Context: an optimization exercise on an open-source flow, tuned for a short achievable clock period and few clock cycles. The choices shown serve that exercise and are no tape-out recipe. The RTL was checked by simulation tests, not by an equivalence proof against the original design. Some runs may be left out. An edit can pass the tests and still lose a function that they never use. Power figures rest on the tool's default switching activity, not on a simulated workload.

$ cat flow/config.mk
export PLATFORM = sky130hd
export DESIGN_NAME = mips_core
export DESIGN_NICKNAME = mips_core
export VERILOG_FILES = /design/flow/design.v
export SDC_FILE = /design/flow/constraint.sdc
export NUM_CORES = 4
export LEC_CHECK = 0
export CAP_MARGIN = 20
export CORE_MARGIN = 2
export CORE_UTILIZATION = 40
export SLEW_MARGIN = 20
$ cat flow/constraint.sdc
create_clock -name core_clock -period 10.0 [get_ports {clk}]
set_input_delay 2.0000 -clock core_clock [delete_from_list [all_inputs] [get_ports {clk}]]
set_output_delay 2.0000 -clock core_clock [all_outputs]
set_load 0.01 [all_outputs]
$ cat flow/design.v
`timescale 1ns / 1ps
module alu ( input      [4:0]  alu_ctl, 
             input      [31:0] a_in, b_in, 
             output reg [31:0] result, 
             output            zero_flag );
     assign zero_flag = (result == 0);
     always @(alu_ctl, a_in, b_in) begin          
          case (alu_ctl)
               0:  result = a_in & b_in;          
               1:  result = a_in | b_in;          
               2:  result = a_in + b_in;          
               6:  result = a_in - b_in;          
               7:  result = a_in < b_in ? 1 : 0;  
               8:  result = ~(a_in | b_in);       
               9:  result = a_in ^ b_in;          
               default: result = 0;
          endcase
     end
endmodule
`timescale 1ns / 1ps
module alu_ctrl( input      [1:0] alu_op,
                 input      [5:0] func_code,
		       output reg [4:0] alu_ctl );
     always @* begin
          if(alu_op == 0)       
               alu_ctl = 2;              
          else if(alu_op == 1)  
               alu_ctl = 6;      
          else case( func_code )
               32: alu_ctl = 2;	      
               34: alu_ctl = 6;	      
               36: alu_ctl = 0;	      
               37: alu_ctl = 1;	      
               38: alu_ctl = 9;	      
               39: alu_ctl = 8;	      
               42: alu_ctl = 7;	      
               default: alu_ctl = 15;    
          endcase
     end
endmodule
`timescale 1ns / 1ps
module control( input [5:0]      opcode,
                input            branch_eq,        
                output reg [1:0] if_pc_source,
                output           id_rt_is_source,  
                output           ex_imm_command,
                output reg       ex_alu_src_b,
                output reg       ex_dst_reg_sel,
                output reg [1:0] ex_alu_op,
                output reg       mem_read,
                output reg       mem_write,
                output reg       wb_mem_to_reg,
                output reg       wb_reg_write );
     localparam     LW    = 6'b100011, 
                    SW    = 6'b101011, 
                    BEQ   = 6'b000100, 
                    RTYPE = 6'b0, 
                    J     = 6'd2,
                    JAL   = 6'd3,			
                    ADDI  = 6'b001000, 
                    ANDI  = 6'b001100, 
                    ORI   = 6'b001101, 
                    XORI  = 6'b001110, 
                    SLTI  = 6'b001010;  
     reg memory_op;
     reg r_type_op;
     reg immediate_op;
     reg branch_op;
     reg jump_op;
     assign ex_imm_command = immediate_op;
     assign id_rt_is_source = (r_type_op | branch_op | opcode == SW);
     always @* begin
          if_pc_source   = 0;
          ex_alu_src_b   = 0;
          ex_dst_reg_sel = 0;
          ex_alu_op      = 0;
          mem_read       = 0;
          mem_write      = 0;
          wb_mem_to_reg  = 0;
          wb_reg_write   = 0;
          memory_op    = ( (opcode == LW) | (opcode == SW) );
          r_type_op    = ( opcode == RTYPE );
          branch_op    = ( opcode == BEQ );
          immediate_op = ( (opcode == ADDI) | (opcode == ANDI) | (opcode == ORI) | (opcode == XORI) | (opcode == SLTI) );
          jump_op      = ( opcode == J);
          if (memory_op) begin
               ex_alu_src_b   = 1'b1;   
               ex_dst_reg_sel = 1'b0;   
               ex_alu_op      = 2'b00;  
               wb_mem_to_reg  = 1'b1;   
               if ( opcode == LW ) begin
                    mem_read = 1'b1;
                    wb_reg_write = 1'b1;              
               end
               else 
                    mem_write = 1'b1;        
          end
          else if (r_type_op) begin
               ex_alu_src_b = 1'b0;     
               ex_dst_reg_sel = 1'b1;   
               ex_alu_op = 2'b10;       
               wb_mem_to_reg = 1'b0;    
               wb_reg_write  = 1'b1;    
          end
          else if (immediate_op) begin
               ex_alu_src_b = 1'b1;     
               ex_dst_reg_sel = 1'b0;   
               ex_alu_op = 2'b10;       
               wb_mem_to_reg = 1'b0;    
               wb_reg_write = 1'b1;           
          end
          else if (branch_op) begin
               if (branch_eq) 
                    if_pc_source = 2'b01;  
               else 
                    if_pc_source = 2'b00;
          end
          else if (jump_op)
               if_pc_source = 2'b10;   
          else begin
          end
     end
endmodule
`timescale 1ns / 1ps
module regfile(
               input wire         clk,                    
               input wire         rst,                    
               input wire [4:0]   raddr1, raddr2, waddr,  
               input wire [31:0]  wdata,                  
               input wire         w_en,                   
               output wire [31:0] rdata1, rdata2          
               );    
   reg [31:0]                        rf [31:0];           
   assign rdata1 = rf [raddr1];
   assign rdata2 = rf [raddr2];
   always @(posedge clk)
     begin
        if (rst)
          rf[0] <= 0;
        else
          if(w_en && waddr != 0)
            rf [waddr] <= wdata;
     end
endmodule
`timescale 1ns / 1ps
module forwarding_unit (
     input        ex_mem_reg_write, 
     input        mem_wb_reg_write,
     input [4:0]  ex_mem_dst_reg, 
     input [4:0]  mem_wb_dst_reg,
     input [4:0]  id_ex_rs, 
     input [4:0]  id_ex_rt,
     input [4:0]  if_id_rs, 
     input [4:0]  if_id_rt,
     output [1:0] if_rs_forward_control, 
     output [1:0] id_rt_forward_control,
     output [1:0] ex_rs_forward_control, 
     output [1:0] ex_rt_forward_control );
     wire [3:0]   id_fwd_ctrl, ex_fwd_ctrl;
     assign if_rs_forward_control = id_fwd_ctrl[0] ? 2'b01 : id_fwd_ctrl[2] ? 2'b10 : 2'b00;
     assign id_rt_forward_control = id_fwd_ctrl[1] ? 2'b01 : id_fwd_ctrl[3] ? 2'b10 : 2'b00;
     assign ex_rs_forward_control = ex_fwd_ctrl[0] ? 2'b01 : ex_fwd_ctrl[2] ? 2'b10 : 2'b00;
     assign ex_rt_forward_control = ex_fwd_ctrl[1] ? 2'b01 : ex_fwd_ctrl[3] ? 2'b10 : 2'b00;
     base_forwarding_unit ex_forwarding_inst(
          .ex_mem_reg_write(ex_mem_reg_write),
          .mem_wb_reg_write(mem_wb_reg_write),
          .ex_mem_dst_reg(ex_mem_dst_reg), 
          .mem_wb_dst_reg(mem_wb_dst_reg), 
          .rs(id_ex_rs), 
          .rt(id_ex_rt),			     
          .forward_control(ex_fwd_ctrl));
     base_forwarding_unit id_forwarding_inst(
          .ex_mem_reg_write(ex_mem_reg_write),
          .mem_wb_reg_write(mem_wb_reg_write),
          .ex_mem_dst_reg(ex_mem_dst_reg), 
          .mem_wb_dst_reg(mem_wb_dst_reg), 
          .rs(if_id_rs),
          .rt(if_id_rt),			     
          .forward_control(id_fwd_ctrl));
endmodule
module base_forwarding_unit ( input            ex_mem_reg_write, 
                              input            mem_wb_reg_write,
                              input      [4:0] ex_mem_dst_reg, 
                              input      [4:0] mem_wb_dst_reg, 
                              input      [4:0] rs, 
                              input      [4:0] rt,
                              output reg [3:0] forward_control);
     reg ex_mem_dst_reg_is_not_zero;
     reg mem_wb_dst_reg_is_not_zero;
     always @* begin
          ex_mem_dst_reg_is_not_zero = |ex_mem_dst_reg;
          mem_wb_dst_reg_is_not_zero = |mem_wb_dst_reg;
          forward_control = 4'h0;        
          if (ex_mem_reg_write & ex_mem_dst_reg_is_not_zero) begin
               if (ex_mem_dst_reg == rs) 
                    forward_control[0] = 1'b1;
               else 
                    forward_control[0] = 1'b0;
               if (ex_mem_dst_reg == rt) 
                    forward_control[1] = 1'b1;
               else 
                    forward_control[1] = 1'b0;
          end
          else 
               forward_control[1:0] = 2'b00;
          if (mem_wb_reg_write & mem_wb_dst_reg_is_not_zero) begin
               if (mem_wb_dst_reg == rs) 
                    forward_control[2] = 1'b1;
               else 
                    forward_control[2] = 1'b0;
               if (mem_wb_dst_reg == rt)
                    forward_control[3] = 1'b1;
               else 
                    forward_control[3] = 1'b0;
          end
          else
               forward_control[3:2] = 2'b00;
     end
endmodule
`timescale 1ns / 1ps
module hazard_unit( input       clk,        
                    input       rst,        
                    input [4:0] ex_dst_reg,
                    input [4:0] mem_dst_reg,
                    input [4:0] id_rs,
                    input [4:0] id_rt,	
                    input wb_done_i,
                    output pstop_o,
                    input [5:0] mem_opcode, 
                    input [5:0] ex_opcode, 
                    input [5:0] id_opcode,
                    input       id_rt_is_source,
                    input       ex_reg_write,
                    input       mem_reg_write,
                    output      pc_write,
                    output      if_id_write_en,
                    output      hazard_detected_o );
     localparam     LW  = 6'b100011, 
                    SW  = 6'b101011,
                    BEQ = 6'b000100;
     assign pc_write       = ~hazard_detected_o;
     assign if_id_write_en = ~hazard_detected_o;
     reg mem_wait_r;
     reg hazard_detected;
     assign hazard_detected_o = hazard_detected;
     assign pstop_o = mem_wait_r;
     always@(posedge clk) begin
        if(rst)  
            mem_wait_r <= 0;
        else if (wb_done_i)
            mem_wait_r <= 0;
        else if (id_opcode == LW || id_opcode == SW)
            mem_wait_r <= (id_opcode == LW || id_opcode == SW);
     end
     reg [1:0] coincidence;
     always @* begin
          coincidence = 0;
          if (ex_reg_write && ( (id_rs == ex_dst_reg) | ( (id_rt == ex_dst_reg) && id_rt_is_source)))
               coincidence[0] = 1'b1;
          else if (mem_reg_write && ( (id_rs == mem_dst_reg) | ( (id_rt == mem_dst_reg) && id_rt_is_source)))
               coincidence[1] = 1'b1;        
     end
     always @* begin
          hazard_detected = 0;
          if (coincidence [0]) begin
               if ( id_opcode == BEQ && ex_opcode == LW )
                    hazard_detected = 1;
               else if ( id_opcode == BEQ && ex_opcode != LW)
                    hazard_detected = 1;
               else if ( id_opcode != BEQ && ex_opcode == LW)
                    hazard_detected = 1;             
          end
          else if (coincidence [1]) begin
               if (id_opcode == BEQ && mem_opcode == LW)
                    hazard_detected = 1;             
          end
     end
endmodule
`timescale 1ns / 1ps
module if_stage( input             clk, rst,
                 input             if_id_write_en,
                 input             pc_write,
                 input      [1:0]  pc_source,
                 input pstop_i,
                 output            i_read_en,
                 output     [31:0] i_addr,
                 input      [31:0] i_instr_in, 
                 input      [31:0] jump_addr, branch_addr,
                 output reg [31:0] IF_ID_next_i_addr,
                 output reg [31:0] IF_ID_instruction );
     reg  [31:0] pc_reg, pc_next;  
     wire [31:0] next_i_addr;
     localparam     LW  = 6'b100011, 
                    SW  = 6'b101011;
     wire mem_op = (IF_ID_instruction[31:26] == LW) || (IF_ID_instruction[31:26] == SW);
     assign next_i_addr = pc_reg + 4;
     assign i_read_en   = 1;
     assign i_addr      = pc_reg >> 2;
     always @* begin
          pc_next = pc_reg;
          case (pc_source)
               2'b00: pc_next = next_i_addr;
               2'b01: pc_next = branch_addr;
               2'b10: pc_next = jump_addr;                   
          endcase
     end
     always @(posedge clk) begin
          if (rst)
               pc_reg <= 0;        
          else begin
               if (pc_write && !(pstop_i || mem_op))
                    pc_reg <= pc_next;             
          end        
     end
     always @(posedge clk) begin
          if (rst) begin
               IF_ID_next_i_addr <= 0;
               IF_ID_instruction <= 0;           
          end
          else begin
               if ( if_id_write_en) begin
                    IF_ID_next_i_addr <= next_i_addr;
                    IF_ID_instruction <= !(pstop_i || mem_op)? i_instr_in: 0;
               end
          end
     end
endmodule
`timescale 1ns / 1ps
module id_stage( input             clk, rst,
                 input             reg_write,
                 input [4:0]       wreg_addr,                 
                 input [31:0]      wreg_data,                 
                 input [31:0]      instruction, next_i_addr,  
                 input [1:0]       rs_fwd_sel, rt_fwd_sel,    
                 input [31:0]      mem_fwd_val, wb_fwd_val,   
                 input             hazard,
                 input pstop_i,
                 output [4:0] id_rs,
                 output [4:0] id_rt,
                 output [5:0] id_opcode,
                 output reg [31:0] ID_EX_A,
                 output reg [31:0] ID_EX_B,
                 output reg [4:0]  ID_EX_rt,
                 output reg [4:0]  ID_EX_rs,
                 output reg [4:0]  ID_EX_rd,
                 output reg [5:0]  ID_EX_opcode,
                 output reg [31:0] ID_EX_sign_extend_offset,
                 output reg        ID_EX_wb_reg_write,
                 output reg        ID_EX_wb_mem_to_reg,
                 output reg        ID_EX_mem_read,
                 output reg        ID_EX_mem_write,
                 output reg        ID_EX_ex_imm_command,
                 output reg        ID_EX_ex_alu_src_b,
                 output reg        ID_EX_ex_dst_reg_sel,
                 output reg [1:0]  ID_EX_ex_alu_op,
                 output [31:0]     branch_addr, jump_addr,     
                 output            id_rt_is_source,
                 output [1:0]      if_pc_source );
     reg  [31:0] A, B;
     wire [31:0] a_out;
     wire [31:0] b_out;
     wire [31:0] sign_extend_offset;
     wire        ex_imm_command;   
     wire        ex_alu_src_b;   
     wire        ex_dst_reg_sel;   
     wire [1:0]  ex_alu_op;   
     wire        mem_read;   
     wire        mem_write;   
     wire        wb_mem_to_reg;   
     wire        wb_reg_write;
     wire        is_nop;
     wire        branch_eq;
     regfile regfile_inst (
          .clk( clk ),
          .rst( rst ),
          .raddr1( instruction[25:21] ),
          .raddr2( instruction[20:16] ),
          .waddr( wreg_addr ),
          .wdata( wreg_data ),
          .w_en( reg_write ),
          .rdata1( a_out ),
          .rdata2( b_out ));
     always @* begin
          A = 0;     
          case (rs_fwd_sel)
               0: A = a_out;
               1: A = mem_fwd_val;
               2: A = wb_fwd_val;
          endcase
     end
     always @* begin
          B = 0;
          case (rt_fwd_sel)
               0: B = b_out;
               1: B = mem_fwd_val;
               2: B = wb_fwd_val;       
          endcase
     end
     assign sign_extend_offset = { { 16{instruction[15]} }, instruction [15:0]};
     assign branch_addr = next_i_addr + ( sign_extend_offset << 2 );
     assign jump_addr = {next_i_addr[31:28], instruction[25:0], 2'b00 };
     assign branch_eq = ( A == B);
     assign id_rs = instruction[25:21];
     assign id_rt =  instruction[20:16];   
     assign id_opcode = instruction[31:26];
     assign is_nop = ~|instruction;
     control cunit_instance (
          .opcode( instruction [31:26] ),
          .branch_eq( branch_eq ),
          .id_rt_is_source(id_rt_is_source),
          .if_pc_source(if_pc_source),
          .ex_imm_command(ex_imm_command),
          .ex_alu_src_b(ex_alu_src_b),
          .ex_dst_reg_sel(ex_dst_reg_sel),
          .ex_alu_op(ex_alu_op),
          .mem_read(mem_read),
          .mem_write(mem_write),
          .wb_mem_to_reg(wb_mem_to_reg),
          .wb_reg_write(wb_reg_write));
     always @(posedge clk) begin
          if (rst) begin
               ID_EX_A <= 0;
               ID_EX_B <= 0;
               ID_EX_rt <= 0;
               ID_EX_rs <= 0;
               ID_EX_rd <= 0;
               ID_EX_opcode <= 0;
               ID_EX_sign_extend_offset <= 0;
               ID_EX_wb_reg_write <= 0;
               ID_EX_wb_mem_to_reg <= 0;
               ID_EX_mem_read <= 0;
               ID_EX_mem_write <= 0;
               ID_EX_ex_imm_command <= 0;
               ID_EX_ex_alu_src_b <= 0;
               ID_EX_ex_dst_reg_sel <= 0;
               ID_EX_ex_alu_op <= 0;
          end
          else begin
               if(!pstop_i) begin
                   ID_EX_A <= A;
                   ID_EX_B <= B;
                   ID_EX_rt <= id_rt;
                   ID_EX_rs <= id_rs;
                   ID_EX_rd <= instruction[15:11];
                   ID_EX_opcode <= id_opcode;
                   ID_EX_sign_extend_offset <= sign_extend_offset;
               end                
               if(!pstop_i) begin
                   if (is_nop || hazard) begin
                        ID_EX_wb_reg_write   <= 0;
                        ID_EX_wb_mem_to_reg  <= 0;
                        ID_EX_mem_read       <= 0;
                        ID_EX_mem_write      <= 0;
                        ID_EX_ex_imm_command <= 0;
                        ID_EX_ex_alu_src_b   <= 0;
                        ID_EX_ex_dst_reg_sel <= 0;
                        ID_EX_ex_alu_op      <= 0;                        
                    end
                    else begin
                        ID_EX_wb_reg_write <= wb_reg_write;
                        ID_EX_wb_mem_to_reg <= wb_mem_to_reg;
                        ID_EX_mem_read <= mem_read;
                        ID_EX_mem_write <= mem_write;
                        ID_EX_ex_imm_command <= ex_imm_command;
                        ID_EX_ex_alu_src_b <= ex_alu_src_b;
                        ID_EX_ex_dst_reg_sel <= ex_dst_reg_sel;
                        ID_EX_ex_alu_op <= ex_alu_op;   
                    end
                end
          end
     end
endmodule
module ex_stage( input             clk,
                 input             rst,
                 input             wb_reg_write,
                 input             wb_mem_to_reg,               
                 input             mem_read, 
                 input             mem_write,
                 input             ex_imm_command,
                 input             ex_alu_src_b,
                 input             ex_dst_reg_sel,
                 input [1:0]       ex_alu_op,
                 input pstop_i,
                 input [31:0]      A,
                 input [31:0]      B,
                 input [31:0]      sign_extend_offset,
                 input [4:0]       rt,                  
                 input [4:0]       rd,                  
                 input [5:0]       opcode, 
                 input [1:0]       rs_fwd_sel,          
                 input [1:0]       rt_fwd_sel,          
                 input [31:0]      mem_fwd_val,         
                 input [31:0]      wb_fwd_val,          
                 output [4:0]      ex_dst_reg,
                 output [5:0]      ex_opcode,
                 output reg [31:0] EX_MEM_alu_result,
                 output reg [31:0] EX_MEM_B_value,
                 output reg [4:0]  EX_MEM_dst_reg,
                 output reg [5:0]  EX_MEM_opcode,                 
                 output reg        EX_MEM_mem_read,
                 output reg        EX_MEM_mem_write,
                 output reg        EX_MEM_wb_reg_write,
                 output reg        EX_MEM_wb_mem_to_reg );
     wire [5:0]  func_field;      
     wire [5:0]  func_code;       
     wire [4:0]  alu_ctl;         
     reg  [31:0] alu_a_in;
     wire [31:0] alu_b_in;
     reg  [31:0] b_value;
     wire [31:0] alu_result;                    
     wire        zero;
     always @* begin
          case(rs_fwd_sel)
               0: alu_a_in = A;
               1: alu_a_in = mem_fwd_val;
               2: alu_a_in = wb_fwd_val;
               default: alu_a_in = 0;   
          endcase
     end
     always @* begin
          case(rt_fwd_sel)
               0: b_value = B;
               1: b_value = mem_fwd_val;
               2: b_value = wb_fwd_val;
               default: b_value = 0;    
          endcase
     end
     assign alu_b_in   = ex_alu_src_b ? sign_extend_offset : b_value;
     assign func_field = sign_extend_offset [5:0];  
     assign func_code  = ex_imm_command ? {{2'b10},{~opcode[2] & opcode[1] & ~opcode[0]},opcode[2:0]} : func_field;
     assign ex_opcode  = opcode;
     assign ex_dst_reg = ex_dst_reg_sel ? rd : rt;
     alu_ctrl aluctl_inst(
          .alu_op    (ex_alu_op),
          .func_code (func_code),
          .alu_ctl   (alu_ctl));
     alu alu_inst(
          .alu_ctl   (alu_ctl), 
          .a_in      (alu_a_in), 
          .b_in      (alu_b_in), 
          .result    (alu_result), 
          .zero_flag (zero));
     always @(posedge clk) begin
          if (rst) begin
                EX_MEM_alu_result <= 0;
                EX_MEM_B_value <= 0;
                EX_MEM_dst_reg <= 0;
                EX_MEM_mem_read <= 0;
                EX_MEM_mem_write <= 0;
                EX_MEM_wb_reg_write <= 0;
                EX_MEM_wb_mem_to_reg <= 0;
          end
          else begin
                EX_MEM_alu_result <= alu_result;
                EX_MEM_B_value <= b_value;
                EX_MEM_dst_reg <= ex_dst_reg;
                EX_MEM_opcode <= opcode;           
                EX_MEM_mem_read <= mem_read;
                EX_MEM_mem_write <= mem_write;
                EX_MEM_wb_reg_write <= wb_reg_write;
                EX_MEM_wb_mem_to_reg <= wb_mem_to_reg;
          end
     end
endmodule
`timescale 1ns / 1ps
module mem_stage  (
                   input             clk, 
                   input             rst,
                   input             mem_read, 
                   input             mem_write,
                   input [31:0]      alu_result, 
                   input [31:0]      B,
                   input [4:0]       dst_reg,
                   input             wb_reg_write,
                   input             wb_mem_to_reg,
                   input pstop_i,
                   output reg [4:0]  MEM_WB_dst_reg,
                   output reg        MEM_WB_reg_write,
                   output reg        MEM_WB_mem_to_reg,
                   output reg [31:0] MEM_WB_mem_out,
                   output reg [31:0] MEM_WB_alu_out,
                   output            d_read_en,
                   output            d_write_en,
                   output [31:0]     d_addr,
                   output [31:0]     d_write_data,
                   input [31:0]      d_data_in                   
   );
   assign d_read_en    = mem_read;
   assign d_write_en   = mem_write;
   assign d_addr       = alu_result;
   assign d_write_data = B;
   always @(posedge clk) begin
      if (rst)
        begin
           MEM_WB_dst_reg <= 0;
           MEM_WB_reg_write <= 0;
           MEM_WB_mem_to_reg <= 0;
           MEM_WB_mem_out <= 0;
           MEM_WB_alu_out <= 0;
        end
      else
        begin
           MEM_WB_dst_reg <= dst_reg;
           MEM_WB_reg_write <= wb_reg_write;
           MEM_WB_mem_to_reg <= wb_mem_to_reg;
           MEM_WB_mem_out <= d_data_in;
           MEM_WB_alu_out <= alu_result;
        end
   end
endmodule
`timescale 1ns / 1ps
module wb_stage( input         mem_to_reg,
                 input  [31:0] mem_out, alu_out,
                 output [31:0] write_data );
     assign write_data = mem_to_reg ? mem_out : alu_out;
endmodule
`timescale 1ns / 1ps
module pipeline ( input wire         clk,
                  input wire         rst,
                  output             i_read_en,
                  output [31:0]      i_addr,
                  input [31:0]       i_instr_in,
                  input wb_done_i,
                  output wire        d_read_en,
                  output wire        d_write_en,
                  output wire [31:0] d_addr,
                  output wire [31:0] d_write_data,
                  input  wire [31:0] d_data_in );
     wire [1:0]  pc_source;
     wire        pc_write;
     wire [31:0] jump_addr;
     wire [31:0] branch_addr;
     wire [31:0] next_i_addr;
     wire [31:0] i_fetched;              
     wire        if_id_write_en;         
     wire [31:0] wreg_data;              
     wire [4:0]  ex_dst_reg;
     wire [5:0]  ex_opcode;
     wire [4:0]  id_rs;
     wire [4:0]  id_rt;
     wire [5:0]  id_opcode;
     wire        ID_EX_wb_reg_write;
     wire        ID_EX_wb_mem_to_reg;
     wire        ID_EX_mem_read;
     wire        ID_EX_mem_write;
     wire        ID_EX_ex_imm_command;
     wire        ID_EX_ex_alu_src_b;
     wire        ID_EX_ex_dst_reg_sel;
     wire [1:0]  ID_EX_ex_alu_op;
     wire [31:0] ID_EX_A;
     wire [31:0] ID_EX_B;
     wire [31:0] ID_EX_sign_extend_offset;
     wire [4:0]  ID_EX_rt;               
     wire [4:0]  ID_EX_rd;               
     wire [4:0]  ID_EX_rs;               
     wire [5:0]  ID_EX_opcode;
     wire [31:0] EX_MEM_alu_result;
     wire [31:0] EX_MEM_B_value;
     wire [4:0]  EX_MEM_dst_reg;
     wire [5:0]  EX_MEM_opcode;
     wire        EX_MEM_mem_read;
     wire        EX_MEM_mem_write;
     wire        EX_MEM_wb_reg_write;
     wire        EX_MEM_wb_mem_to_reg;
     wire [4:0]  MEM_WB_dst_reg;
     wire        MEM_WB_reg_write;
     wire        MEM_WB_mem_to_reg;
     wire [31:0] MEM_WB_mem_out;
     wire [31:0] MEM_WB_alu_out;
     wire        id_rt_is_source;
     wire        hazard_detected;
     wire        pstop;                  
     wire [1:0]  if_rs_forward_control;
     wire [1:0]  id_rt_forward_control;
     wire [1:0]  ex_rs_forward_control;
     wire [1:0]  ex_rt_forward_control;
     if_stage ifetch_inst(
          .clk               ( clk ),
          .rst               ( rst ),
          .pstop_i(pstop),
          .if_id_write_en    ( if_id_write_en ),
          .pc_write          ( pc_write ),
          .pc_source         ( pc_source ),
          .i_read_en         ( i_read_en ),
          .i_addr            ( i_addr ),
          .i_instr_in        ( i_instr_in),
          .jump_addr         ( jump_addr ),
          .branch_addr       ( branch_addr ),
          .IF_ID_instruction ( i_fetched ),
          .IF_ID_next_i_addr ( next_i_addr ));
     hazard_unit hazard_inst(
          .clk ( clk ),                
          .rst ( rst ),                
          .ex_dst_reg ( ex_dst_reg ),
          .pstop_o(pstop),
          .mem_dst_reg ( EX_MEM_dst_reg ),
          .id_rs ( id_rs ),
          .id_rt ( id_rt ),
          .mem_opcode ( EX_MEM_opcode ),
          .ex_opcode ( ex_opcode ),
          .id_opcode ( id_opcode ),
          .id_rt_is_source ( id_rt_is_source ),
          .ex_reg_write ( ID_EX_wb_reg_write ),
          .mem_reg_write ( EX_MEM_wb_reg_write ),
          .pc_write ( pc_write ),
          .if_id_write_en ( if_id_write_en ),
          .wb_done_i(wb_done_i),
          .hazard_detected_o ( hazard_detected ));
     forwarding_unit forwarding_inst(
          .ex_mem_reg_write (EX_MEM_wb_reg_write),
          .mem_wb_reg_write (MEM_WB_reg_write),
          .ex_mem_dst_reg (EX_MEM_dst_reg),
          .mem_wb_dst_reg (MEM_WB_dst_reg),
          .id_ex_rs (ID_EX_rs),
          .id_ex_rt (ID_EX_rt),
          .if_id_rs (id_rs),
          .if_id_rt (id_rt),
          .if_rs_forward_control ( if_rs_forward_control ),
          .id_rt_forward_control ( id_rt_forward_control ),
          .ex_rs_forward_control ( ex_rs_forward_control ),
          .ex_rt_forward_control ( ex_rt_forward_control ));
     id_stage idecode_inst(      
          .clk ( clk ),
          .rst ( rst ),      
          .reg_write ( MEM_WB_reg_write ),
          .wreg_addr ( MEM_WB_dst_reg ),                
          .wreg_data ( wreg_data ),                     
          .instruction ( i_fetched ),
          .next_i_addr ( next_i_addr ),                 
          .pstop_i(pstop),
          .rs_fwd_sel ( if_rs_forward_control ),        
          .rt_fwd_sel ( id_rt_forward_control ),        
          .mem_fwd_val ( EX_MEM_alu_result ),           
          .wb_fwd_val ( wreg_data ),                    
          .hazard ( hazard_detected ),
          .id_rs( id_rs ),
          .id_rt( id_rt ),
          .id_opcode( id_opcode ),
          .ID_EX_A ( ID_EX_A ),
          .ID_EX_B ( ID_EX_B ),
          .ID_EX_rt ( ID_EX_rt ),
          .ID_EX_rs ( ID_EX_rs ),
          .ID_EX_rd ( ID_EX_rd ),
          .ID_EX_opcode ( ID_EX_opcode ),
          .ID_EX_sign_extend_offset ( ID_EX_sign_extend_offset ),
          .ID_EX_wb_reg_write ( ID_EX_wb_reg_write ),
          .ID_EX_wb_mem_to_reg ( ID_EX_wb_mem_to_reg ),
          .ID_EX_mem_read ( ID_EX_mem_read ),
          .ID_EX_mem_write ( ID_EX_mem_write ),
          .ID_EX_ex_imm_command ( ID_EX_ex_imm_command ),
          .ID_EX_ex_alu_src_b ( ID_EX_ex_alu_src_b ),
          .ID_EX_ex_dst_reg_sel ( ID_EX_ex_dst_reg_sel ),
          .ID_EX_ex_alu_op ( ID_EX_ex_alu_op ),
          .branch_addr ( branch_addr ),
          .jump_addr ( jump_addr ),
          .id_rt_is_source ( id_rt_is_source ),
          .if_pc_source ( pc_source ));
     ex_stage execute_inst(
          .clk ( clk ),
          .rst ( rst ),
          .wb_reg_write ( ID_EX_wb_reg_write ),
          .wb_mem_to_reg ( ID_EX_wb_mem_to_reg ),
          .mem_read ( ID_EX_mem_read ),
          .pstop_i(pstop),
          .mem_write ( ID_EX_mem_write ),
          .ex_imm_command ( ID_EX_ex_imm_command ),
          .ex_alu_src_b ( ID_EX_ex_alu_src_b ),
          .ex_dst_reg_sel ( ID_EX_ex_dst_reg_sel ),
          .ex_alu_op ( ID_EX_ex_alu_op ),
          .A ( ID_EX_A ),
          .B ( ID_EX_B ),
          .sign_extend_offset ( ID_EX_sign_extend_offset ),
          .rt ( ID_EX_rt ),                                  
          .rd ( ID_EX_rd ),                                  
          .opcode ( ID_EX_opcode ),
          .rs_fwd_sel ( ex_rs_forward_control ),             
          .rt_fwd_sel ( ex_rt_forward_control ),             
          .mem_fwd_val ( EX_MEM_alu_result ),                
          .wb_fwd_val ( wreg_data ),                         
          .ex_dst_reg ( ex_dst_reg ),
          .ex_opcode ( ex_opcode ),
          .EX_MEM_alu_result ( EX_MEM_alu_result ),
          .EX_MEM_B_value ( EX_MEM_B_value ),
          .EX_MEM_dst_reg ( EX_MEM_dst_reg ),
          .EX_MEM_opcode ( EX_MEM_opcode ),
          .EX_MEM_mem_read ( EX_MEM_mem_read ),
          .EX_MEM_mem_write ( EX_MEM_mem_write ),
          .EX_MEM_wb_reg_write ( EX_MEM_wb_reg_write ),
          .EX_MEM_wb_mem_to_reg ( EX_MEM_wb_mem_to_reg ));
     mem_stage memstage_inst(
          .clk ( clk ),
          .rst ( rst ),
          .mem_read ( EX_MEM_mem_read ),
          .mem_write ( EX_MEM_mem_write ),
          .alu_result ( EX_MEM_alu_result ),
          .B ( EX_MEM_B_value ),
          .pstop_i(pstop),
          .dst_reg ( EX_MEM_dst_reg ),
          .wb_reg_write ( EX_MEM_wb_reg_write ),
          .wb_mem_to_reg ( EX_MEM_wb_mem_to_reg ),
          .MEM_WB_dst_reg ( MEM_WB_dst_reg ),
          .MEM_WB_reg_write ( MEM_WB_reg_write ),
          .MEM_WB_mem_to_reg ( MEM_WB_mem_to_reg ),
          .MEM_WB_mem_out ( MEM_WB_mem_out ),
          .MEM_WB_alu_out ( MEM_WB_alu_out ),
          .d_read_en ( d_read_en ),
          .d_write_en ( d_write_en ),
          .d_addr ( d_addr ),
          .d_write_data ( d_write_data ),
          .d_data_in ( d_data_in ));
     wb_stage wb_inst(
          .mem_to_reg ( MEM_WB_mem_to_reg ),
          .mem_out ( MEM_WB_mem_out ),
          .alu_out ( MEM_WB_alu_out ),
          .write_data ( wreg_data ));
endmodule
`timescale 1ns / 1ps
module master_wb(
    input clk,
    input rst,
    output reg done_o,
    input  wire         d_read_en,
    input  wire         d_write_en,
    input  wire [31:0]  d_addr,
    input  wire [31:0]  d_write_data,
    output reg  [31:0]  d_data_out,
    input             wbm_done_pls_i,
    input      [31:0] wbm_dat_i,
    input             wbm_ack_i,
    output reg [31:0] wbm_dat_o,
    output reg        wbm_we_o,
    output     [3:0]  wbm_sel_o,
    output reg [31:0] wbm_adr_o,
    output reg        wbm_cyc_o,
    output reg        wbm_stb_o
);
    reg [1:0] state_r;
    assign wbm_sel_o = 4'b1111;
    localparam IDLE      = 0;
    localparam WRITE_ACK = 1;
    localparam READ_ACK  = 2;
    localparam DONE_PLS  = 3;
    reg rd_r, wr_r;
    always@(posedge clk) 
        if(rst) begin
             state_r    <= IDLE;
             done_o     <= 1'b0;
             wbm_adr_o <= 0;
             wbm_dat_o  <= 0;
             wbm_we_o   <= 1'b0;
             wbm_stb_o  <= 1'b0;
             wbm_cyc_o  <= 1'b0;
             d_data_out <= 0;
             rd_r <= 0;
             wr_r <= 0;
        end else begin
            rd_r <= d_read_en;
            wr_r <= d_write_en;
            done_o <= 1'b0;
            case(state_r) 
                IDLE: 
                    if(d_write_en && !wr_r) begin
                         wbm_adr_o <= d_addr;
                         wbm_dat_o  <= d_write_data;
                         wbm_we_o   <= 1'b1;
                         wbm_stb_o  <= 1'b1;
                         wbm_cyc_o  <= 1'b1;
                         state_r    <= WRITE_ACK;
                    end else if (d_read_en && !rd_r) begin
                         wbm_adr_o <= d_addr;
                         wbm_stb_o  <= 1'b1;
                         wbm_cyc_o  <= 1'b1;
                         state_r <= READ_ACK;
                    end else if (wbm_done_pls_i) begin
                         done_o  <= 1'b1;
                         state_r <= DONE_PLS;
                    end
                WRITE_ACK: 
                    if(wbm_ack_i) begin
                        wbm_we_o   <= 1'b0;
                        wbm_stb_o  <= 1'b0;
                        wbm_cyc_o  <= 1'b0;
                        done_o     <= 1'b1;
                        state_r    <= IDLE;
                    end
                READ_ACK:
                    if(wbm_ack_i) begin
                         wbm_stb_o  <= 1'b0;
                         wbm_cyc_o  <= 1'b0;
                         d_data_out <= wbm_dat_i;
                         done_o     <= 1'b1;
                         state_r    <= IDLE;
                    end
                DONE_PLS: 
                    if(!wbm_done_pls_i)
                         state_r <= IDLE;
            endcase
        end
endmodule
`timescale 1ns / 1ps
module mips_core (
     input  wire        clk,
     input  wire        rst,
     output wire [31:0] i_addr,
     input  wire [31:0] i_instr_in,
     input  wire [31:0] wbm_dat_i,
     input  wire        wbm_ack_i,
     output wire [31:0] wbm_dat_o,
     output wire        wbm_we_o,
     output wire [3:0]  wbm_sel_o,
     output wire [31:0] wbm_adr_o,
     output wire        wbm_cyc_o,
     output wire        wbm_stb_o
);
     wire        i_read_en;
     wire        d_read_en;
     wire        d_write_en;
     wire [31:0] d_addr;
     wire [31:0] d_write_data;
     wire [31:0] d_read_data;
     wire        wb_done;
     pipeline pipeline_inst (
          .clk(clk),
          .rst(rst),
          .wb_done_i(wb_done),
          .i_read_en(i_read_en),
          .i_addr(i_addr),
          .i_instr_in(i_instr_in),
          .d_read_en(d_read_en),
          .d_write_en(d_write_en),
          .d_addr(d_addr),
          .d_write_data(d_write_data),
          .d_data_in(d_read_data));
     master_wb mwb_inst (
          .clk(clk),
          .rst(rst),
          .done_o(wb_done),
          .d_read_en(d_read_en),
          .d_write_en(d_write_en),
          .d_addr(d_addr),
          .d_write_data(d_write_data),
          .d_data_out(d_read_data),
          .wbm_done_pls_i(1'b0),
          .wbm_dat_i(wbm_dat_i),
          .wbm_ack_i(wbm_ack_i),
          .wbm_dat_o(wbm_dat_o),
          .wbm_we_o(wbm_we_o),
          .wbm_sel_o(wbm_sel_o),
          .wbm_adr_o(wbm_adr_o),
          .wbm_cyc_o(wbm_cyc_o),
          .wbm_stb_o(wbm_stb_o));
endmodule
$ cat flow/run.sh
#!/bin/bash
# synth_recipe.tcl (not shown) runs the flow's synth.tcl, then flattens the netlist and writes it again
# the make line also repeats each setting of config.mk as NAME=value (left out here)
make -C /OpenROAD-flow-scripts/flow DESIGN_CONFIG=/design/flow/config.mk WORK_HOME=/design/flow/orfs CLKGATE_MAP_FILE= SYNTH_SCRIPT=/design/flow/synth_recipe.tcl finish
==> notes.md, run 1 <==
status -> finished clean
deepest clock path buffer count -> 3
Max Transition Viols Final -> 0
Final setup viols -> 0
critical path's largest stage delay -> 0.93 ns
H-tree depth -> 4
Max Cap Viol -> 0
Post-Route Skew -> 0.0570 ns
FF-to-FF End -> pipeline_inst.ifetch_inst.pc_reg[24]
Post-synth EDFFs -> 1,030
Setup crit end kind -> flop
worst hold path depth -> 1
final cell count without fillers -> 8,408
detailed placer's ending HPWL -> 158 mm
Initial DRC Count -> 6,234
Synth Flop Type -> edfxtp_1
total detailed-routing wirelength -> 252 mm
Initial Utilization -> 0.402
first-pass GRT wire length -> 361 mm
Layout Area Growth over Synthesis -> 13.7%
Placed Cells -> 8,108
pwr/cell area -> 176 nW/µm²
vias -> 52.1k
number of I/O port buffers -> 163
grt ovf -> 0
Setup Fix Bufs, Post-CTS -> 0
Die Span X -> 435 µm
antenna violations before repair -> 4
vias in the first global route -> 50.6k
post-synth cell types -> 90
ANT nets after route -> 0
Period minus WS final -> 7.77 ns
CP Data Required Time -> 10.69 ns
Rel. slew slack -> 0.183
#FFs+latches synth -> 1,484
Slowest-stage cell, CP -> dfxtp_4
reg-to-reg setup timing slack -> 2.23 ns
area leader, netlist -> edfxtp_1
layout cells sized above 1 -> 0.186
FF-to-FF path depth -> 15
Syn Area/Cell -> 13.0 µm²
Leak -> 28.2 nW
main combinational cell family by area after synthesis -> multiplexers
Worst setup SP type -> flop
CTS root buffer -> clkbuf_16
Core ar. -> 185,000 µm²
Yosys top cell area share -> 0.416
Biggest register -> pipeline_inst.idecode_inst.regfile_inst.rf
cts repair resizes -> 0
post-synthesis compound-gate area fraction -> 0.0980
clk sinks -> 1,484
Seq/Total Area, Yosys -> 0.538
Die Ht -> 435 µm
worst setup path class -> reg2reg
Worst Hold Endpoint -> pipeline_inst.hazard_inst.mem_wait_r
Skew-Pair Late Insertion Delay -> 0.84 ns
mux cell area share after synthesis -> 0.201
Ys Warns -> 11
Synth Area in Simple Gates -> 0.0885
period utilisation layout -> 0.777
Synth Area in Adders -> 0.0234
fmax -> 129 MHz
Slew @ Worst Pin -> 1.19 ns
# DRC -> 0
Hold Path Origin -> mwb_inst.done_o
die area -> 189,000 µm²
worst-path fanout max -> 40
RSZ-0062 raised after global routing -> no
CTS tree -> yes
Fin. Hold Viols -> 0
most frequent cells in the layout -> edfxtp_1 (1,030), nand2_1 (540), mux4_2 (532)
CP most frequent cell -> mux4_2
nets@finish -> 5,992
largest net degree at the start of global routing -> 168
mapped cell area -> 74,300 µm²
Util after Layout -> 0.457
xor/xnor cell area share of the yosys netlist -> 0.0171
total CTS buffers -> 158
crit-path cells -> buf_12, buf_4, mux4_2, mux4_2, a2111o_1, xor2_1, nand4_1, nor4_1, nand3_1, nor4_2, ha_1, clkinv_1, nand2_1, a21oi_1, a2111oi_0
Ports -> 170
Clock transition at path regs -> 0.06 ns
fraction of registers with async set/reset -> 0
hold-fix buffers at CTS -> 0
setup_tns -> 0 ns
wire length per cell -> 29.9 µm
dominant cells by area after synthesis -> edfxtp_1 (42%), mux4_2 (16%), dfxtp_1 (12%), mux2i_1 (3.6%), nand2_1 (2.7%)
WP data arrival -> 8.46 ns
Peak supply drop -> 0.142 mV
Gate Count Post-Synth -> 5,721
vias per inst -> 6.20
DRT Pass-1 Iters -> 8
FP Rows -> 158
placer congestion estimate -> 0.943
Final Total Pwr -> 14.8 mW
Worst Hold Class -> reg2reg
most common cell after layout, fill and taps aside -> edfxtp_1
max FFs per register -> 1,024
Testbench counts for the RTL of run 1, summed over its fixed seeds: cycles 37,053.
-- run 1: power by group --
group | switching [mW] | internal (mW)
combinational | 1.08 | 0.721
clock | 2.59 | 3.64
sequential | 0.197 | 6.60
-- run 1: worst max-delay path, delay by kind of cell, from the launching register on --
family | cells | cell delay, ns
AOI/OAI and AO/OA | 3 | 0.93
xor gates and xnor gates | 1 | 0.17
adders and majority gates | 1 | 0.62
buffers and inverters | 3 | 1.58
DFF | 1 | 0.93
muxes | 2 | 1.12
and+or+nand+nor | 5 | 2.13
-- run 1: worst max-delay path by stage --
stage | end | slack, ns | cells past startpoint | from
2_1_floorplan | pipeline_inst.idecode_inst.regfile_inst.rf[4][0] | 3.88 | 5 | rst
3_3_place_gp | pipeline_inst.ifetch_inst.pc_reg[17] | 2.11 | 18 | flop
3_5_place_dp | pipeline_inst.ifetch_inst.pc_reg[25] | 2.40 | 15 | flop
4_1_cts | pipeline_inst.ifetch_inst.pc_reg[24] | 2.35 | 15 | flop
5_1_grt | pipeline_inst.ifetch_inst.pc_reg[24] | 1.85 | 15 | flop
6_report | pipeline_inst.ifetch_inst.pc_reg[24] | 2.23 | 15 | flop
-- run 1: per-stage QoR --
stage          cell area (µm²)  hold WS [ns]  setup WS (ns)
6_report                 84500         0.400           2.23
5_1_grt                  84500         0.420           1.85
4_1_cts                  84500         0.407           2.35
3_5_place_dp             79000         0.393           2.40
3_3_place_gp             78900         0.385           2.11
2_1_floorplan            74300         0.373           3.88
-- run 1: cell usage after synthesis (all sizes together) (72+ instances only) --
master and count:
edfxtp 1030, nand2 542, mux4 532, dfxtp 454, nor2 393, a21oi 357, mux2i 266, clkbuf 256
o21ai 230, buf 183, ha 134, inv 117, nor2b 108, nand3 102, xnor2 87, a22oi 73
a211oi 72
-- run 1: cell type report --
cell class / instances / area, µm²
fill: 16496 / 101000
sequential: 1484 / 40100
multi-input combinational: 3683 / 32200
clock buffer: 202 / 4380
timing repair buffer: 342 / 3140
tap: 2480 / 3100
clock inverter: 94 / 1130
inverter: 119 / 447
antenna: 4 / 10.0
-- run 1: layer usage --
layer	track usage	wire [µm]	vias up
met5	0	0	-
met4	0.116	12200	0
met3	0.0504	23400	543
met2	0.412	117000	2858
met1	0.346	99000	26523
li1	-	-	22213
**Run 1: signal wires on met4**

Bar = 100 µm.
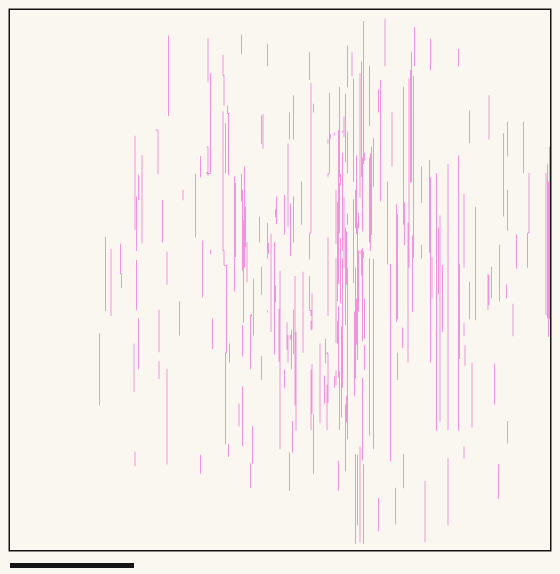
- share of all routed wire: 4.8%
- wire length on this layer: 12,200 µm

**Run 1: local utilization**

Bar = 100 µm. 22 x 22 tiles, from dark purple (low) to yellow (high), 0 to 100% covered.
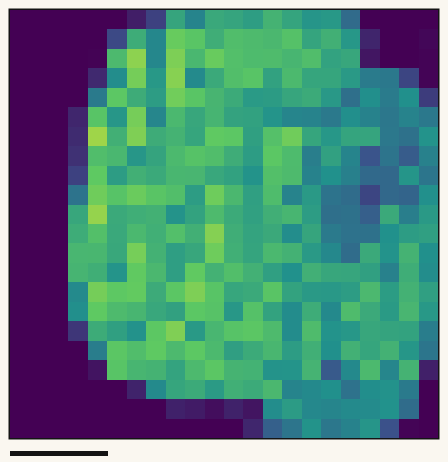
- emptiest ninth of the die: lower left
- nearly empty tiles: 23%
- mean over tiles: 43%
- tiles over 75% full: 5.6%
- fullest tile: 85%

**Run 1: signal routing as the flow saved it**

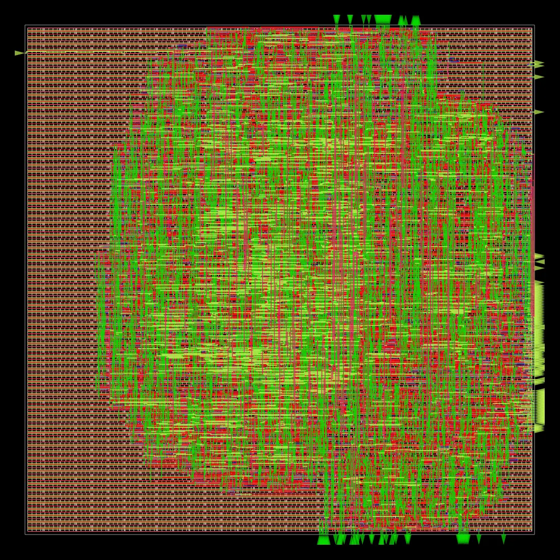
total track usage: 0.260
Routed met1 length: 99.0 mm
metal2 WL: 117 mm
Max Used Layer: met4

**Run 1: sequential cells coloured by netlist name**

Other sequential cells in the stronger grey, the rest of the logic in the fainter grey.
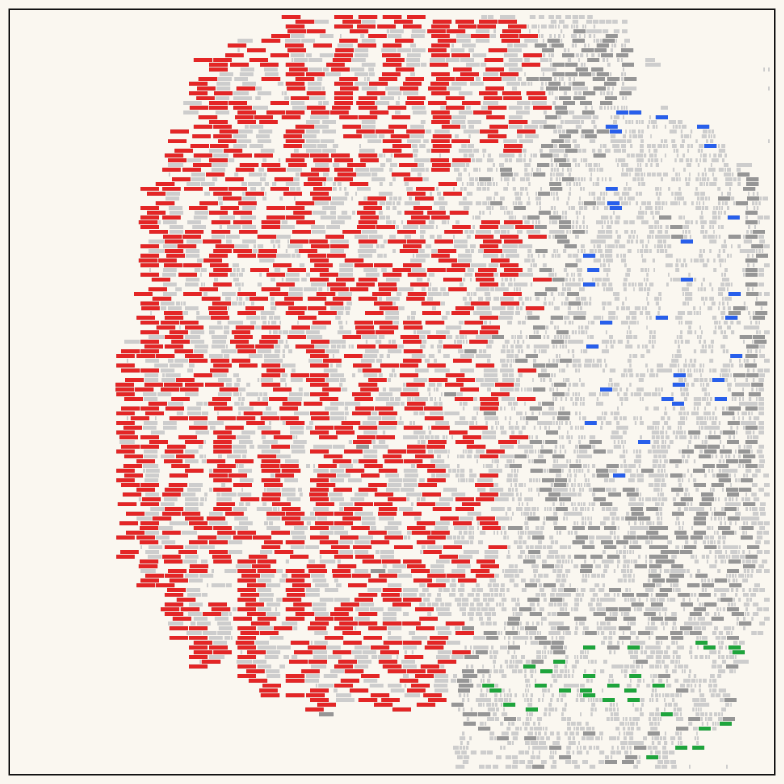
- blue: pipeline_inst.execute_inst.EX_MEM_alu_result (placed flops 32)
- green: pipeline_inst.ifetch_inst.pc_reg (placed flops 30; where lower right)
- red: pipeline_inst.idecode_inst.regfile_inst.rf (placed flops 1,024)
- not coloured: 398

## Run 2: files that changed since run 1, shown whole
removed: flow/run.sh
==> flow/design.v <==
`timescale 1ns / 1ps
module ks_add #(parameter W = 32) (
     input  wire [W-1:0] a,
     input  wire [W-1:0] b,
     input  wire         cin,
     output reg  [W-1:0] sum,
     output reg          cout
);
     reg [W-1:0] p, g, gg, pp, ng, np;
     integer d, i;
     always @* begin
          p = a ^ b;
          g = a & b;
          g[0] = g[0] | (p[0] & cin);
          gg = g;
          pp = p;
          for (d = 1; d < W; d = d * 2) begin
               ng = gg;
               np = pp;
               for (i = d; i < W; i = i + 1) begin
                    ng[i] = gg[i] | (pp[i] & gg[i-d]);
                    np[i] = pp[i] & pp[i-d];
               end
               gg = ng;
               pp = np;
          end
          sum  = p ^ {gg[W-2:0], cin};
          cout = gg[W-1];
     end
endmodule
`timescale 1ns / 1ps
module mips_core (
     input  wire        clk,
     input  wire        rst,
     output wire [31:0] i_addr,
     input  wire [31:0] i_instr_in,
     input  wire [31:0] wbm_dat_i,
     input  wire        wbm_ack_i,
     output wire [31:0] wbm_dat_o,
     output wire        wbm_we_o,
     output wire [3:0]  wbm_sel_o,
     output wire [31:0] wbm_adr_o,
     output wire        wbm_cyc_o,
     output wire        wbm_stb_o
);
     localparam OP_R    = 6'd0,
                OP_J    = 6'd2,
                OP_BEQ  = 6'd4,
                OP_ADDI = 6'd8,
                OP_SLTI = 6'd10,
                OP_ANDI = 6'd12,
                OP_ORI  = 6'd13,
                OP_XORI = 6'd14,
                OP_LW   = 6'd35,
                OP_SW   = 6'd43;
     integer i;
     reg  [29:0] pc;                  
     reg  [31:0] fd_ins;
     reg  [29:0] fd_npc;              
     reg  [31:0] fd_rs_oh, fd_rt_oh, fd_rd_oh;  
     reg         fd_r, fd_imm, fd_lw, fd_sw, fd_beq, fd_j;
     reg  [31:0] e_a, e_op2, e_sd;    
     reg  [31:0] e_op2n;              
     reg         e_fa, e_fb, e_fs;    
     reg  [4:0]  e_dest;
     reg         e_wr;                
     reg         e_mem, e_ld, e_ldbusy, e_beq;
     reg  [29:0] e_target;            
     reg         e_and, e_or, e_xor, e_nor;
     reg         s_add_ab, s_add_mb, s_add_am, s_add_mm;
     reg         s_sub_ab, s_sub_mb, s_sub_am;
     reg         s_slt_ab, s_slt_mb, s_slt_am;
     reg  [31:0] m_res, m_resn;       
     reg  [31:0] m_wd;                
     reg  [4:0]  m_dest;
     reg         m_wr;
     reg         o_valid, o_we, o_ld;
     reg  [31:0] o_adr, o_dat;
     reg  [4:0]  o_dest;
     reg  [31:0] o_ldoh;              
     localparam QN = 4, QB = 2;
     reg  [QN-1:0] q_we;
     reg  [31:0]   q_adr  [0:QN-1];
     reg  [31:0]   q_dat  [0:QN-1];
     reg  [4:0]    q_dest [0:QN-1];
     reg  [31:0]   q_ldoh [0:QN-1];
     reg  [QN-1:0] q_th;              
     reg  [QB-1:0] q_rd, q_wr;
     reg  [31:0]   busy;
     reg         w_valid;
     reg  [31:0] w_data;
     reg  [4:0]  w_dest;
     reg  [31:0] rf [1:31];
     assign i_addr = {2'b00, pc};
     wire [5:0] f_op = i_instr_in[31:26];
     wire [4:0]  d_rs  = fd_ins[25:21];
     wire [4:0]  d_rt  = fd_ins[20:16];
     wire [4:0]  d_rd  = fd_ins[15:11];
     wire [5:0]  d_fn  = fd_ins[5:0];
     wire [31:0] d_se  = {{16{fd_ins[15]}}, fd_ins[15:0]};
     reg  [31:0] a_rf, b_rf;
     always @* begin
          a_rf = 32'd0;
          b_rf = 32'd0;
          for (i = 1; i < 32; i = i + 1) begin
               a_rf = a_rf | ({32{fd_rs_oh[i]}} & rf[i]);
               b_rf = b_rf | ({32{fd_rt_oh[i]}} & rf[i]);
          end
     end
     wire        byp_a  = m_wr && (m_dest == d_rs);
     wire        byp_b  = m_wr && (m_dest == d_rt);
     wire        wbyp_a = w_valid && (w_dest == d_rs);
     wire        wbyp_b = w_valid && (w_dest == d_rt);
     wire [31:0] d_a    = byp_a ? m_wd : wbyp_a ? w_data : a_rf;
     wire [31:0] d_b    = byp_b ? m_wd : wbyp_b ? w_data : b_rf;
     wire [4:0]  d_dest    = fd_r ? d_rd : d_rt;
     wire        d_writes  = fd_r | fd_imm | fd_lw;
     wire        d_wr      = (fd_r | fd_imm) && (d_dest != 5'd0);
     wire        d_use_rs  = fd_r | fd_imm | fd_lw | fd_sw | fd_beq;
     wire        d_use_rt  = fd_r | fd_sw | fd_beq;
     wire        d_op2_imm = fd_imm | fd_lw | fd_sw;
     wire r_add = fd_r && (d_fn == 6'd32);
     wire r_sub = fd_r && (d_fn == 6'd34);
     wire r_and = fd_r && (d_fn == 6'd36);
     wire r_or  = fd_r && (d_fn == 6'd37);
     wire r_xor = fd_r && (d_fn == 6'd38);
     wire r_nor = fd_r && (d_fn == 6'd39);
     wire r_slt = fd_r && (d_fn == 6'd42);
     wire [5:0] d_op = fd_ins[31:26];
     wire d_add = r_add | (d_op == OP_ADDI) | fd_lw | fd_sw;
     wire d_and = r_and | (d_op == OP_ANDI);
     wire d_or  = r_or  | (d_op == OP_ORI);
     wire d_xor = r_xor | (d_op == OP_XORI);
     wire d_slt = r_slt | (d_op == OP_SLTI);
     wire [31:0] d_dest_oh = fd_r ? fd_rd_oh : fd_rt_oh;
     wire haz_ld  = (d_use_rs && |(fd_rs_oh & busy)) || (d_use_rt && |(fd_rt_oh & busy)) ||
                    (d_writes && |(d_dest_oh & busy));
     wire q_empty = !q_th[0];
     wire q_full  = q_th[QN-1];
     wire stall_e = e_mem && q_full;
     wire haz_d   = haz_ld;
     wire stall_d = stall_e | haz_d;
     wire [31:0] x_a   = e_fa ? m_res : e_a;
     wire [31:0] x_b   = e_fb ? m_res : e_op2;
     wire [31:0] x_sd  = e_fs ? m_res : e_sd;
     wire [31:0] sum_ab, sum_mb, sum_am, diff_ab, diff_mb, diff_am;
     wire        c_ab, c_mb, c_am, nlt_ab, nlt_mb, nlt_am;
     wire [31:0] sum_mm  = {m_res[30:0], 1'b0};
     ks_add add_ab (.a(e_a),   .b(e_op2),  .cin(1'b0), .sum(sum_ab),  .cout(c_ab));
     ks_add add_mb (.a(m_res), .b(e_op2),  .cin(1'b0), .sum(sum_mb),  .cout(c_mb));
     ks_add add_am (.a(e_a),   .b(m_res),  .cin(1'b0), .sum(sum_am),  .cout(c_am));
     ks_add sub_ab (.a(e_a),   .b(e_op2n), .cin(1'b1), .sum(diff_ab), .cout(nlt_ab));
     ks_add sub_mb (.a(m_res), .b(e_op2n), .cin(1'b1), .sum(diff_mb), .cout(nlt_mb));
     ks_add sub_am (.a(e_a),   .b(m_resn), .cin(1'b1), .sum(diff_am), .cout(nlt_am));
     wire        lt_ab   = !nlt_ab;
     wire        lt_mb   = !nlt_mb;
     wire        lt_am   = !nlt_am;
     wire [31:0] x_addr = e_fa ? sum_mb : sum_ab;
     wire [31:0] x_res = ({32{s_add_ab}} & sum_ab) |
                         ({32{s_add_mb}} & sum_mb) |
                         ({32{s_add_am}} & sum_am) |
                         ({32{s_add_mm}} & sum_mm) |
                         ({32{s_sub_ab}} & diff_ab) |
                         ({32{s_sub_mb}} & diff_mb) |
                         ({32{s_sub_am}} & diff_am) |
                         ({32{e_and}} & (x_a & x_b)) |
                         ({32{e_or }} & (x_a | x_b)) |
                         ({32{e_xor}} & (x_a ^ x_b)) |
                         ({32{e_nor}} & ~(x_a | x_b)) |
                         {31'd0, (s_slt_ab & lt_ab) | (s_slt_mb & lt_mb) | (s_slt_am & lt_am)};
     wire eq_rr  = (e_a == e_op2);
     wire eq_mr  = (m_res == e_op2);
     wire eq_rm  = (e_a == m_res);
     wire x_eq   = e_fa ? (e_fb ? 1'b1 : eq_mr) : (e_fb ? eq_rm : eq_rr);
     wire taken  = e_beq && x_eq;
     wire e_send = e_mem && !q_full;
     wire n_fa = e_wr && (e_dest == d_rs);
     wire n_fb = e_wr && (e_dest == d_rt) && !d_op2_imm;
     wire o_free = !o_valid || wbm_ack_i;
     assign wbm_cyc_o = o_valid;
     assign wbm_stb_o = o_valid;
     assign wbm_we_o  = o_we;
     assign wbm_adr_o = o_adr;
     assign wbm_dat_o = o_dat;
     assign wbm_sel_o = 4'b1111;
     always @(posedge clk) begin
          if (rst)
               pc <= 30'd0;
          else if (taken)
               pc <= e_target;
          else if (!stall_d) begin
               if (fd_j)
                    pc <= {pc[29:26], fd_ins[25:0]};
               else
                    pc <= pc + 30'd1;
          end
     end
     always @(posedge clk) begin
          if (rst) begin
               fd_r     <= 1'b0;
               fd_imm   <= 1'b0;
               fd_lw    <= 1'b0;
               fd_sw    <= 1'b0;
               fd_beq   <= 1'b0;
               fd_j     <= 1'b0;
          end else if (!stall_d) begin
               fd_r     <= !taken && (f_op == OP_R);
               fd_imm   <= !taken && ((f_op == OP_ADDI) | (f_op == OP_SLTI) | (f_op == OP_ANDI) |
                                      (f_op == OP_ORI) | (f_op == OP_XORI));
               fd_lw    <= !taken && (f_op == OP_LW);
               fd_sw    <= !taken && (f_op == OP_SW);
               fd_beq   <= !taken && (f_op == OP_BEQ);
               fd_j     <= !taken && (f_op == OP_J);
          end
     end
     always @(posedge clk) begin
          if (!stall_d) begin
               fd_ins   <= i_instr_in;
               fd_npc   <= pc + 30'd1;
               fd_rs_oh <= 32'd1 << i_instr_in[25:21];
               fd_rt_oh <= 32'd1 << i_instr_in[20:16];
               fd_rd_oh <= 32'd1 << i_instr_in[15:11];
          end
     end
     always @(posedge clk) begin
          if (rst) begin
               e_wr     <= 1'b0;
               e_mem    <= 1'b0;
               e_ldbusy <= 1'b0;
               e_beq    <= 1'b0;
               e_fa     <= 1'b0;
               e_fb     <= 1'b0;
               e_fs     <= 1'b0;
          end else if (stall_e) begin
               e_fa     <= 1'b0;
               e_fb     <= 1'b0;
               e_fs     <= 1'b0;
          end else begin
               e_fa     <= n_fa;
               e_fb     <= n_fb;
               e_fs     <= e_wr && (e_dest == d_rt);
               e_wr     <= !haz_d && d_wr;
               e_mem    <= !haz_d && (fd_lw | fd_sw);
               e_ldbusy <= !haz_d && fd_lw && (d_rt != 5'd0);
               e_beq    <= !haz_d && fd_beq;
          end
     end
     always @(posedge clk) begin
          if (stall_e) begin
               e_a      <= x_a;
               e_op2    <= x_b;
               e_op2n   <= ~x_b;
               e_sd     <= x_sd;
          end else begin
               e_a      <= d_a;
               e_op2    <= d_op2_imm ? d_se : d_b;
               e_op2n   <= ~(d_op2_imm ? d_se : d_b);
               e_sd     <= d_b;
               e_dest   <= d_dest;
               e_ld     <= fd_lw;
               e_target <= fd_npc + d_se[29:0];
               s_add_ab <= d_add & !n_fa & !n_fb;
               s_add_mb <= d_add &  n_fa & !n_fb;
               s_add_am <= d_add & !n_fa &  n_fb;
               s_add_mm <= d_add &  n_fa &  n_fb;
               s_sub_ab <= r_sub & !n_fa & !n_fb;
               s_sub_mb <= r_sub &  n_fa & !n_fb;
               s_sub_am <= r_sub & !n_fa &  n_fb;
               s_slt_ab <= d_slt & !n_fa & !n_fb;
               s_slt_mb <= d_slt &  n_fa & !n_fb;
               s_slt_am <= d_slt & !n_fa &  n_fb;
               e_and    <= d_and;
               e_or     <= d_or;
               e_xor    <= d_xor;
               e_nor    <= r_nor;
          end
     end
     always @(posedge clk) begin
          if (rst)
               m_wr <= 1'b0;
          else
               m_wr <= e_wr;
          m_res  <= x_res;
          m_resn <= ~x_res;
          if (e_wr)
               m_wd <= x_res;
          m_dest <= e_dest;
     end
     wire q_pop  = o_free && !q_empty;
     wire q_push = e_send && !(o_free && q_empty);
     wire [31:0] e_ldoh = e_ldbusy ? (32'd1 << e_dest) : 32'd0;
     always @(posedge clk) begin
          if (rst) begin
               o_valid <= 1'b0;
               q_th    <= 0;
               q_rd    <= 0;
               q_wr    <= 0;
          end else begin
               if (o_free)
                    o_valid <= !q_empty | e_send;
               if (q_pop)
                    q_rd <= q_rd + 1'b1;
               if (q_push)
                    q_wr <= q_wr + 1'b1;
               if (q_push && !q_pop)
                    q_th <= {q_th[QN-2:0], 1'b1};
               else if (q_pop && !q_push)
                    q_th <= {1'b0, q_th[QN-1:1]};
          end
     end
     wire d_go = !stall_e && !haz_d;
     always @(posedge clk) begin
          if (rst)
               busy <= 32'd0;
          else
               busy <= (busy & ~({32{o_valid && wbm_ack_i}} & o_ldoh)) |
                       ((d_go && fd_lw) ? (fd_rt_oh & 32'hFFFF_FFFE) : 32'd0);
     end
     always @(posedge clk) begin
          if (o_free) begin
               if (!q_empty) begin
                    o_we    <= q_we[q_rd];
                    o_ld    <= |q_ldoh[q_rd];
                    o_ldoh  <= q_ldoh[q_rd];
                    o_adr   <= q_adr[q_rd];
                    o_dat   <= q_dat[q_rd];
                    o_dest  <= q_dest[q_rd];
               end else begin
                    o_we    <= !e_ld;
                    o_ld    <= e_ldbusy;
                    o_ldoh  <= e_ldoh;
                    o_adr   <= x_addr;
                    o_dat   <= x_sd;
                    o_dest  <= e_dest;
               end
          end
          if (e_send) begin
               q_we[q_wr]   <= !e_ld;
               q_ldoh[q_wr] <= e_ldoh;
               q_adr[q_wr]  <= x_addr;
               q_dat[q_wr]  <= x_sd;
               q_dest[q_wr] <= e_dest;
          end
     end
     always @(posedge clk) begin
          if (rst)
               w_valid <= 1'b0;
          else
               w_valid <= o_valid && o_ld && wbm_ack_i;
          w_data <= wbm_dat_i;
          w_dest <= o_dest;
     end
     always @(posedge clk) begin
          for (i = 1; i < 32; i = i + 1) begin
               if (w_valid && w_dest == i)
                    rf[i] <= w_data;
               else if (m_wr && m_dest == i)
                    rf[i] <= m_wd;
          end
     end
endmodule
==> flow/flow/run.sh <==
#!/bin/bash
# The standard ORFS layout (standard.sh) of the standard synthesis,
# with timing repair aiming further below the unchanged clock period.
# Each tool's output goes to a log file of its own in the work folder.
set -euo pipefail
bash standard.sh synth > synth_tool.log 2>&1
bash standard.sh finish SETUP_SLACK_MARGIN=6.8 > layout_tool.log 2>&1
==> flow/standard.sh <==
#!/bin/bash
# synth_recipe.tcl (not shown) runs the flow's synth.tcl, then flattens the netlist and writes it again
# the make line also repeats each setting of config.mk as NAME=value (left out here)
make -C /OpenROAD-flow-scripts/flow DESIGN_CONFIG=/design/flow/config.mk WORK_HOME=/design/flow/orfs CLKGATE_MAP_FILE= SYNTH_SCRIPT=/design/flow/synth_recipe.tcl "${@:-finish}"
==> flow/config.mk <==
export PLATFORM = sky130hd
export DESIGN_NAME = mips_core
export DESIGN_NICKNAME = mips_core
export VERILOG_FILES = /design/flow/design.v
export SDC_FILE = /design/flow/constraint.sdc
export NUM_CORES = 4
export LEC_CHECK = 0
export CAP_MARGIN = 20
export CELL_PAD_IN_SITES_DETAIL_PLACEMENT = 1
export CORE_MARGIN = 2
export CORE_UTILIZATION = 30
export PLACE_DENSITY = 0.45
export SLEW_MARGIN = 20
export TNS_END_PERCENT = 100
==> notes.md, run 2 <==
first-pass GRT wire length -> 778 mm (was 361 mm)
post-synthesis compound-gate area fraction -> 0.149 (was 0.0980)
Seq/Total Area, Yosys -> 0.540 (was 0.538)
DRT Pass-1 Iters -> 11 (was 8)
worst-path fanout max -> 4 (was 40)
fraction of registers with async set/reset -> 0 (unchanged)
detailed placer's ending HPWL -> 342 mm (was 158 mm)
#FFs+latches synth -> 2,065 (was 1,484)
grt ovf -> 0 (unchanged)
Peak supply drop -> 0.159 mV (was 0.142 mV)
CTS tree -> yes (unchanged)
Synth Flop Type -> edfxtp_1 (unchanged)
FP Rows -> 221 (was 158)
Post-Route Skew -> 0.0561 ns (was 0.0570 ns)
post-placement setup slack -> 5.33 ns (was 2.40 ns)
nets@finish -> 9,376 (was 5,992)
CP Data Required Time -> 10.68 ns (was 10.69 ns)
Slowest-stage cell, CP -> or4b_4 (was dfxtp_4)
crit-path cells -> inv_4, ha_2, fa_2, nand2b_4, a21oi_4, o21ba_4, a21oi_4, o21ba_4, o221ai_4, a21oi_2, o311a_1, or4b_4 (was buf_12, buf_4, mux4_2, mux4_2, a2111o_1, xor2_1, nand4_1, nor4_1, nand3_1, nor4_2, ha_1, clkinv_1, nand2_1, a21oi_1, a2111oi_0)
# DRC -> 0 (unchanged)
period utilisation layout -> 0.367 (was 0.777)
Slew @ Worst Pin -> 1.30 ns (was 1.19 ns)
worst hold slack -> 0.396 ns (was 0.400 ns)
wire length per cell -> 41.7 µm (was 29.9 µm)
number of I/O port buffers -> 163 (unchanged)
clk sinks -> 2,065 (was 1,484)
hold-fix buffers at CTS -> 0 (unchanged)
Max Transition Viols Final -> 0 (unchanged)
setup_tns -> 0 ns (unchanged)
critical path's largest stage delay -> 0.52 ns (was 0.93 ns)
Final WS setup -> 6.33 ns (was 2.23 ns)
Core ar. -> 362,000 µm² (was 185,000 µm²)
Period minus WS final -> 3.67 ns (was 7.77 ns)
Clock transition at path regs -> 0.07 ns (was 0.06 ns)
Layout Area Growth over Synthesis -> 22.0% (was 13.7%)
Syn Area/Cell -> 12.5 µm² (was 13.0 µm²)
# fillers -> 37.7k (was 16.5k)
Leak -> 46.3 nW (was 28.2 nW)
Die Ht -> 606 µm (was 435 µm)
Setup crit end kind -> flop (unchanged)
Rel. slew slack -> 0.135 (was 0.183)
placer congestion estimate -> 0.925 (was 0.943)
area leader, netlist -> edfxtp_1 (unchanged)
Skew-Pair Late Insertion Delay -> 0.98 ns (was 0.84 ns)
Max Cap Viol -> 0 (unchanged)
Area after DPL -> 117,000 µm² (was 79,000 µm²)
max FFs per register -> 992 (was 1,024)
status -> finished clean (unchanged)
post-synth cell types -> 105 (was 90)
CTS root buffer -> clkbuf_16 (unchanged)
Synth Area in Adders -> 0.0347 (was 0.0234)
Final setup viols -> 0 (unchanged)
Gate Count Post-Synth -> 8,682 (was 5,721)
Biggest register -> rf (was pipeline_inst.idecode_inst.regfile_inst.rf)
Die Span X -> 606 µm (was 435 µm)
Fin. Hold Viols -> 0 (unchanged)
layout cells sized above 1 -> 0.339 (was 0.186)
Ports -> 170 (unchanged)
vias -> 90.3k (was 52.1k)
H-tree depth -> 4 (unchanged)
xor/xnor cell area share of the yosys netlist -> 0.0220 (was 0.0171)
pwr/cell area -> 179 nW/µm² (was 176 nW/µm²)
worst setup path class -> reg2reg (unchanged)
total detailed-routing wirelength -> 585 mm (was 252 mm)
vias per inst -> 6.44 (was 6.20)
dominant cells by area after synthesis -> edfxtp_1 (48%), mux2_2 (12%), dfxtp_1 (5.9%), ha_1 (3.3%), a221oi_1 (2.8%) (was edfxtp_1 (42%), mux4_2 (16%), dfxtp_1 (12%), mux2i_1 (3.6%), nand2_1 (2.7%))
Worst Hold Class -> reg2reg (unchanged)
most common cell after layout, fill and taps aside -> edfxtp_1 (unchanged)
largest delay contributor family on the critical path -> compound AO/OA/AOI/OAI gates (was simple AND/OR/NAND/NOR gates)
Final Total Pwr -> 23.7 mW (was 14.8 mW)
RSZ-0062 raised after global routing -> yes (was no)
WP data arrival -> 4.35 ns (was 8.46 ns)
fin area -> 133,000 µm² (was 84,500 µm²)
Post-synth EDFFs -> 1,743 (was 1,030)
mapped cell area -> 109,000 µm² (was 74,300 µm²)
deepest clock path buffer count -> 4 (was 3)
Yosys top cell area share -> 0.481 (was 0.416)
fmax -> 273 MHz (was 129 MHz)
total CTS buffers -> 240 (was 158)
total track usage -> 0.306 (was 0.260)
vias in the first global route -> 88.8k (was 50.6k)
critical path buffer and inverter count -> 1 (was 3)
Initial Utilization -> 0.301 (was 0.402)
antenna violations before repair -> 44 (was 4)
main combinational cell family by area after synthesis -> multiplexers (unchanged)
ANT nets after route -> 0 (unchanged)
most frequent cells in the layout -> edfxtp_1 (1,743), mux2_2 (1,140), buf_4 (497) (was edfxtp_1 (1,030), nand2_1 (540), mux4_2 (532))
Initial DRC Count -> 14.5k (was 6,234)
Worst setup SP type -> flop (unchanged)
Synth top cells by count -> edfxtp_1 (1,743), mux2_2 (1,165), clkbuf_1 (634), nor2_1 (479), nand2_1 (384) (was edfxtp_1 (1,030), nand2_1 (542), mux4_2 (532), dfxtp_1 (454), nor2_1 (390))
Synth Area in Simple Gates -> 0.0698 (was 0.0885)
Ys Warns -> 3 (was 11)
most numerous cell in the Yosys netlist -> edfxtp_1 (unchanged)
die area -> 368,000 µm² (was 189,000 µm²)
largest net degree at the start of global routing -> 109 (was 168)
mux cell area share after synthesis -> 0.151 (was 0.201)
Testbench counts for the RTL of run 2, summed over its fixed seeds: cycles 12,949.
## run 2: changes by cell type after synthesis, sizes merged, moves of 92 or more
cell	delta
mux2	+1137
edfxtp	+713
mux4	-430
clkbuf	+379
a22o	+313
a221oi	+306
a22oi	+266
mux2i	-166
ha	+157
nand2	-156
dfxtp	-132
nand4	+126
a222oi	+92
## run 2: final cells by class
type / count / area [µm²] / area share
Clock inverter: 118 / 1150 / 0.00864
Multi-Input combinational cell: 5696 / 51500 / 0.387
Sequential cell: 2065 / 59100 / 0.445
Clock buffer: 324 / 6530 / 0.0491
Timing Repair Buffer: 837 / 7840 / 0.0591
Tap cell: 4794 / 6000 / 0.0452
Timing Repair inverter: 3 / 33.8 / 0.000254
Antenna cell: 23 / 57.6 / 0.000433
Inverter: 168 / 671 / 0.00505
## run 2: what timing repair did
item | CTS | global route
setup buffers | 209 | 155
pin swaps | 178 | 164
gates resized for setup | 1164 | 441
gates cloned | 13 | 8
endpoints found under the setup margin | 1478 | 771
## run 2: kinds of logic after synthesis
kind of cell | Yosys count
fa+ha+maj | 298
xor+xnor | 273
other cells | 2
compound gates | 2161
simple gates | 1583
flops | 2065
buf+inv | 933
mux | 1367
## run 2: report_power, final
group / internal, mW / switching [mW] / leakage [nW] / total (mW)
Clock: 5.02 / 3.91 / 3.73 / 8.93
Combinational: 1.93 / 2.90 / 23.3 / 4.83
Sequential: 9.69 / 0.300 / 19.3 / 9.99
Total: 16.6 / 7.11 / 46.3 / 23.7
## run 2: worst paths after layout
kind	start	to	slack, ns	cells past startpoint
worst min-delay path	o_dest[1]	w_dest[1]	0.40	0
worst min register to register	o_dest[1]	w_dest[1]	0.40	0
worst max register to register	e_a[0]	m_wd[0]	6.33	12
worst max-delay path	e_a[0]	m_wd[0]	6.33	12
## run 2: per-stage QoR
step,cells,util
after global routing,14014,0.367
after global placement,13171,0.322
after floorplan,8686,-
after detailed placement,13178,0.322
after CTS,13842,0.357
final,14028,0.367
## run 2: layer usage
layer	up-vias	GRT usage	wire, µm
li1	35037	-	-
met1	46854	0.394	229000
met2	6432	0.459	250000
met3	2000	0.0804	61300
met4	22	0.184	44200
met5	-	0.00222	237
**Run 2: local utilization**

Bar = 200 µm. 30 x 30 tiles, from dark purple (low) to yellow (high), 0 to 100% covered.
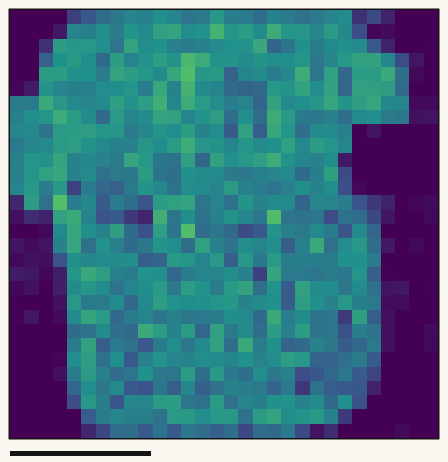
- fullest tile: 70%
- nearly empty tiles: 17%
- densest ninth of the die: top centre
- mean over tiles: 35%

**Run 2: signal wires on met4**

Bar = 200 µm.
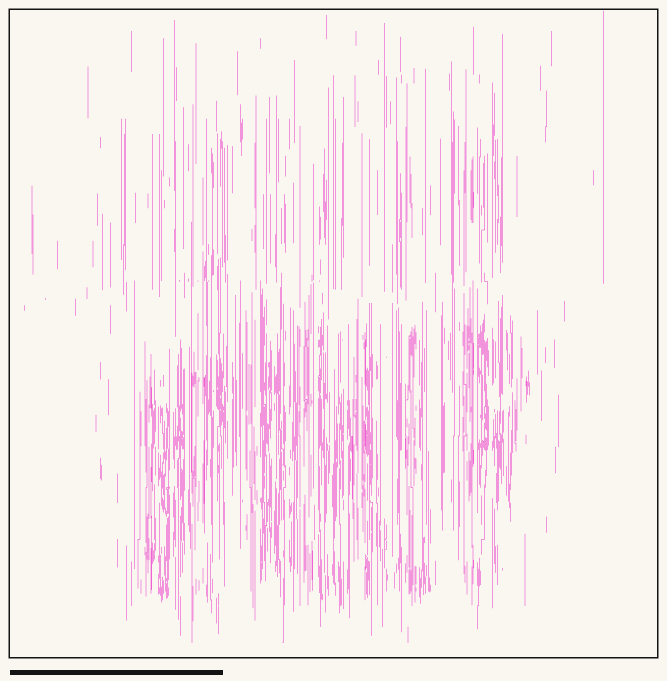
- wire length on this layer: 44.2 mm
- main direction: vertical
- nets with wire on the layer: 394
- longest straight run: 270 µm
- share of all routed wire: 7.6%

**Run 2: sequential cells coloured by netlist name**

Other sequential cells in the stronger grey, the rest of the logic in the fainter grey.
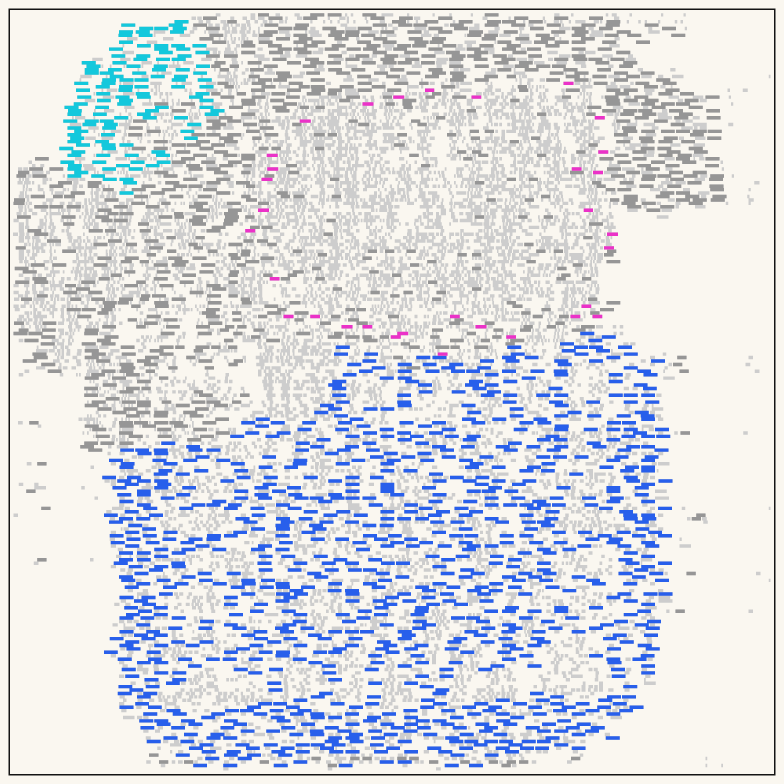
- magenta: m_res (placed flops 32)
- cyan: q_ldoh (placed flops 128; where upper left)
- blue: rf (placed flops 992)
- not coloured: 913

--- run 3 (diff from run 2) ---
--- a/flow/design.v
+++ b/flow/design.v
@@ -62,3 +62,3 @@
      reg  [31:0] e_a, e_op2, e_sd;    
-     reg  [31:0] e_op2n;              
+     reg  [31:0] e_an;                
      reg         e_fa, e_fb, e_fs;    
@@ -146,3 +146,3 @@
      wire [31:0] sum_ab, sum_mb, sum_am, diff_ab, diff_mb, diff_am;
-     wire        c_ab, c_mb, c_am, nlt_ab, nlt_mb, nlt_am;
+     wire        c_ab, c_mb, c_am;
      wire [31:0] sum_mm  = {m_res[30:0], 1'b0};
@@ -151,8 +151,10 @@
      ks_add add_am (.a(e_a),   .b(m_res),  .cin(1'b0), .sum(sum_am),  .cout(c_am));
-     ks_add sub_ab (.a(e_a),   .b(e_op2n), .cin(1'b1), .sum(diff_ab), .cout(nlt_ab));
-     ks_add sub_mb (.a(m_res), .b(e_op2n), .cin(1'b1), .sum(diff_mb), .cout(nlt_mb));
-     ks_add sub_am (.a(e_a),   .b(m_resn), .cin(1'b1), .sum(diff_am), .cout(nlt_am));
-     wire        lt_ab   = !nlt_ab;
-     wire        lt_mb   = !nlt_mb;
-     wire        lt_am   = !nlt_am;
+     wire [31:0] ndiff_ab, ndiff_mb, ndiff_am;
+     wire        lt_ab, lt_mb, lt_am;
+     ks_add sub_ab (.a(e_an),   .b(e_op2), .cin(1'b0), .sum(ndiff_ab), .cout(lt_ab));
+     ks_add sub_mb (.a(m_resn), .b(e_op2), .cin(1'b0), .sum(ndiff_mb), .cout(lt_mb));
+     ks_add sub_am (.a(e_an),   .b(m_res), .cin(1'b0), .sum(ndiff_am), .cout(lt_am));
+     assign diff_ab = ~ndiff_ab;
+     assign diff_mb = ~ndiff_mb;
+     assign diff_am = ~ndiff_am;
      wire [31:0] x_addr = e_fa ? sum_mb : sum_ab;
@@ -251,3 +253,3 @@
                e_op2    <= x_b;
-               e_op2n   <= ~x_b;
+               e_an     <= ~x_a;
                e_sd     <= x_sd;
@@ -256,3 +258,3 @@
                e_op2    <= d_op2_imm ? d_se : d_b;
-               e_op2n   <= ~(d_op2_imm ? d_se : d_b);
+               e_an     <= ~d_a;
                e_sd     <= d_b;
@@ -284,4 +286,3 @@
           m_resn <= ~x_res;
-          if (e_wr)
-               m_wd <= x_res;
+          m_wd   <= {32{e_wr}} & x_res;
           m_dest <= e_dest;
==> notes.md, run 3 <==
status -> finished clean (unchanged)
layout cells sized above 1 -> 0.330 (was 0.339)
CTS tree -> yes (unchanged)
fraction of registers with async set/reset -> 0 (unchanged)
Initial DRC Count -> 15.3k (was 14.5k)
Syn Area/Cell -> 12.2 µm² (was 12.5 µm²)
# DRC -> 0 (unchanged)
Final WS setup -> 6.23 ns (was 6.33 ns)
CP most frequent cell -> nand4_1
deepest clock path buffer count -> 4 (unchanged)
Layout Area Growth over Synthesis -> 21.5% (was 22.0%)
Ports -> 170 (unchanged)
Fin. Hold Viols -> 0 (unchanged)
die area -> 369,000 µm² (was 368,000 µm²)
Worst Hold Class -> reg2reg (unchanged)
largest delay contributor family on the critical path -> simple AND/OR/NAND/NOR gates (was compound AO/OA/AOI/OAI gates)
# fillers -> 38.0k (was 37.7k)
wire length per cell -> 41.9 µm (was 41.7 µm)
Skew-Pair Late Insertion Delay -> 0.94 ns (was 0.98 ns)
Clock transition at path regs -> 0.07 ns (about the same)
Yosys top cell area share -> 0.471 (was 0.481)
nets@finish -> 9,550 (was 9,376)
met1 GRT Util -> 0.390 (was 0.394)
CTS root buffer -> clkbuf_16 (unchanged)
Biggest register -> rf (unchanged)
hold-fix buffers at CTS -> 0 (unchanged)
final cell count without fillers -> 14.2k (was 14.0k)
FP Rows -> 221 (unchanged)
Gate Count Post-Synth -> 8,930 (was 8,682)
vias in the first global route -> 89.8k (was 88.8k)
post-placement setup slack -> 5.21 ns (was 5.33 ns)
total detailed-routing wirelength -> 595 mm (was 585 mm)
met3 Usage GRT -> 0.0901 (was 0.0804)
period utilisation layout -> 0.377 (was 0.367)
Core ar. -> 362,000 µm² (about the same)
vias per inst -> 6.49 (was 6.44)
worst setup path class -> reg2reg (unchanged)
dominant cells by area after synthesis -> edfxtp_1 (47%), mux2_2 (12%), dfxtp_1 (6.5%), ha_1 (3.3%), a22oi_1 (3.1%) (was edfxtp_1 (48%), mux2_2 (12%), dfxtp_1 (5.9%), ha_1 (3.3%), a221oi_1 (2.8%))
grt ovf -> 0 (unchanged)
area leader, netlist -> edfxtp_1 (unchanged)
RSZ-0062 raised after global routing -> yes (unchanged)
Setup crit end kind -> flop (unchanged)
most frequent cells in the layout -> edfxtp_1 (1,711), mux2_2 (1,102), nor2_1 (614) (was edfxtp_1 (1,743), mux2_2 (1,140), buf_4 (497))
crit-path cells -> ha_1, nand4_1, nor3_1, a2111oi_4, buf_4, buf_6, o31ai_4, xnor2_2, a21oi_1, nand4_1, and2_1 (was inv_4, ha_2, fa_2, nand2b_4, a21oi_4, o21ba_4, a21oi_4, o21ba_4, o221ai_4, a21oi_2, o311a_1, or4b_4)
Ys Warns -> 3 (unchanged)
vias -> 92.1k (was 90.3k)
critical path buffer and inverter count -> 2 (was 1)
most common cell after layout, fill and taps aside -> edfxtp_1 (unchanged)
critical path's largest stage delay -> 0.87 ns (was 0.52 ns)
WP data arrival -> 4.60 ns (was 4.35 ns)
ANT nets after route -> 0 (unchanged)
Post-Route Skew -> 0.0758 ns (was 0.0561 ns)
Synth top cells by count -> edfxtp_1 (1,711), mux2_2 (1,121), nor2_1 (668), clkbuf_1 (661), a22oi_1 (452) (was edfxtp_1 (1,743), mux2_2 (1,165), clkbuf_1 (634), nor2_1 (479), nand2_1 (384))
pwr/cell area -> 179 nW/µm² (about the same)
clk sinks -> 2,065 (unchanged)
setup_tns -> 0 ns (unchanged)
number of I/O port buffers -> 163 (unchanged)
DRT Pass-1 Iters -> 8 (was 11)
Slew @ Worst Pin -> 1.25 ns (was 1.30 ns)
Post-synth EDFFs -> 1,711 (was 1,743)
Initial Utilization -> 0.301 (about the same)
antenna violations before repair -> 35 (was 44)
Synth Flop Type -> edfxtp_1 (unchanged)
most numerous cell in the Yosys netlist -> edfxtp_1 (unchanged)
worst-path fanout max -> 7 (was 4)
max FFs per register -> 992 (unchanged)
largest net degree at the start of global routing -> 92 (was 109)
Leak -> 48.9 nW (was 46.3 nW)
total CTS buffers -> 232 (was 240)
Max Transition Viols Final -> 0 (unchanged)
Final setup viols -> 0 (unchanged)
post-synth cell types -> 108 (was 105)
Seq/Total Area, Yosys -> 0.536 (was 0.540)
detailed placer's ending HPWL -> 356 mm (was 342 mm)
Max Cap Viol -> 0 (unchanged)
Testbench counts for the RTL of run 3, summed over its fixed seeds: cycles 12,949.
[run 3: changes by cell type after synthesis, sizes merged, moves of 38 or more]
cell / delta
a22oi: +113
a211oi: +38
a221oi: -55
nor2: +190
mux2: -43
a22o: -59
inv: +39
o21ai: -43
[run 3: worst paths after layout]
path	startpoint	endpoint	cells past startpoint
worst min-delay path	o_dest[4]	w_dest[4]	0
worst min register to register	o_dest[4]	w_dest[4]	0
worst max-delay path	m_res[21]	m_wd[30]	11
worst max register to register	m_res[21]	m_wd[30]	11
[run 3: cell families after synthesis]
family / Yosys count / synth area share
adders and majority gates: 298 / 0.0346
muxes: 1323 / 0.146
AOI/OAI and AO/OA: 2190 / 0.150
DFF: 2065 / 0.536
and+or+nand+nor: 1788 / 0.0775
buffers and inverters: 993 / 0.0346
other: 2 / 0.0000688
xor gates and xnor gates: 271 / 0.0217
[run 3: layout make-up]
type | count | area share
antenna | 20 | 0.000377
clock buffer | 300 | 0.0475
clock inverter | 130 | 0.0103
inverter | 202 | 0.00600
multi-input combinational | 5886 | 0.390
sequential | 2065 | 0.443
tap | 4794 | 0.0452
timing repair buffer | 792 | 0.0575
timing repair inverter | 6 | 0.000547
[run 3: through the flow]
step / utilization / hold slack, ns / power (mW) / cell area [µm²]
final: 0.366 / 0.414 / 23.7 / 133000
after global routing: 0.366 / 0.405 / 24.3 / 133000
after CTS: 0.358 / 0.390 / 23.4 / 130000
after detailed placement: 0.323 / 0.353 / 14.1 / 117000
after global placement: 0.323 / 0.384 / 14.0 / 117000
after floorplan: - / 0.323 / 12.2 / 109000
[run 3: metal layers]
metal / vias to the layer above / routed length (µm)
li1: 35535 / -
met4: 16 / 44000
met3: 2190 / 69500
met1: 47248 / 226000
met2: 7108 / 255000
met5: - / 332
[run 3: power breakdown]
| part | total, mW | internal [mW] | switching [mW] |
|---|---|---|---|
| clock | 8.99 | 5.08 | 3.91 |
| sequential | 9.95 | 9.66 | 0.298 |
| combinational | 4.77 | 1.78 | 3.00 |
| total | 23.7 | 16.5 | 7.20 |
[run 3: what timing repair did]
| action | in CTS | in global routing |
|---|---|---|
| pin swaps | 193 | 154 |
| cloned | 20 | 12 |
| setup buffers | 205 | 106 |
| gates resized for setup | 1177 | 403 |
| endpoints found under the setup margin | 1639 | 988 |
**Run 3: signal routing as the flow saved it**

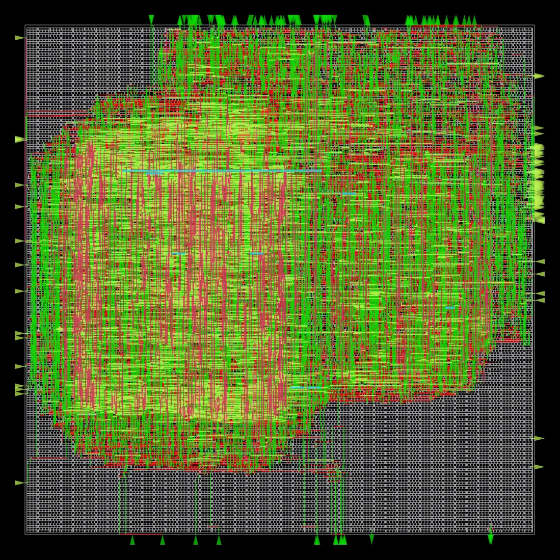
Max Used Layer: met5
Routed met1 length: 226 mm

**Run 3: signal wires on met4**

Bar = 200 µm.
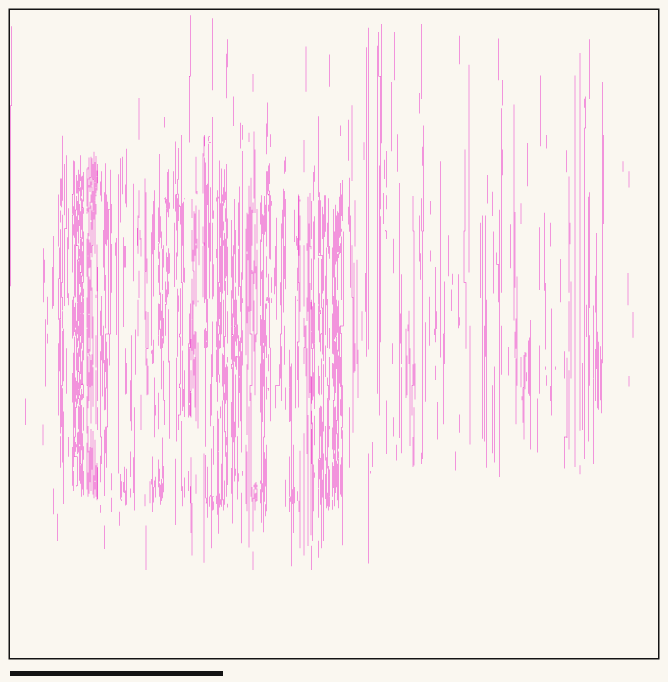
- main direction: vertical
- nets with wire on the layer: 410
- wire length on this layer: 44.0 mm
- share of all routed wire: 7.4%

**Run 3: local utilization**

Bar = 200 µm. 30 x 30 tiles, from dark purple (low) to yellow (high), 0 to 100% covered.
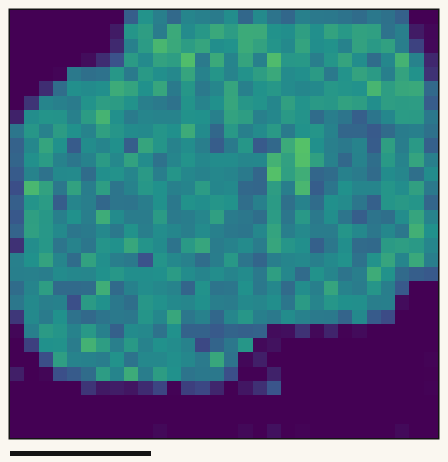
- emptiest ninth of the die: lower right
- mean over tiles: 34%
- nearly empty tiles: 22%
- fullest tile: 71%

--- run 4 (diff from run 3) ---
--- a/flow/flow/run.sh
+++ b/flow/flow/run.sh
@@ -6,2 +6,2 @@
 bash standard.sh synth > synth_tool.log 2>&1
-bash standard.sh finish SETUP_SLACK_MARGIN=6.8 > layout_tool.log 2>&1
+bash standard.sh finish SETUP_SLACK_MARGIN=7.5 > layout_tool.log 2>&1
--- a/flow/config.mk
+++ b/flow/config.mk
@@ -11,3 +11,3 @@
 export CORE_UTILIZATION = 30
-export PLACE_DENSITY = 0.45
+export PLACE_DENSITY = 0.4
 export SLEW_MARGIN = 20
==> notes.md, run 4 <==
DRT Pass-1 Iters -> 10 (was 8)
Synth Flop Type -> edfxtp_1 (unchanged)
critical path's largest stage delay -> 0.50 ns (was 0.87 ns)
reg-to-reg setup timing slack -> 6.39 ns (was 6.23 ns)
vias in the first global route -> 93.3k (was 89.8k)
pwr/cell area -> 173 nW/µm² (was 179 nW/µm²)
worst-path fanout max -> 1 (was 7)
Ys Warns -> 3 (unchanged)
deepest clock path buffer count -> 4 (unchanged)
Leak -> 54.6 nW (was 48.9 nW)
Seq/Total Area, Yosys -> 0.536 (unchanged)
mapped cell area -> 109,000 µm² (unchanged)
most common cell after layout, fill and taps aside -> edfxtp_1 (unchanged)
fraction of registers with async set/reset -> 0 (unchanged)
Skew-Pair Late Insertion Delay -> 0.96 ns (was 0.94 ns)
fin area -> 146,000 µm² (was 133,000 µm²)
Initial Utilization -> 0.301 (unchanged)
#FFs+latches synth -> 2,065 (unchanged)
# fillers -> 37.0k (was 38.0k)
CTS tree -> yes (unchanged)
Clock transition at path regs -> 0.06 ns (was 0.07 ns)
Rel. slew slack -> 0.184 (was 0.165)
H-tree depth -> 5 (was 4)
clk sinks -> 2,065 (unchanged)
area leader, netlist -> edfxtp_1 (unchanged)
sw frac -> 0.307 (was 0.304)
first-pass GRT wire length -> 879 mm (was 791 mm)
Worst setup SP type -> flop (unchanged)
layout cells sized above 1 -> 0.422 (was 0.330)
Worst Hold Class -> reg2reg (unchanged)
vias -> 96.7k (was 92.1k)
post-synth cell types -> 108 (unchanged)
antenna violations before repair -> 70 (was 35)
max FFs per register -> 992 (unchanged)
final cell count without fillers -> 14.8k (was 14.2k)
wire length per cell -> 45.7 µm (was 41.9 µm)
Placed Cells -> 13.4k (about the same)
setup_tns -> 0 ns (unchanged)
Final Total Pwr -> 25.3 mW (was 23.7 mW)
ANT nets after route -> 0 (unchanged)
Int Power -> 17.5 mW (was 16.5 mW)
Core ar. -> 362,000 µm² (unchanged)
number of I/O port buffers -> 163 (unchanged)
Setup crit end kind -> primary output (was flop)
Layout Area Growth over Synthesis -> 34.1% (was 21.5%)
Synth top cells by count -> edfxtp_1 (1,711), mux2_2 (1,121), nor2_1 (668), clkbuf_1 (661), a22oi_1 (452) (unchanged)
Gate Count Post-Synth -> 8,930 (unchanged)
Period minus WS final -> 3.62 ns (was 3.77 ns)
post-placement setup slack -> 5.05 ns (was 5.21 ns)
Gate power share -> 0.219 (was 0.201)
Max Transition Viols Final -> 0 (unchanged)
Biggest register -> rf (unchanged)
Clock Power Share -> 0.386 (was 0.379)
Die Span X -> 607 µm (unchanged)
most numerous cell in the Yosys netlist -> edfxtp_1 (unchanged)
worst setup path class -> reg2out (was reg2reg)
Max Cap Viol -> 0 (unchanged)
period utilisation layout -> 0.362 (was 0.377)
CTS root buffer -> clkbuf_16 (unchanged)
worst hold slack -> 0.491 ns (was 0.414 ns)
Fin. Hold Viols -> 0 (unchanged)
Sw Pwr -> 7.77 mW (was 7.20 mW)
largest delay contributor family on the critical path -> flip-flops (was simple AND/OR/NAND/NOR gates)
Ports -> 170 (unchanged)
largest net degree at the start of global routing -> 77 (was 92)
status -> finished clean (unchanged)
Slew @ Worst Pin -> 1.22 ns (was 1.25 ns)
Initial DRC Count -> 14.8k (was 15.3k)
Post-synth EDFFs -> 1,711 (unchanged)
most frequent cells in the layout -> edfxtp_1 (1,711), mux2_2 (1,089), nor2_1 (579) (was edfxtp_1 (1,711), mux2_2 (1,102), nor2_1 (614))
WP data arrival -> 1.62 ns (was 4.60 ns)
vias per inst -> 6.54 (was 6.49)
Peak supply drop -> 0.114 mV (was 0.162 mV)
grt ovf -> 0 (unchanged)
CP Data Required Time -> 8.00 ns (was 10.83 ns)
FP Rows -> 221 (unchanged)
Die Ht -> 607 µm (unchanged)
Area after DPL -> 118,000 µm² (was 117,000 µm²)
die area -> 369,000 µm² (unchanged)
detailed placer's ending HPWL -> 375 mm (was 356 mm)
Seq pwr share -> 0.395 (was 0.420)
Util after Layout -> 0.404 (was 0.366)
# DRC -> 0 (unchanged)
nets@finish -> 10.1k (was 9,550)
total CTS buffers -> 264 (was 232)
Slowest-stage cell, CP -> edfxtp_1 (was nor3_1)
Post-Route Skew -> 0.0797 ns (was 0.0758 ns)
crit-path cells -> buf_6 (was ha_1, nand4_1, nor3_1, a2111oi_4, buf_4, buf_6, o31ai_4, xnor2_2, a21oi_1, nand4_1, and2_1)
Yosys top cell area share -> 0.471 (unchanged)
critical path buffer and inverter count -> 1 (was 2)
Final WS setup -> 6.38 ns (was 6.23 ns)
RSZ-0062 raised after global routing -> yes (unchanged)
Final setup viols -> 0 (unchanged)
fmax -> 276 MHz (was 265 MHz)
Syn Area/Cell -> 12.2 µm² (unchanged)
total track usage -> 0.350 (was 0.308)
dominant cells by area after synthesis -> edfxtp_1 (47%), mux2_2 (12%), dfxtp_1 (6.5%), ha_1 (3.3%), a22oi_1 (3.1%) (unchanged)
placer congestion estimate -> 0.950 (was 0.972)
## run 4: layout make-up
type                            count  area (µm²)  area share
Timing Repair inverter             15         263     0.00179
Timing Repair Buffer             1314       16400       0.112
Clock buffer                      359        7410      0.0506
Sequential cell                  2065       58800       0.402
Antenna cell                       44         110    0.000752
Clock inverter                    113        1060     0.00721
Inverter                          202         816     0.00557
Multi-Input combinational cell   5889       55600       0.380
Tap cell                         4794        6000      0.0410
## run 4: power groups by stage
| stage | clock, mW | sequential, mW | combinational, mW |
|---|---|---|---|
| floorplan | 0 | 10.0 | 2.35 |
| finish | 9.77 | 9.99 | 5.53 |
| CTS | 9.84 | 9.98 | 5.14 |
| global route | 10.1 | 10.0 | 5.76 |
| detailed placement | 0 | 10.2 | 4.20 |
| global placement | 0 | 10.2 | 4.17 |
## run 4: path summary, 6_finish.rpt
path | startpoint | end | depth (start not counted)
worst max-delay path | o_dat[6] | wbm_dat_o[6] | 1
worst min-delay path | e_target[13] | pc[13] | 1
worst max register to register | m_res[1] | m_wd[29] | 14
worst min register to register | e_target[13] | pc[13] | 1
## run 4: cells by family (layout without fill, tap and decap cells)
logic type | after synthesis | in the layout | share of synthesized area
buffers and inverters | 993 | 2003 | 0.0346
adder cells (fa/ha/maj) | 298 | 298 | 0.0346
AND/OR/NAND/NOR | 1788 | 1801 | 0.0775
AO/OA/AOI/OAI | 2190 | 2190 | 0.150
multiplexers | 1323 | 1323 | 0.146
XOR/XNOR | 271 | 271 | 0.0217
flip-flops | 2065 | 2065 | 0.536
other | 2 | 50 | 0.0000688
## run 4: repair_timing
| item | in CTS | in global routing |
|---|---|---|
| gates cloned | 102 | 11 |
| setup buffers | 592 | 150 |
| hold endpoints to repair | 0 | 0 |
| pin swaps | 489 | 391 |
| hold buffers | 0 | 0 |
| setup endpoints to repair | 2983 | 1236 |
| gates resized for setup | 2283 | 568 |
## run 4: layer usage
layer	up-vias	track usage	share of wire	wire length, µm
li1	36768	-	-	-
met1	49847	0.432	0.38	254000
met2	7526	0.516	0.42	285000
met3	2522	0.113	0.11	77600
met4	28	0.245	0.087	58700
met5	-	0	0.00030	200
**Run 4: local utilization**

Bar = 200 µm. 30 x 30 tiles, from dark purple (low) to yellow (high), 0 to 100% covered.
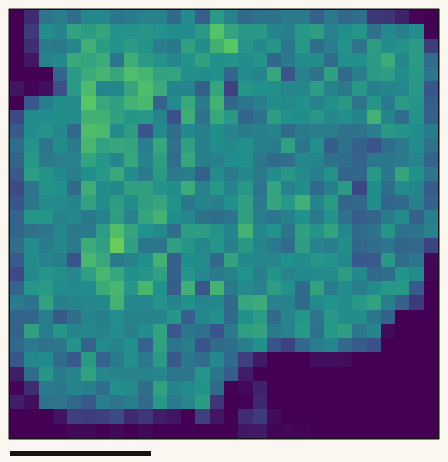
- fullest tile: 77%
- nearly empty tiles: 13%
- mean over tiles: 38%
- tiles over 75% full: 0.10%
- emptiest ninth of the die: lower right

**Run 4: signal wires on met4**

Bar = 200 µm.
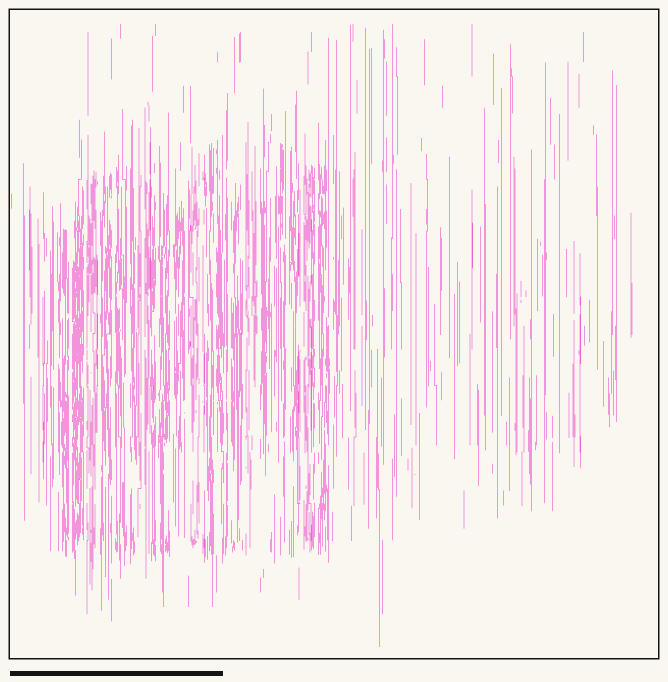
- wire length on this layer: 58.7 mm
- main direction: vertical
- share of all routed wire: 8.7%
- longest straight run: 407 µm

**Run 4: signal routing as the flow saved it**

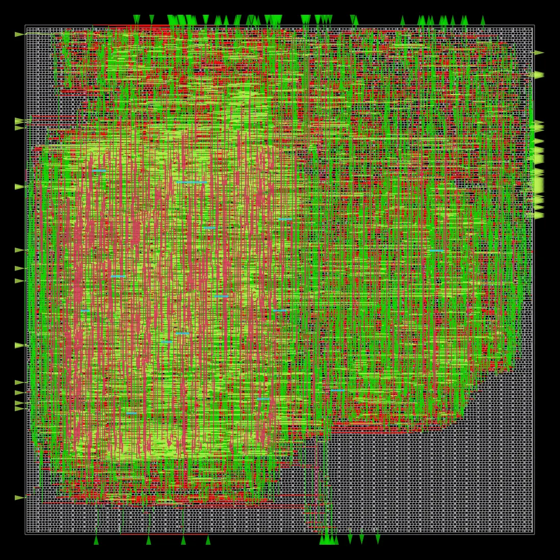
metal2 WL: 285 mm
total detailed-routing wirelength: 676 mm
Routed met1 length: 254 mm

--- run 5 (diff from run 4) ---
--- a/flow/design.v
+++ b/flow/design.v
@@ -63,3 +63,2 @@
      reg  [31:0] e_an;                
-     reg         e_fa, e_fb, e_fs;    
      reg  [4:0]  e_dest;
@@ -68,7 +67,3 @@
      reg  [29:0] e_target;            
-     reg         e_and, e_or, e_xor, e_nor;
-     reg         s_add_ab, s_add_mb, s_add_am, s_add_mm;
-     reg         s_sub_ab, s_sub_mb, s_sub_am;
-     reg         s_slt_ab, s_slt_mb, s_slt_am;
-     reg  [31:0] m_res, m_resn;       
+     reg         e_add, e_sub, e_slt, e_and, e_or, e_xor, e_nor;
      reg  [31:0] m_wd;                
@@ -140,42 +135,20 @@
      wire stall_e = e_mem && q_full;
-     wire haz_d   = haz_ld;
+     wire haz_e   = e_wr && ((d_use_rs && d_rs == e_dest) || (d_use_rt && d_rt == e_dest));
+     wire haz_d   = haz_ld | haz_e;
      wire stall_d = stall_e | haz_d;
-     wire [31:0] x_a   = e_fa ? m_res : e_a;
-     wire [31:0] x_b   = e_fb ? m_res : e_op2;
-     wire [31:0] x_sd  = e_fs ? m_res : e_sd;
-     wire [31:0] sum_ab, sum_mb, sum_am, diff_ab, diff_mb, diff_am;
-     wire        c_ab, c_mb, c_am;
-     wire [31:0] sum_mm  = {m_res[30:0], 1'b0};
-     ks_add add_ab (.a(e_a),   .b(e_op2),  .cin(1'b0), .sum(sum_ab),  .cout(c_ab));
-     ks_add add_mb (.a(m_res), .b(e_op2),  .cin(1'b0), .sum(sum_mb),  .cout(c_mb));
-     ks_add add_am (.a(e_a),   .b(m_res),  .cin(1'b0), .sum(sum_am),  .cout(c_am));
-     wire [31:0] ndiff_ab, ndiff_mb, ndiff_am;
-     wire        lt_ab, lt_mb, lt_am;
-     ks_add sub_ab (.a(e_an),   .b(e_op2), .cin(1'b0), .sum(ndiff_ab), .cout(lt_ab));
-     ks_add sub_mb (.a(m_resn), .b(e_op2), .cin(1'b0), .sum(ndiff_mb), .cout(lt_mb));
-     ks_add sub_am (.a(e_an),   .b(m_res), .cin(1'b0), .sum(ndiff_am), .cout(lt_am));
-     assign diff_ab = ~ndiff_ab;
-     assign diff_mb = ~ndiff_mb;
-     assign diff_am = ~ndiff_am;
-     wire [31:0] x_addr = e_fa ? sum_mb : sum_ab;
-     wire [31:0] x_res = ({32{s_add_ab}} & sum_ab) |
-                         ({32{s_add_mb}} & sum_mb) |
-                         ({32{s_add_am}} & sum_am) |
-                         ({32{s_add_mm}} & sum_mm) |
-                         ({32{s_sub_ab}} & diff_ab) |
-                         ({32{s_sub_mb}} & diff_mb) |
-                         ({32{s_sub_am}} & diff_am) |
-                         ({32{e_and}} & (x_a & x_b)) |
-                         ({32{e_or }} & (x_a | x_b)) |
-                         ({32{e_xor}} & (x_a ^ x_b)) |
-                         ({32{e_nor}} & ~(x_a | x_b)) |
-                         {31'd0, (s_slt_ab & lt_ab) | (s_slt_mb & lt_mb) | (s_slt_am & lt_am)};
-     wire eq_rr  = (e_a == e_op2);
-     wire eq_mr  = (m_res == e_op2);
-     wire eq_rm  = (e_a == m_res);
-     wire x_eq   = e_fa ? (e_fb ? 1'b1 : eq_mr) : (e_fb ? eq_rm : eq_rr);
-     wire taken  = e_beq && x_eq;
-     wire e_send = e_mem && !q_full;
-     wire n_fa = e_wr && (e_dest == d_rs);
-     wire n_fb = e_wr && (e_dest == d_rt) && !d_op2_imm;
+     wire [31:0] x_sum, nx_diff;
+     wire        x_c, x_lt;
+     ks_add add_i (.a(e_a),  .b(e_op2), .cin(1'b0), .sum(x_sum),   .cout(x_c));
+     ks_add sub_i (.a(e_an), .b(e_op2), .cin(1'b0), .sum(nx_diff), .cout(x_lt));
+     wire [31:0] x_res = ({32{e_add}} & x_sum) |
+                         ({32{e_sub}} & ~nx_diff) |
+                         ({32{e_and}} & (e_a & e_op2)) |
+                         ({32{e_or }} & (e_a | e_op2)) |
+                         ({32{e_xor}} & (e_a ^ e_op2)) |
+                         ({32{e_nor}} & ~(e_a | e_op2)) |
+                         {31'd0, e_slt & x_lt};
+     wire [31:0] x_addr = x_sum;
+     wire [31:0] x_sd   = e_sd;
+     wire        taken  = e_beq && (e_a == e_op2);
+     wire        e_send = e_mem && !q_full;
      wire o_free = !o_valid || wbm_ack_i;
@@ -232,13 +205,3 @@
                e_beq    <= 1'b0;
-               e_fa     <= 1'b0;
-               e_fb     <= 1'b0;
-               e_fs     <= 1'b0;
-          end else if (stall_e) begin
-               e_fa     <= 1'b0;
-               e_fb     <= 1'b0;
-               e_fs     <= 1'b0;
-          end else begin
-               e_fa     <= n_fa;
-               e_fb     <= n_fb;
-               e_fs     <= e_wr && (e_dest == d_rt);
+          end else if (!stall_e) begin
                e_wr     <= !haz_d && d_wr;
@@ -250,8 +213,3 @@
      always @(posedge clk) begin
-          if (stall_e) begin
-               e_a      <= x_a;
-               e_op2    <= x_b;
-               e_an     <= ~x_a;
-               e_sd     <= x_sd;
-          end else begin
+          if (!stall_e) begin
                e_a      <= d_a;
@@ -263,12 +221,5 @@
                e_target <= fd_npc + d_se[29:0];
-               s_add_ab <= d_add & !n_fa & !n_fb;
-               s_add_mb <= d_add &  n_fa & !n_fb;
-               s_add_am <= d_add & !n_fa &  n_fb;
-               s_add_mm <= d_add &  n_fa &  n_fb;
-               s_sub_ab <= r_sub & !n_fa & !n_fb;
-               s_sub_mb <= r_sub &  n_fa & !n_fb;
-               s_sub_am <= r_sub & !n_fa &  n_fb;
-               s_slt_ab <= d_slt & !n_fa & !n_fb;
-               s_slt_mb <= d_slt &  n_fa & !n_fb;
-               s_slt_am <= d_slt & !n_fa &  n_fb;
+               e_add    <= d_add;
+               e_sub    <= r_sub;
+               e_slt    <= d_slt;
                e_and    <= d_and;
@@ -284,5 +235,3 @@
                m_wr <= e_wr;
-          m_res  <= x_res;
-          m_resn <= ~x_res;
-          m_wd   <= {32{e_wr}} & x_res;
+          m_wd   <= x_res;
           m_dest <= e_dest;
==> notes.md, run 5 <==
clk sinks -> 1,991 (was 2,065)
Ports -> 170 (unchanged)
mux cell area share after synthesis -> 0.162 (was 0.146)
most numerous cell in the Yosys netlist -> edfxtp_1 (unchanged)
pwr/cell area -> 176 nW/µm² (was 173 nW/µm²)
Peak supply drop -> 0.153 mV (was 0.114 mV)
deepest clock path buffer count -> 4 (unchanged)
Gate power share -> 0.180 (was 0.219)
wire length per cell -> 45.7 µm (about the same)
post-synthesis compound-gate area fraction -> 0.127 (was 0.150)
Biggest register -> rf (unchanged)
Setup crit end kind -> primary output (unchanged)
Seq/Total Area, Yosys -> 0.594 (was 0.536)
Skew-Pair Late Insertion Delay -> 0.97 ns (was 0.96 ns)
#FFs+latches synth -> 1,991 (was 2,065)
Post-Route Skew -> 0.0816 ns (was 0.0797 ns)
critical path's largest stage delay -> 0.44 ns (was 0.50 ns)
crit-path cells -> buf_6 (unchanged)
Final setup viols -> 0 (unchanged)
reg-to-reg setup timing slack -> 6.68 ns (was 6.39 ns)
vias per inst -> 6.41 (was 6.54)
vias -> 80.1k (was 96.7k)
nets@finish -> 8,144 (was 10.1k)
Synth Area in Adders -> 0.0177 (was 0.0346)
H-tree depth -> 4 (was 5)
FP Rows -> 209 (was 221)
CTS tree -> yes (unchanged)
Die Span X -> 576 µm (was 607 µm)
Leak -> 48.4 nW (was 54.6 nW)
Synth top cells by count -> edfxtp_1 (1,832), mux2_2 (1,113), clkbuf_1 (591), a22oi_1 (463), nor2_1 (309) (was edfxtp_1 (1,711), mux2_2 (1,121), nor2_1 (668), clkbuf_1 (661), a22oi_1 (452))
largest net degree at the start of global routing -> 72 (was 77)
Final WS setup -> 6.49 ns (was 6.38 ns)
Layout Area Growth over Synthesis -> 34.5% (was 34.1%)
detailed placer's ending HPWL -> 310 mm (was 375 mm)
area leader, netlist -> edfxtp_1 (unchanged)
placer congestion estimate -> 0.918 (was 0.950)
post-synth cell types -> 82 (was 108)
CP Data Required Time -> 8.00 ns (about the same)
fmax -> 285 MHz (was 276 MHz)
final cell count without fillers -> 12.5k (was 14.8k)
layout cells sized above 1 -> 0.450 (was 0.422)
Rel. slew slack -> 0.183 (was 0.184)
first-pass GRT wire length -> 744 mm (was 879 mm)
Util after Layout -> 0.406 (was 0.404)
dominant cells by area after synthesis -> edfxtp_1 (56%), mux2_2 (13%), a22oi_1 (3.5%), dfxtp_1 (3.2%), mux4_2 (2.3%) (was edfxtp_1 (47%), mux2_2 (12%), dfxtp_1 (6.5%), ha_1 (3.3%), a22oi_1 (3.1%))
worst setup path class -> reg2out (unchanged)
main combinational cell family by area after synthesis -> multiplexers (was compound AO/OA/AOI/OAI gates)
DRT Pass-1 Iters -> 9 (was 10)
number of I/O port buffers -> 163 (unchanged)
mapped cell area -> 98,100 µm² (was 109,000 µm²)
WP data arrival -> 1.51 ns (was 1.62 ns)
critical path buffer and inverter count -> 1 (unchanged)
status -> finished clean (unchanged)
Core ar. -> 325,000 µm² (was 362,000 µm²)
Die Ht -> 576 µm (was 607 µm)
Post-synth EDFFs -> 1,832 (was 1,711)
antenna violations before repair -> 40 (was 70)
post-placement setup slack -> 5.44 ns (was 5.05 ns)
setup_tns -> 0 ns (unchanged)
Gate Count Post-Synth -> 7,085 (was 8,930)
Sw Pwr -> 6.40 mW (was 7.77 mW)
fraction of registers with async set/reset -> 0 (unchanged)
Ys Warns -> 3 (unchanged)
Max Cap Viol -> 0 (unchanged)
die area -> 331,000 µm² (was 369,000 µm²)
Synth Area in Simple Gates -> 0.0536 (was 0.0775)
Period minus WS final -> 3.51 ns (was 3.62 ns)
Testbench counts for the RTL of run 5, summed over its fixed seeds: cycles 13,150.
run 5: changes by cell type in the layout (fill, tap and decap cells not counted), sizes merged, moves of 50 or more:
| cell | change |
|---|---|
| a211oi | -53 |
| a21o | -54 |
| a21oi | -216 |
| clkbuf | -50 |
| dfxtp | -195 |
| edfxtp | +121 |
| ha | -157 |
| inv | -67 |
| nand2 | -174 |
| nor2 | -360 |
| o21ai | -94 |
| xnor2 | -82 |
| xor2 | -53 |
run 5: worst paths after layout:
path | end | depth (start not counted) | from
min | w_dest[4] | 0 | o_dest[4]
max reg2reg | o_adr[30] | 11 | e_op2[0]
min reg2reg | w_dest[4] | 0 | o_dest[4]
max | wbm_dat_o[25] | 1 | o_dat[25]
run 5: logic make-up (layout without fill, tap and decap cells):
kind of cell    count (synthesis)  in the layout
mux                          1318           1318
other cells                     2             30
flops                        1991           1991
compound gates               1585           1585
simple gates                 1067           1083
fa+ha+maj                     137            137
buf+inv                       849           1889
xor+xnor                      136            136
run 5: power groups by stage:
stage | Clock, mW | Sequential (mW) | Combinational, mW
2_1_floorplan | 0 | 9.88 | 1.66
3_3_place_gp | 0 | 9.98 | 2.82
3_5_place_dp | 0 | 9.98 | 2.85
4_1_cts | 9.37 | 9.79 | 3.77
5_1_grt | 9.65 | 9.82 | 4.38
6_report | 9.27 | 9.79 | 4.18
run 5: repair_timing:
item / 4_1_cts / 5_1_grt
pin swaps: 360 / 281
setup buffers: 591 / 165
endpoints found under the setup margin: 3049 / 1035
cloned: 87 / 16
gates resized for setup: 1981 / 400
run 5: stage by stage:
| step | cell area (µm²) | total power, mW | hold slack [ns] |
|---|---|---|---|
| after floorplan | 99100 | 11.5 | 0.323 |
| after global placement | 106000 | 12.8 | 0.496 |
| after detailed placement | 106000 | 12.8 | 0.485 |
| after CTS | 128000 | 22.9 | 0.506 |
| after global routing | 132000 | 23.8 | 0.518 |
| final | 132000 | 23.2 | 0.495 |
run 5: per-layer routing:
layer,track usage,vias to the layer above,part of all wire
li1,-,30266,-
met1,0.416,41816,0.38
met2,0.488,5905,0.42
met3,0.102,2046,0.11
met4,0.224,22,0.084
met5,0,-,0.00037
run 5: layout make-up:
type | count | area [µm²]
timing repair buffer | 1296 | 16700
tap | 4325 | 5410
multi-input combinational | 4265 | 42800
fill | 32536 | 193000
clock inverter | 137 | 1560
inverter | 147 | 571
clock buffer | 309 | 6510
sequential | 1991 | 58400
antenna | 24 | 60.1
**Run 5: signal wires on met4**

Bar = 200 µm.
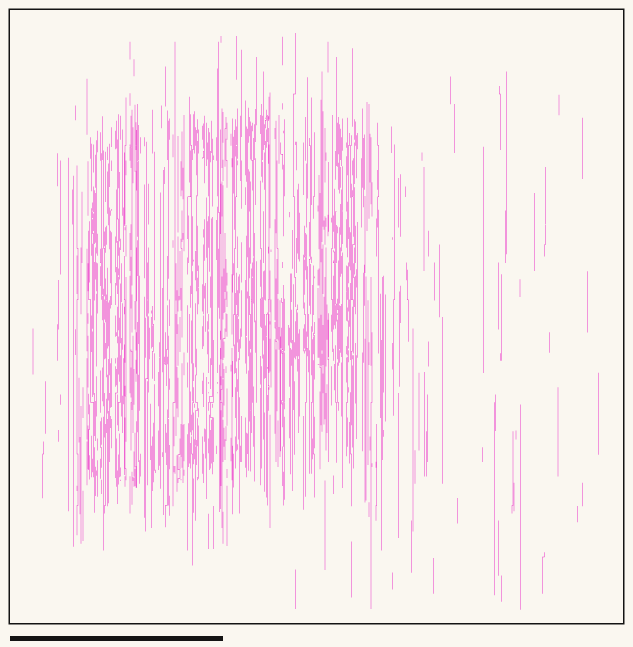
- wire length on this layer: 48.2 mm
- share of all routed wire: 8.5%
- longest straight run: 348 µm
- nets with wire on the layer: 461

**Run 5: local utilization**

Bar = 200 µm. 29 x 29 tiles, from dark purple (low) to yellow (high), 0 to 100% covered.
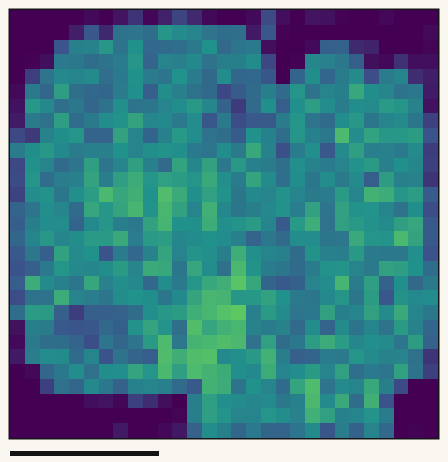
- nearly empty tiles: 10%
- fullest tile: 75%
- emptiest ninth of the die: lower left

**Run 5: signal routing as the flow saved it**

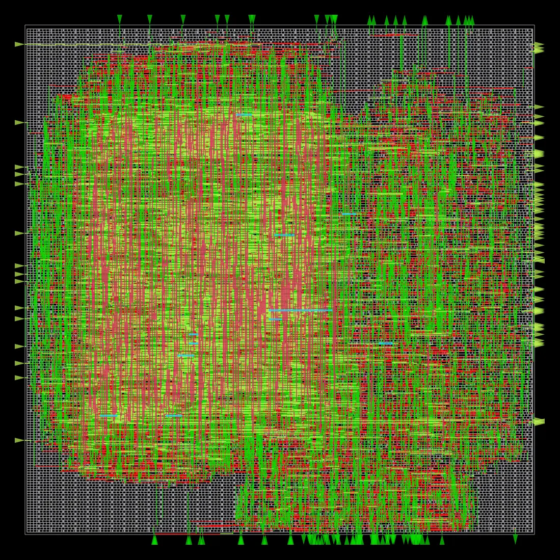
total detailed-routing wirelength: 571 mm
total track usage: 0.331
Routed met1 length: 219 mm

--- run 6 (diff from run 5) ---
--- a/flow/design.v
+++ b/flow/design.v
@@ -73,2 +73,4 @@
      reg  [31:0] o_adr, o_dat;
+     reg         b_valid, b_we;
+     reg  [31:0] b_adr, b_dat;
      reg  [4:0]  o_dest;
@@ -154,7 +156,7 @@
      wire o_free = !o_valid || wbm_ack_i;
-     assign wbm_cyc_o = o_valid;
-     assign wbm_stb_o = o_valid;
-     assign wbm_we_o  = o_we;
-     assign wbm_adr_o = o_adr;
-     assign wbm_dat_o = o_dat;
+     assign wbm_cyc_o = b_valid;
+     assign wbm_stb_o = b_valid;
+     assign wbm_we_o  = b_we;
+     assign wbm_adr_o = b_adr;
+     assign wbm_dat_o = b_dat;
      assign wbm_sel_o = 4'b1111;
@@ -268,2 +270,15 @@
      end
+     wire        n_valid = !q_empty | e_send;
+     wire        n_we    = !q_empty ? q_we[q_rd]  : !e_ld;
+     wire [31:0] n_adr   = !q_empty ? q_adr[q_rd] : x_addr;
+     wire [31:0] n_dat   = !q_empty ? q_dat[q_rd] : x_sd;
+     always @(posedge clk) begin
+          if (rst)
+               b_valid <= 1'b0;
+          else
+               b_valid <= o_free ? n_valid : o_valid;
+          b_we  <= o_free ? (n_valid & n_we) : o_we;
+          b_adr <= o_free ? ({32{n_valid}} & n_adr) : o_adr;
+          b_dat <= o_free ? ({32{n_valid}} & n_dat) : o_dat;
+     end
      always @(posedge clk) begin
==> notes.md, run 6 <==
Die Ht -> 581 µm (was 576 µm)
Gate Count Post-Synth -> 7,310 (was 7,085)
wire length per cell -> 44.4 µm (was 45.7 µm)
worst hold slack -> 0.416 ns (was 0.495 ns)
H-tree depth -> 4 (unchanged)
Max Transition Viols Final -> 0 (unchanged)
RSZ-0062 raised after global routing -> yes (unchanged)
hold-fix buffers at CTS -> 0 (unchanged)
most frequent cells in the layout -> edfxtp_1 (1,832), mux2_2 (1,095), buf_4 (550) (was edfxtp_1 (1,832), mux2_2 (1,070), buf_4 (486))
Leak -> 49.8 nW (was 48.4 nW)
vias -> 81.4k (was 80.1k)
# DRC -> 0 (unchanged)
# fillers -> 32.9k (was 32.5k)
Syn Area/Cell -> 13.7 µm² (was 13.8 µm²)
largest delay contributor family on the critical path -> flip-flops (unchanged)
clk sinks -> 2,056 (was 1,991)
setup_tns -> 0 ns (unchanged)
die area -> 337,000 µm² (was 331,000 µm²)
Ports -> 170 (unchanged)
Core ar. -> 331,000 µm² (was 325,000 µm²)
ANT nets after route -> 0 (unchanged)
most common cell after layout, fill and taps aside -> edfxtp_1 (unchanged)
fraction of registers with async set/reset -> 0 (unchanged)
Max Cap Viol -> 0 (unchanged)
Slew @ Worst Pin -> 1.14 ns (was 1.22 ns)
status -> finished clean (unchanged)
Rel. slew slack -> 0.241 (was 0.183)
period utilisation layout -> 0.345 (was 0.351)
Worst Hold Class -> reg2reg (unchanged)
Critical path origin -> pc[0] (was o_dat[25])
Clock transition at path regs -> 0.07 ns (was 0.06 ns)
nets@finish -> 8,423 (was 8,144)
CTS root buffer -> clkbuf_16 (unchanged)
max FFs per register -> 992 (unchanged)
Synth Flop Type -> edfxtp_1 (unchanged)
Initial Utilization -> 0.302 (about the same)
antenna violations before repair -> 42 (was 40)
critical path buffer and inverter count -> 1 (unchanged)
grt ovf -> 0 (unchanged)
detailed placer's ending HPWL -> 304 mm (was 310 mm)
Yosys top cell area share -> 0.551 (was 0.561)
Synth top cells by count -> edfxtp_1 (1,832), mux2_2 (1,116), clkbuf_1 (619), a22oi_1 (467), nor2_1 (385) (was edfxtp_1 (1,832), mux2_2 (1,113), clkbuf_1 (591), a22oi_1 (463), nor2_1 (309))
placer congestion estimate -> 0.931 (was 0.918)
Skew-Pair Late Insertion Delay -> 0.97 ns (about the same)
critical path's largest stage delay -> 0.38 ns (was 0.44 ns)
vias per inst -> 6.35 (was 6.41)
Initial DRC Count -> 13.0k (was 11.9k)
DRT Pass-1 Iters -> 9 (unchanged)
#FFs+latches synth -> 2,056 (was 1,991)
most numerous cell in the Yosys netlist -> edfxtp_1 (unchanged)
Ys Warns -> 3 (unchanged)
total CTS buffers -> 242 (was 239)
worst-path fanout max -> 2 (was 1)
largest net degree at the start of global routing -> 71 (was 72)
Setup crit end kind -> primary output (unchanged)
vias in the first global route -> 78.8k (was 77.6k)
post-placement setup slack -> 5.10 ns (was 5.44 ns)
Final setup viols -> 0 (unchanged)
fin area -> 135,000 µm² (was 132,000 µm²)
mapped cell area -> 99,800 µm² (was 98,100 µm²)
total track usage -> 0.324 (was 0.331)
Slowest-stage cell, CP -> dfxtp_4 (was edfxtp_1)
Post-Route Skew -> 0.0555 ns (was 0.0816 ns)
reg2reg start -> fd_rs_oh[20] (was e_op2[0])
pwr/cell area -> 179 nW/µm² (was 176 nW/µm²)
Final Total Pwr -> 24.2 mW (was 23.2 mW)
Post-synth EDFFs -> 1,832 (unchanged)
fmax -> 290 MHz (was 285 MHz)
WP data arrival -> 1.45 ns (was 1.51 ns)
Fin. Hold Viols -> 0 (unchanged)
Final WS setup -> 6.55 ns (was 6.49 ns)
Peak supply drop -> 0.146 mV (was 0.153 mV)
Worst setup SP type -> flop (unchanged)
final cell count without fillers -> 12.8k (was 12.5k)
Seq/Total Area, Yosys -> 0.596 (was 0.594)
Area after DPL -> 108,000 µm² (was 106,000 µm²)
FP Rows -> 211 (was 209)
Die Span X -> 581 µm (was 576 µm)
CP Data Required Time -> 8.00 ns (about the same)
Util after Layout -> 0.409 (was 0.406)
worst setup path class -> reg2out (unchanged)
number of I/O port buffers -> 163 (unchanged)
area leader, netlist -> edfxtp_1 (unchanged)
deepest clock path buffer count -> 4 (unchanged)
Biggest register -> rf (unchanged)
Placed Cells -> 11.4k (was 11.2k)
Hold Path Origin -> o_dest[4] (unchanged)
post-synth cell types -> 73 (was 82)
dominant cells by area after synthesis -> edfxtp_1 (55%), mux2_2 (13%), dfxtp_1 (4.5%), a22oi_1 (3.5%), a22o_1 (2.8%) (was edfxtp_1 (56%), mux2_2 (13%), a22oi_1 (3.5%), dfxtp_1 (3.2%), mux4_2 (2.3%))
CTS tree -> yes (unchanged)
layout cells sized above 1 -> 0.461 (was 0.450)
crit-path cells -> buf_6 (unchanged)
first-pass GRT wire length -> 744 mm (about the same)
Layout Area Growth over Synthesis -> 35.6% (was 34.5%)
Period minus WS final -> 3.45 ns (was 3.51 ns)
Testbench counts for the RTL of run 6, summed over its fixed seeds: cycles 13,150.
==> run 6: changes by cell type in the layout (fill, tap and decap cells not counted), moves of 31 or more <==
cell and change:
a22o_1 +57, a32o_1 -31, buf_2 -37, buf_4 +64, dfxtp_2 +33, nor2_1 +77
==> run 6: repair_timing <==
item	4_1_cts	5_1_grt
cloned	86	11
pin swaps	434	333
endpoints found under the setup margin	3167	1306
buffers inserted	592	228
resized for setup	2111	465
==> run 6: final cells by class <==
| cell class | instances | area (µm²) | area share |
|---|---|---|---|
| Sequential cell | 2056 | 59700 | 0.441 |
| Multi-Input combinational cell | 4409 | 44000 | 0.325 |
| Timing Repair Buffer | 1365 | 17400 | 0.129 |
| Clock buffer | 332 | 6890 | 0.0509 |
| Tap cell | 4366 | 5460 | 0.0403 |
| Clock inverter | 121 | 1240 | 0.00913 |
| Inverter | 141 | 558 | 0.00412 |
| Antenna cell | 24 | 60.1 | 0.000444 |
| Timing Repair inverter | 4 | 33.8 | 0.000250 |
==> run 6: cell families after synthesis <==
kind of cell	after synthesis	share of synthesized area
AOI/OAI and AO/OA	1634	0.127
xor gates and xnor gates	140	0.0123
adders and majority gates	137	0.0174
buffers and inverters	858	0.0328
DFF	2056	0.596
muxes	1278	0.155
other	2	0.0000752
and+or+nand+nor	1205	0.0591
==> run 6: final timing paths <==
check                               endpoint  slack [ns]  cells past startpoint
worst min register to register     w_dest[4]        0.42                      0
worst max-delay path               i_addr[0]        6.55                      1
worst max register to register  fd_rt_oh[23]        6.69                     13
worst min-delay path               w_dest[4]        0.42                      0
==> run 6: layer usage <==
layer,global-route usage,routed length [µm],vias to the layer above
met5,0,261,-
met4,0.208,44800,26
met3,0.0989,63200,2004
met2,0.477,241000,6062
met1,0.411,219000,42213
li1,-,-,31087
==> run 6: where the power goes <==
part           leakage [nW]  internal (mW)  total [mW]  switching, mW
Combinational          26.3           2.15        4.74           2.59
Clock                  3.97           5.35        9.31           3.96
Sequential             19.5           9.87        10.1          0.275
**Run 6: local utilization**

Bar = 200 µm. 29 x 29 tiles, from dark purple (low) to yellow (high), 0 to 100% covered.
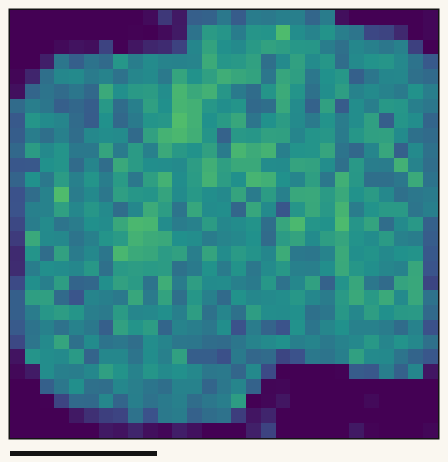
- mean over tiles: 39%
- fullest tile: 69%
- emptiest ninth of the die: lower right
- nearly empty tiles: 12%

**Run 6: sequential cells coloured by netlist name**

Other sequential cells in the stronger grey, the rest of the logic in the fainter grey.
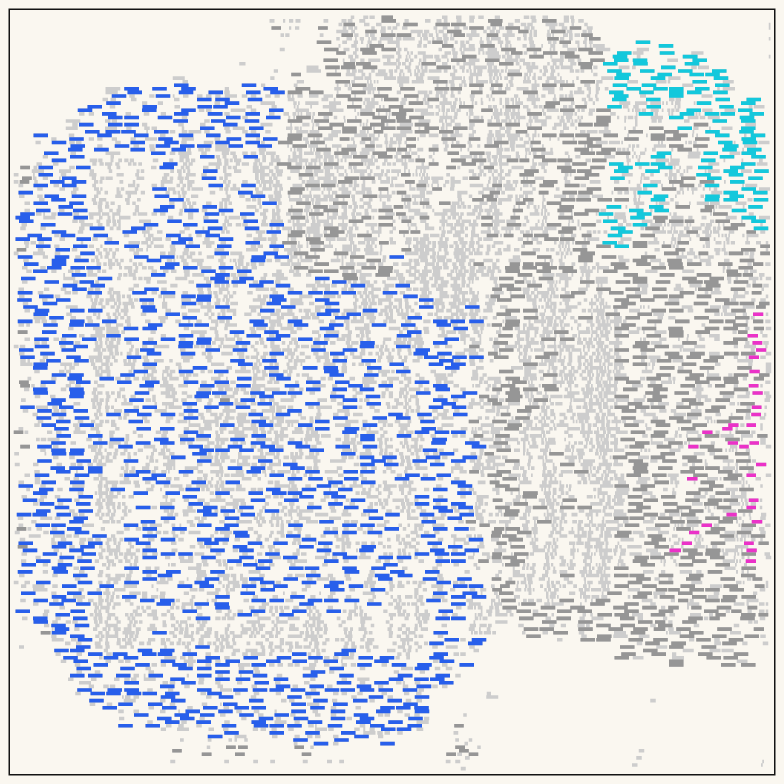
- magenta: b_adr (placed flops 32; where middle right)
- cyan: q_ldoh (placed flops 128; where upper right)
- blue: rf (placed flops 992)
- not coloured: 904

**Run 6: signal routing as the flow saved it**

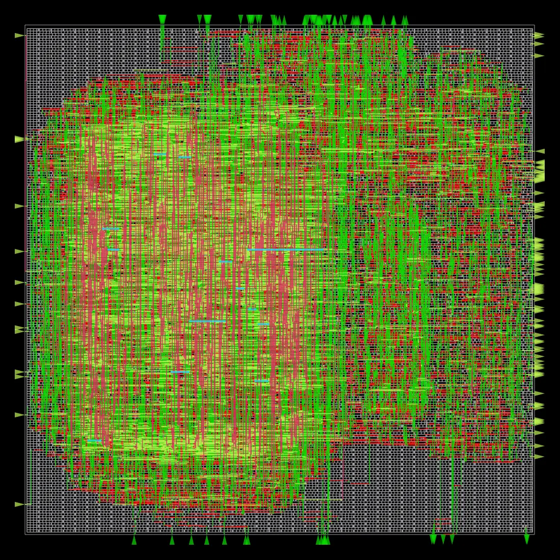
metal3 WL: 63.2 mm
total detailed-routing wirelength: 569 mm
metal2 WL: 241 mm

--- run 7 (diff from run 6) ---
--- a/flow/design.v
+++ b/flow/design.v
@@ -82,3 +82,3 @@
      reg  [4:0]    q_dest [0:QN-1];
-     reg  [31:0]   q_ldoh [0:QN-1];
+     reg  [QN-1:0] q_ld;              
      reg  [QN-1:0] q_th;              
@@ -287,4 +287,4 @@
                     o_we    <= q_we[q_rd];
-                    o_ld    <= |q_ldoh[q_rd];
-                    o_ldoh  <= q_ldoh[q_rd];
+                    o_ld    <= q_ld[q_rd];
+                    o_ldoh  <= q_ld[q_rd] ? (32'd1 << q_dest[q_rd]) : 32'd0;
                     o_adr   <= q_adr[q_rd];
@@ -303,3 +303,3 @@
                q_we[q_wr]   <= !e_ld;
-               q_ldoh[q_wr] <= e_ldoh;
+               q_ld[q_wr]   <= e_ldbusy;
                q_adr[q_wr]  <= x_addr;
--- a/flow/config.mk
+++ b/flow/config.mk
@@ -10,4 +10,4 @@
 export CORE_MARGIN = 2
-export CORE_UTILIZATION = 30
-export PLACE_DENSITY = 0.4
+export CORE_UTILIZATION = 45
+export PLACE_DENSITY = 0.5
 export SLEW_MARGIN = 20
==> notes.md, run 7 <==
status -> finished clean (unchanged)
Worst Hold Class -> reg2reg (unchanged)
Max Used Layer -> met5 (unchanged)
Gate Count Post-Synth -> 7,122 (was 7,310)
wire length per cell -> 50.0 µm (was 44.4 µm)
worst hold slack -> 0.466 ns (was 0.416 ns)
Slew @ Worst Pin -> 1.24 ns (was 1.14 ns)
setup_tns -> 0 ns (unchanged)
fraction of registers with async set/reset -> 0 (unchanged)
Placed Cells -> 9,645 (was 11.4k)
Skew-Pair Late Insertion Delay -> 0.96 ns (was 0.97 ns)
Peak supply drop -> 0.231 mV (was 0.146 mV)
sw frac -> 0.289 (was 0.282)
WP data arrival -> 1.43 ns (was 1.45 ns)
fin area -> 127,000 µm² (was 135,000 µm²)
Area after DPL -> 101,000 µm² (was 108,000 µm²)
Sw Pwr -> 6.55 mW (was 6.82 mW)
FF-to-FF path depth -> 14 (was 13)
placer congestion estimate -> 0.955 (was 0.931)
CTS tree -> yes (unchanged)
Worst setup SP type -> flop (unchanged)
CP Capture Point -> i_addr[16] (was i_addr[0])
crit-path cells -> buf_6 (unchanged)
RSZ-0062 raised after global routing -> yes (unchanged)
first-pass GRT wire length -> 690 mm (was 744 mm)
Ys Warns -> 3 (unchanged)
number of I/O port buffers -> 163 (unchanged)
Clock transition at path regs -> 0.06 ns (was 0.07 ns)
Synth Flop Type -> edfxtp_1 (unchanged)
final cell count without fillers -> 11.0k (was 12.8k)
Post-synth EDFFs -> 1,708 (was 1,832)
Ports -> 170 (unchanged)
# fillers -> 19.1k (was 32.9k)
post-synth cell types -> 86 (was 73)
Gate power share -> 0.213 (was 0.196)
post-placement setup slack -> 5.60 ns (was 5.10 ns)
Final WS setup -> 6.57 ns (was 6.55 ns)
CP Data Required Time -> 8.00 ns (about the same)
Post-Route Skew -> 0.0620 ns (was 0.0555 ns)
fmax -> 292 MHz (was 290 MHz)
Layout Area Growth over Synthesis -> 33.5% (was 35.6%)
Final Total Pwr -> 22.7 mW (was 24.2 mW)
total detailed-routing wirelength -> 551 mm (was 569 mm)
worst-path fanout max -> 2 (unchanged)
Max Cap Viol -> 0 (unchanged)
hold-fix buffers at CTS -> 0 (unchanged)
Initial DRC Count -> 16.3k (was 13.0k)
DRT Pass-1 Iters -> 13 (was 9)
# DRC -> 0 (unchanged)
Clock Power Share -> 0.364 (was 0.385)
grt ovf -> 0 (unchanged)
vias per inst -> 7.68 (was 6.35)
Seq pwr share -> 0.423 (was 0.419)
Util after Layout -> 0.606 (was 0.409)
Testbench counts for the RTL of run 7, summed over its fixed seeds: cycles 13,150.
==> run 7: per-layer routing <==
metal	global-route usage	vias up
li1	-	30196
met1	0.578	42711
met2	0.656	8529
met3	0.206	3047
met4	0.331	50
met5	0.0136	-
==> run 7: cell type report <==
class / count / area [µm²] / share of cell area
Antenna cell: 42 / 105 / 0.000826
Clock buffer: 308 / 5980 / 0.0470
Clock inverter: 91 / 1150 / 0.00903
Inverter: 157 / 668 / 0.00525
Multi-Input combinational cell: 4346 / 43300 / 0.340
Sequential cell: 1932 / 56000 / 0.440
Tap cell: 2805 / 3510 / 0.0276
Timing Repair Buffer: 1291 / 16000 / 0.126
Timing Repair inverter: 32 / 538 / 0.00423
==> run 7: worst min path at each step <==
stage	to	slack [ns]	depth (start not counted)
after floorplan	w_dest[0]	0.32	0
after global placement	b_dat[5]	0.45	1
after detailed placement	b_adr[30]	0.45	2
after CTS	b_adr[30]	0.47	2
after global routing	b_dat[21]	0.48	1
final	b_adr[29]	0.47	2
==> run 7: power by group through the flow <==
stage | Combinational, mW | Sequential, mW | Clock (mW)
floorplan | 1.85 | 9.61 | 0
global placement | 2.78 | 9.75 | 0
detailed placement | 2.84 | 9.76 | 0
CTS | 3.85 | 9.58 | 8.20
global route | 4.99 | 9.62 | 8.53
finish | 4.84 | 9.60 | 8.27
==> run 7: cell families after synthesis <==
kind of cell | count (synthesis) | share of synthesized area
DFF | 1932 | 0.585
AOI/OAI and AO/OA | 1709 | 0.138
muxes | 1246 | 0.155
and+or+nand+nor | 1110 | 0.0571
buffers and inverters | 853 | 0.0341
adders and majority gates | 137 | 0.0182
xor gates and xnor gates | 133 | 0.0122
other | 2 | 0.0000788
==> run 7: timing repair <==
item / CTS / global route
cloned: 92 / 35
endpoints found under the hold margin: 0 / 0
pin swaps: 267 / 360
gates resized for setup: 1864 / 864
setup buffers: 511 / 280
setup endpoints to repair: 2968 / 1953
==> run 7: worst register-to-register path, delay by kind of cell (launching register included) <==
kind	cells	cell delay, ns
buffers and inverters	3	0.42
DFF	1	0.46
AOI/OAI and AO/OA	8	1.61
and+or+nand+nor	1	0.07
adders and majority gates	2	0.62
**Run 7: signal wires on met4**

Bar = 100 µm.
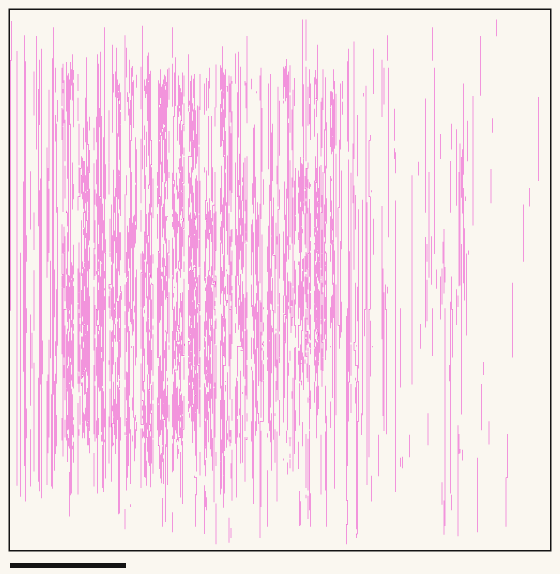
- main direction: vertical
- share of all routed wire: 10%

**Run 7: signal routing as the flow saved it**

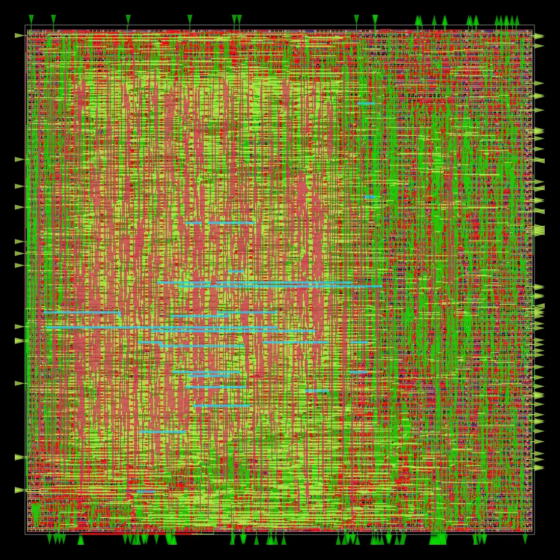
metal3 WL: 87.0 mm
total track usage: 0.470
metal2 WL: 220 mm
Routed met1 length: 186 mm
vias: 84.5k

**Run 7: sequential cells coloured by netlist name**

Other sequential cells in the stronger grey, the rest of the logic in the fainter grey.
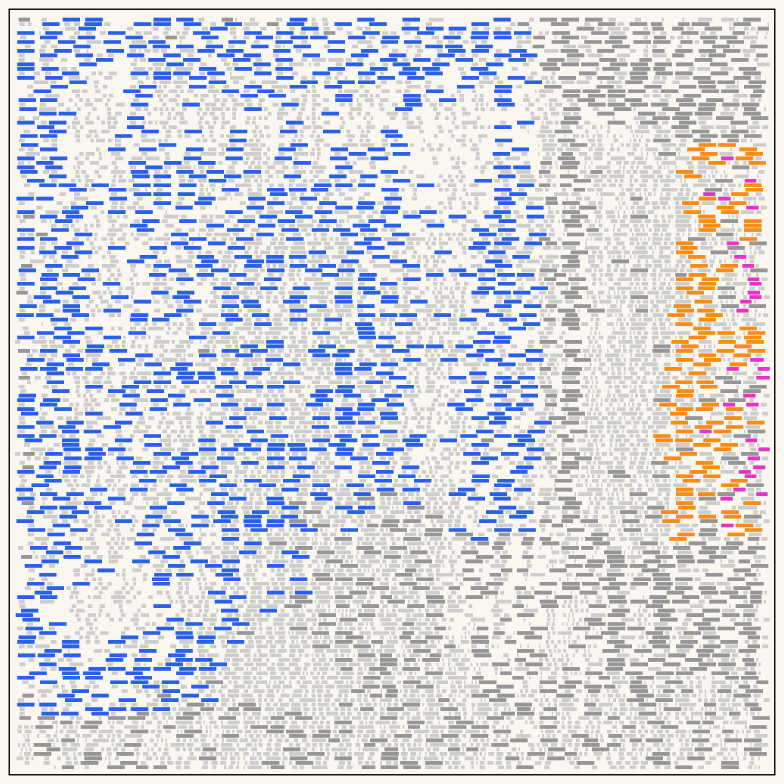
- magenta: b_adr (placed flops 32; where middle right)
- blue: rf (placed flops 992)
- orange: q_adr (placed flops 128)

==> static timing again, ports no longer ideal <==
The results above use ideal ports. As a check the final layouts listed here were re-extracted and re-timed, cells and wires unchanged.
Step 1 sets driving cells, clkbuf_16 on the clock port and buf_2 on the other inputs (assumed; they add their load-dependent delay and slew).
Step 2, shift: input delay + t, output delay - t, t = (earliest + latest rising clock arrival at the registers) / 2. This alone moves slack from input paths to output paths.
Three values: ideal ports, drivers, drivers and shift; two values: the first two.
| run | shift t [ns] | setup WS [ns] |
|---|---|---|
| run 1 | 0.903 | 2.228 / 2.228 / 2.228 |
| run 2 | 1.056 | 6.331 / 6.273 / 5.900 |
| run 3 | 1.018 | 6.229 / 6.229 / 6.090 |
| run 4 | 1.052 | 6.382 / 6.255 / 6.389 |
| run 5 | 1.044 | 6.490 / 6.377 / 6.385 |
| run 6 | 1.051 | 6.554 / 6.447 / 6.197 |
| run 7 | 1.035 | 6.572 / 6.461 / 6.070 |
After both steps setup and hold are still met in every run listed.
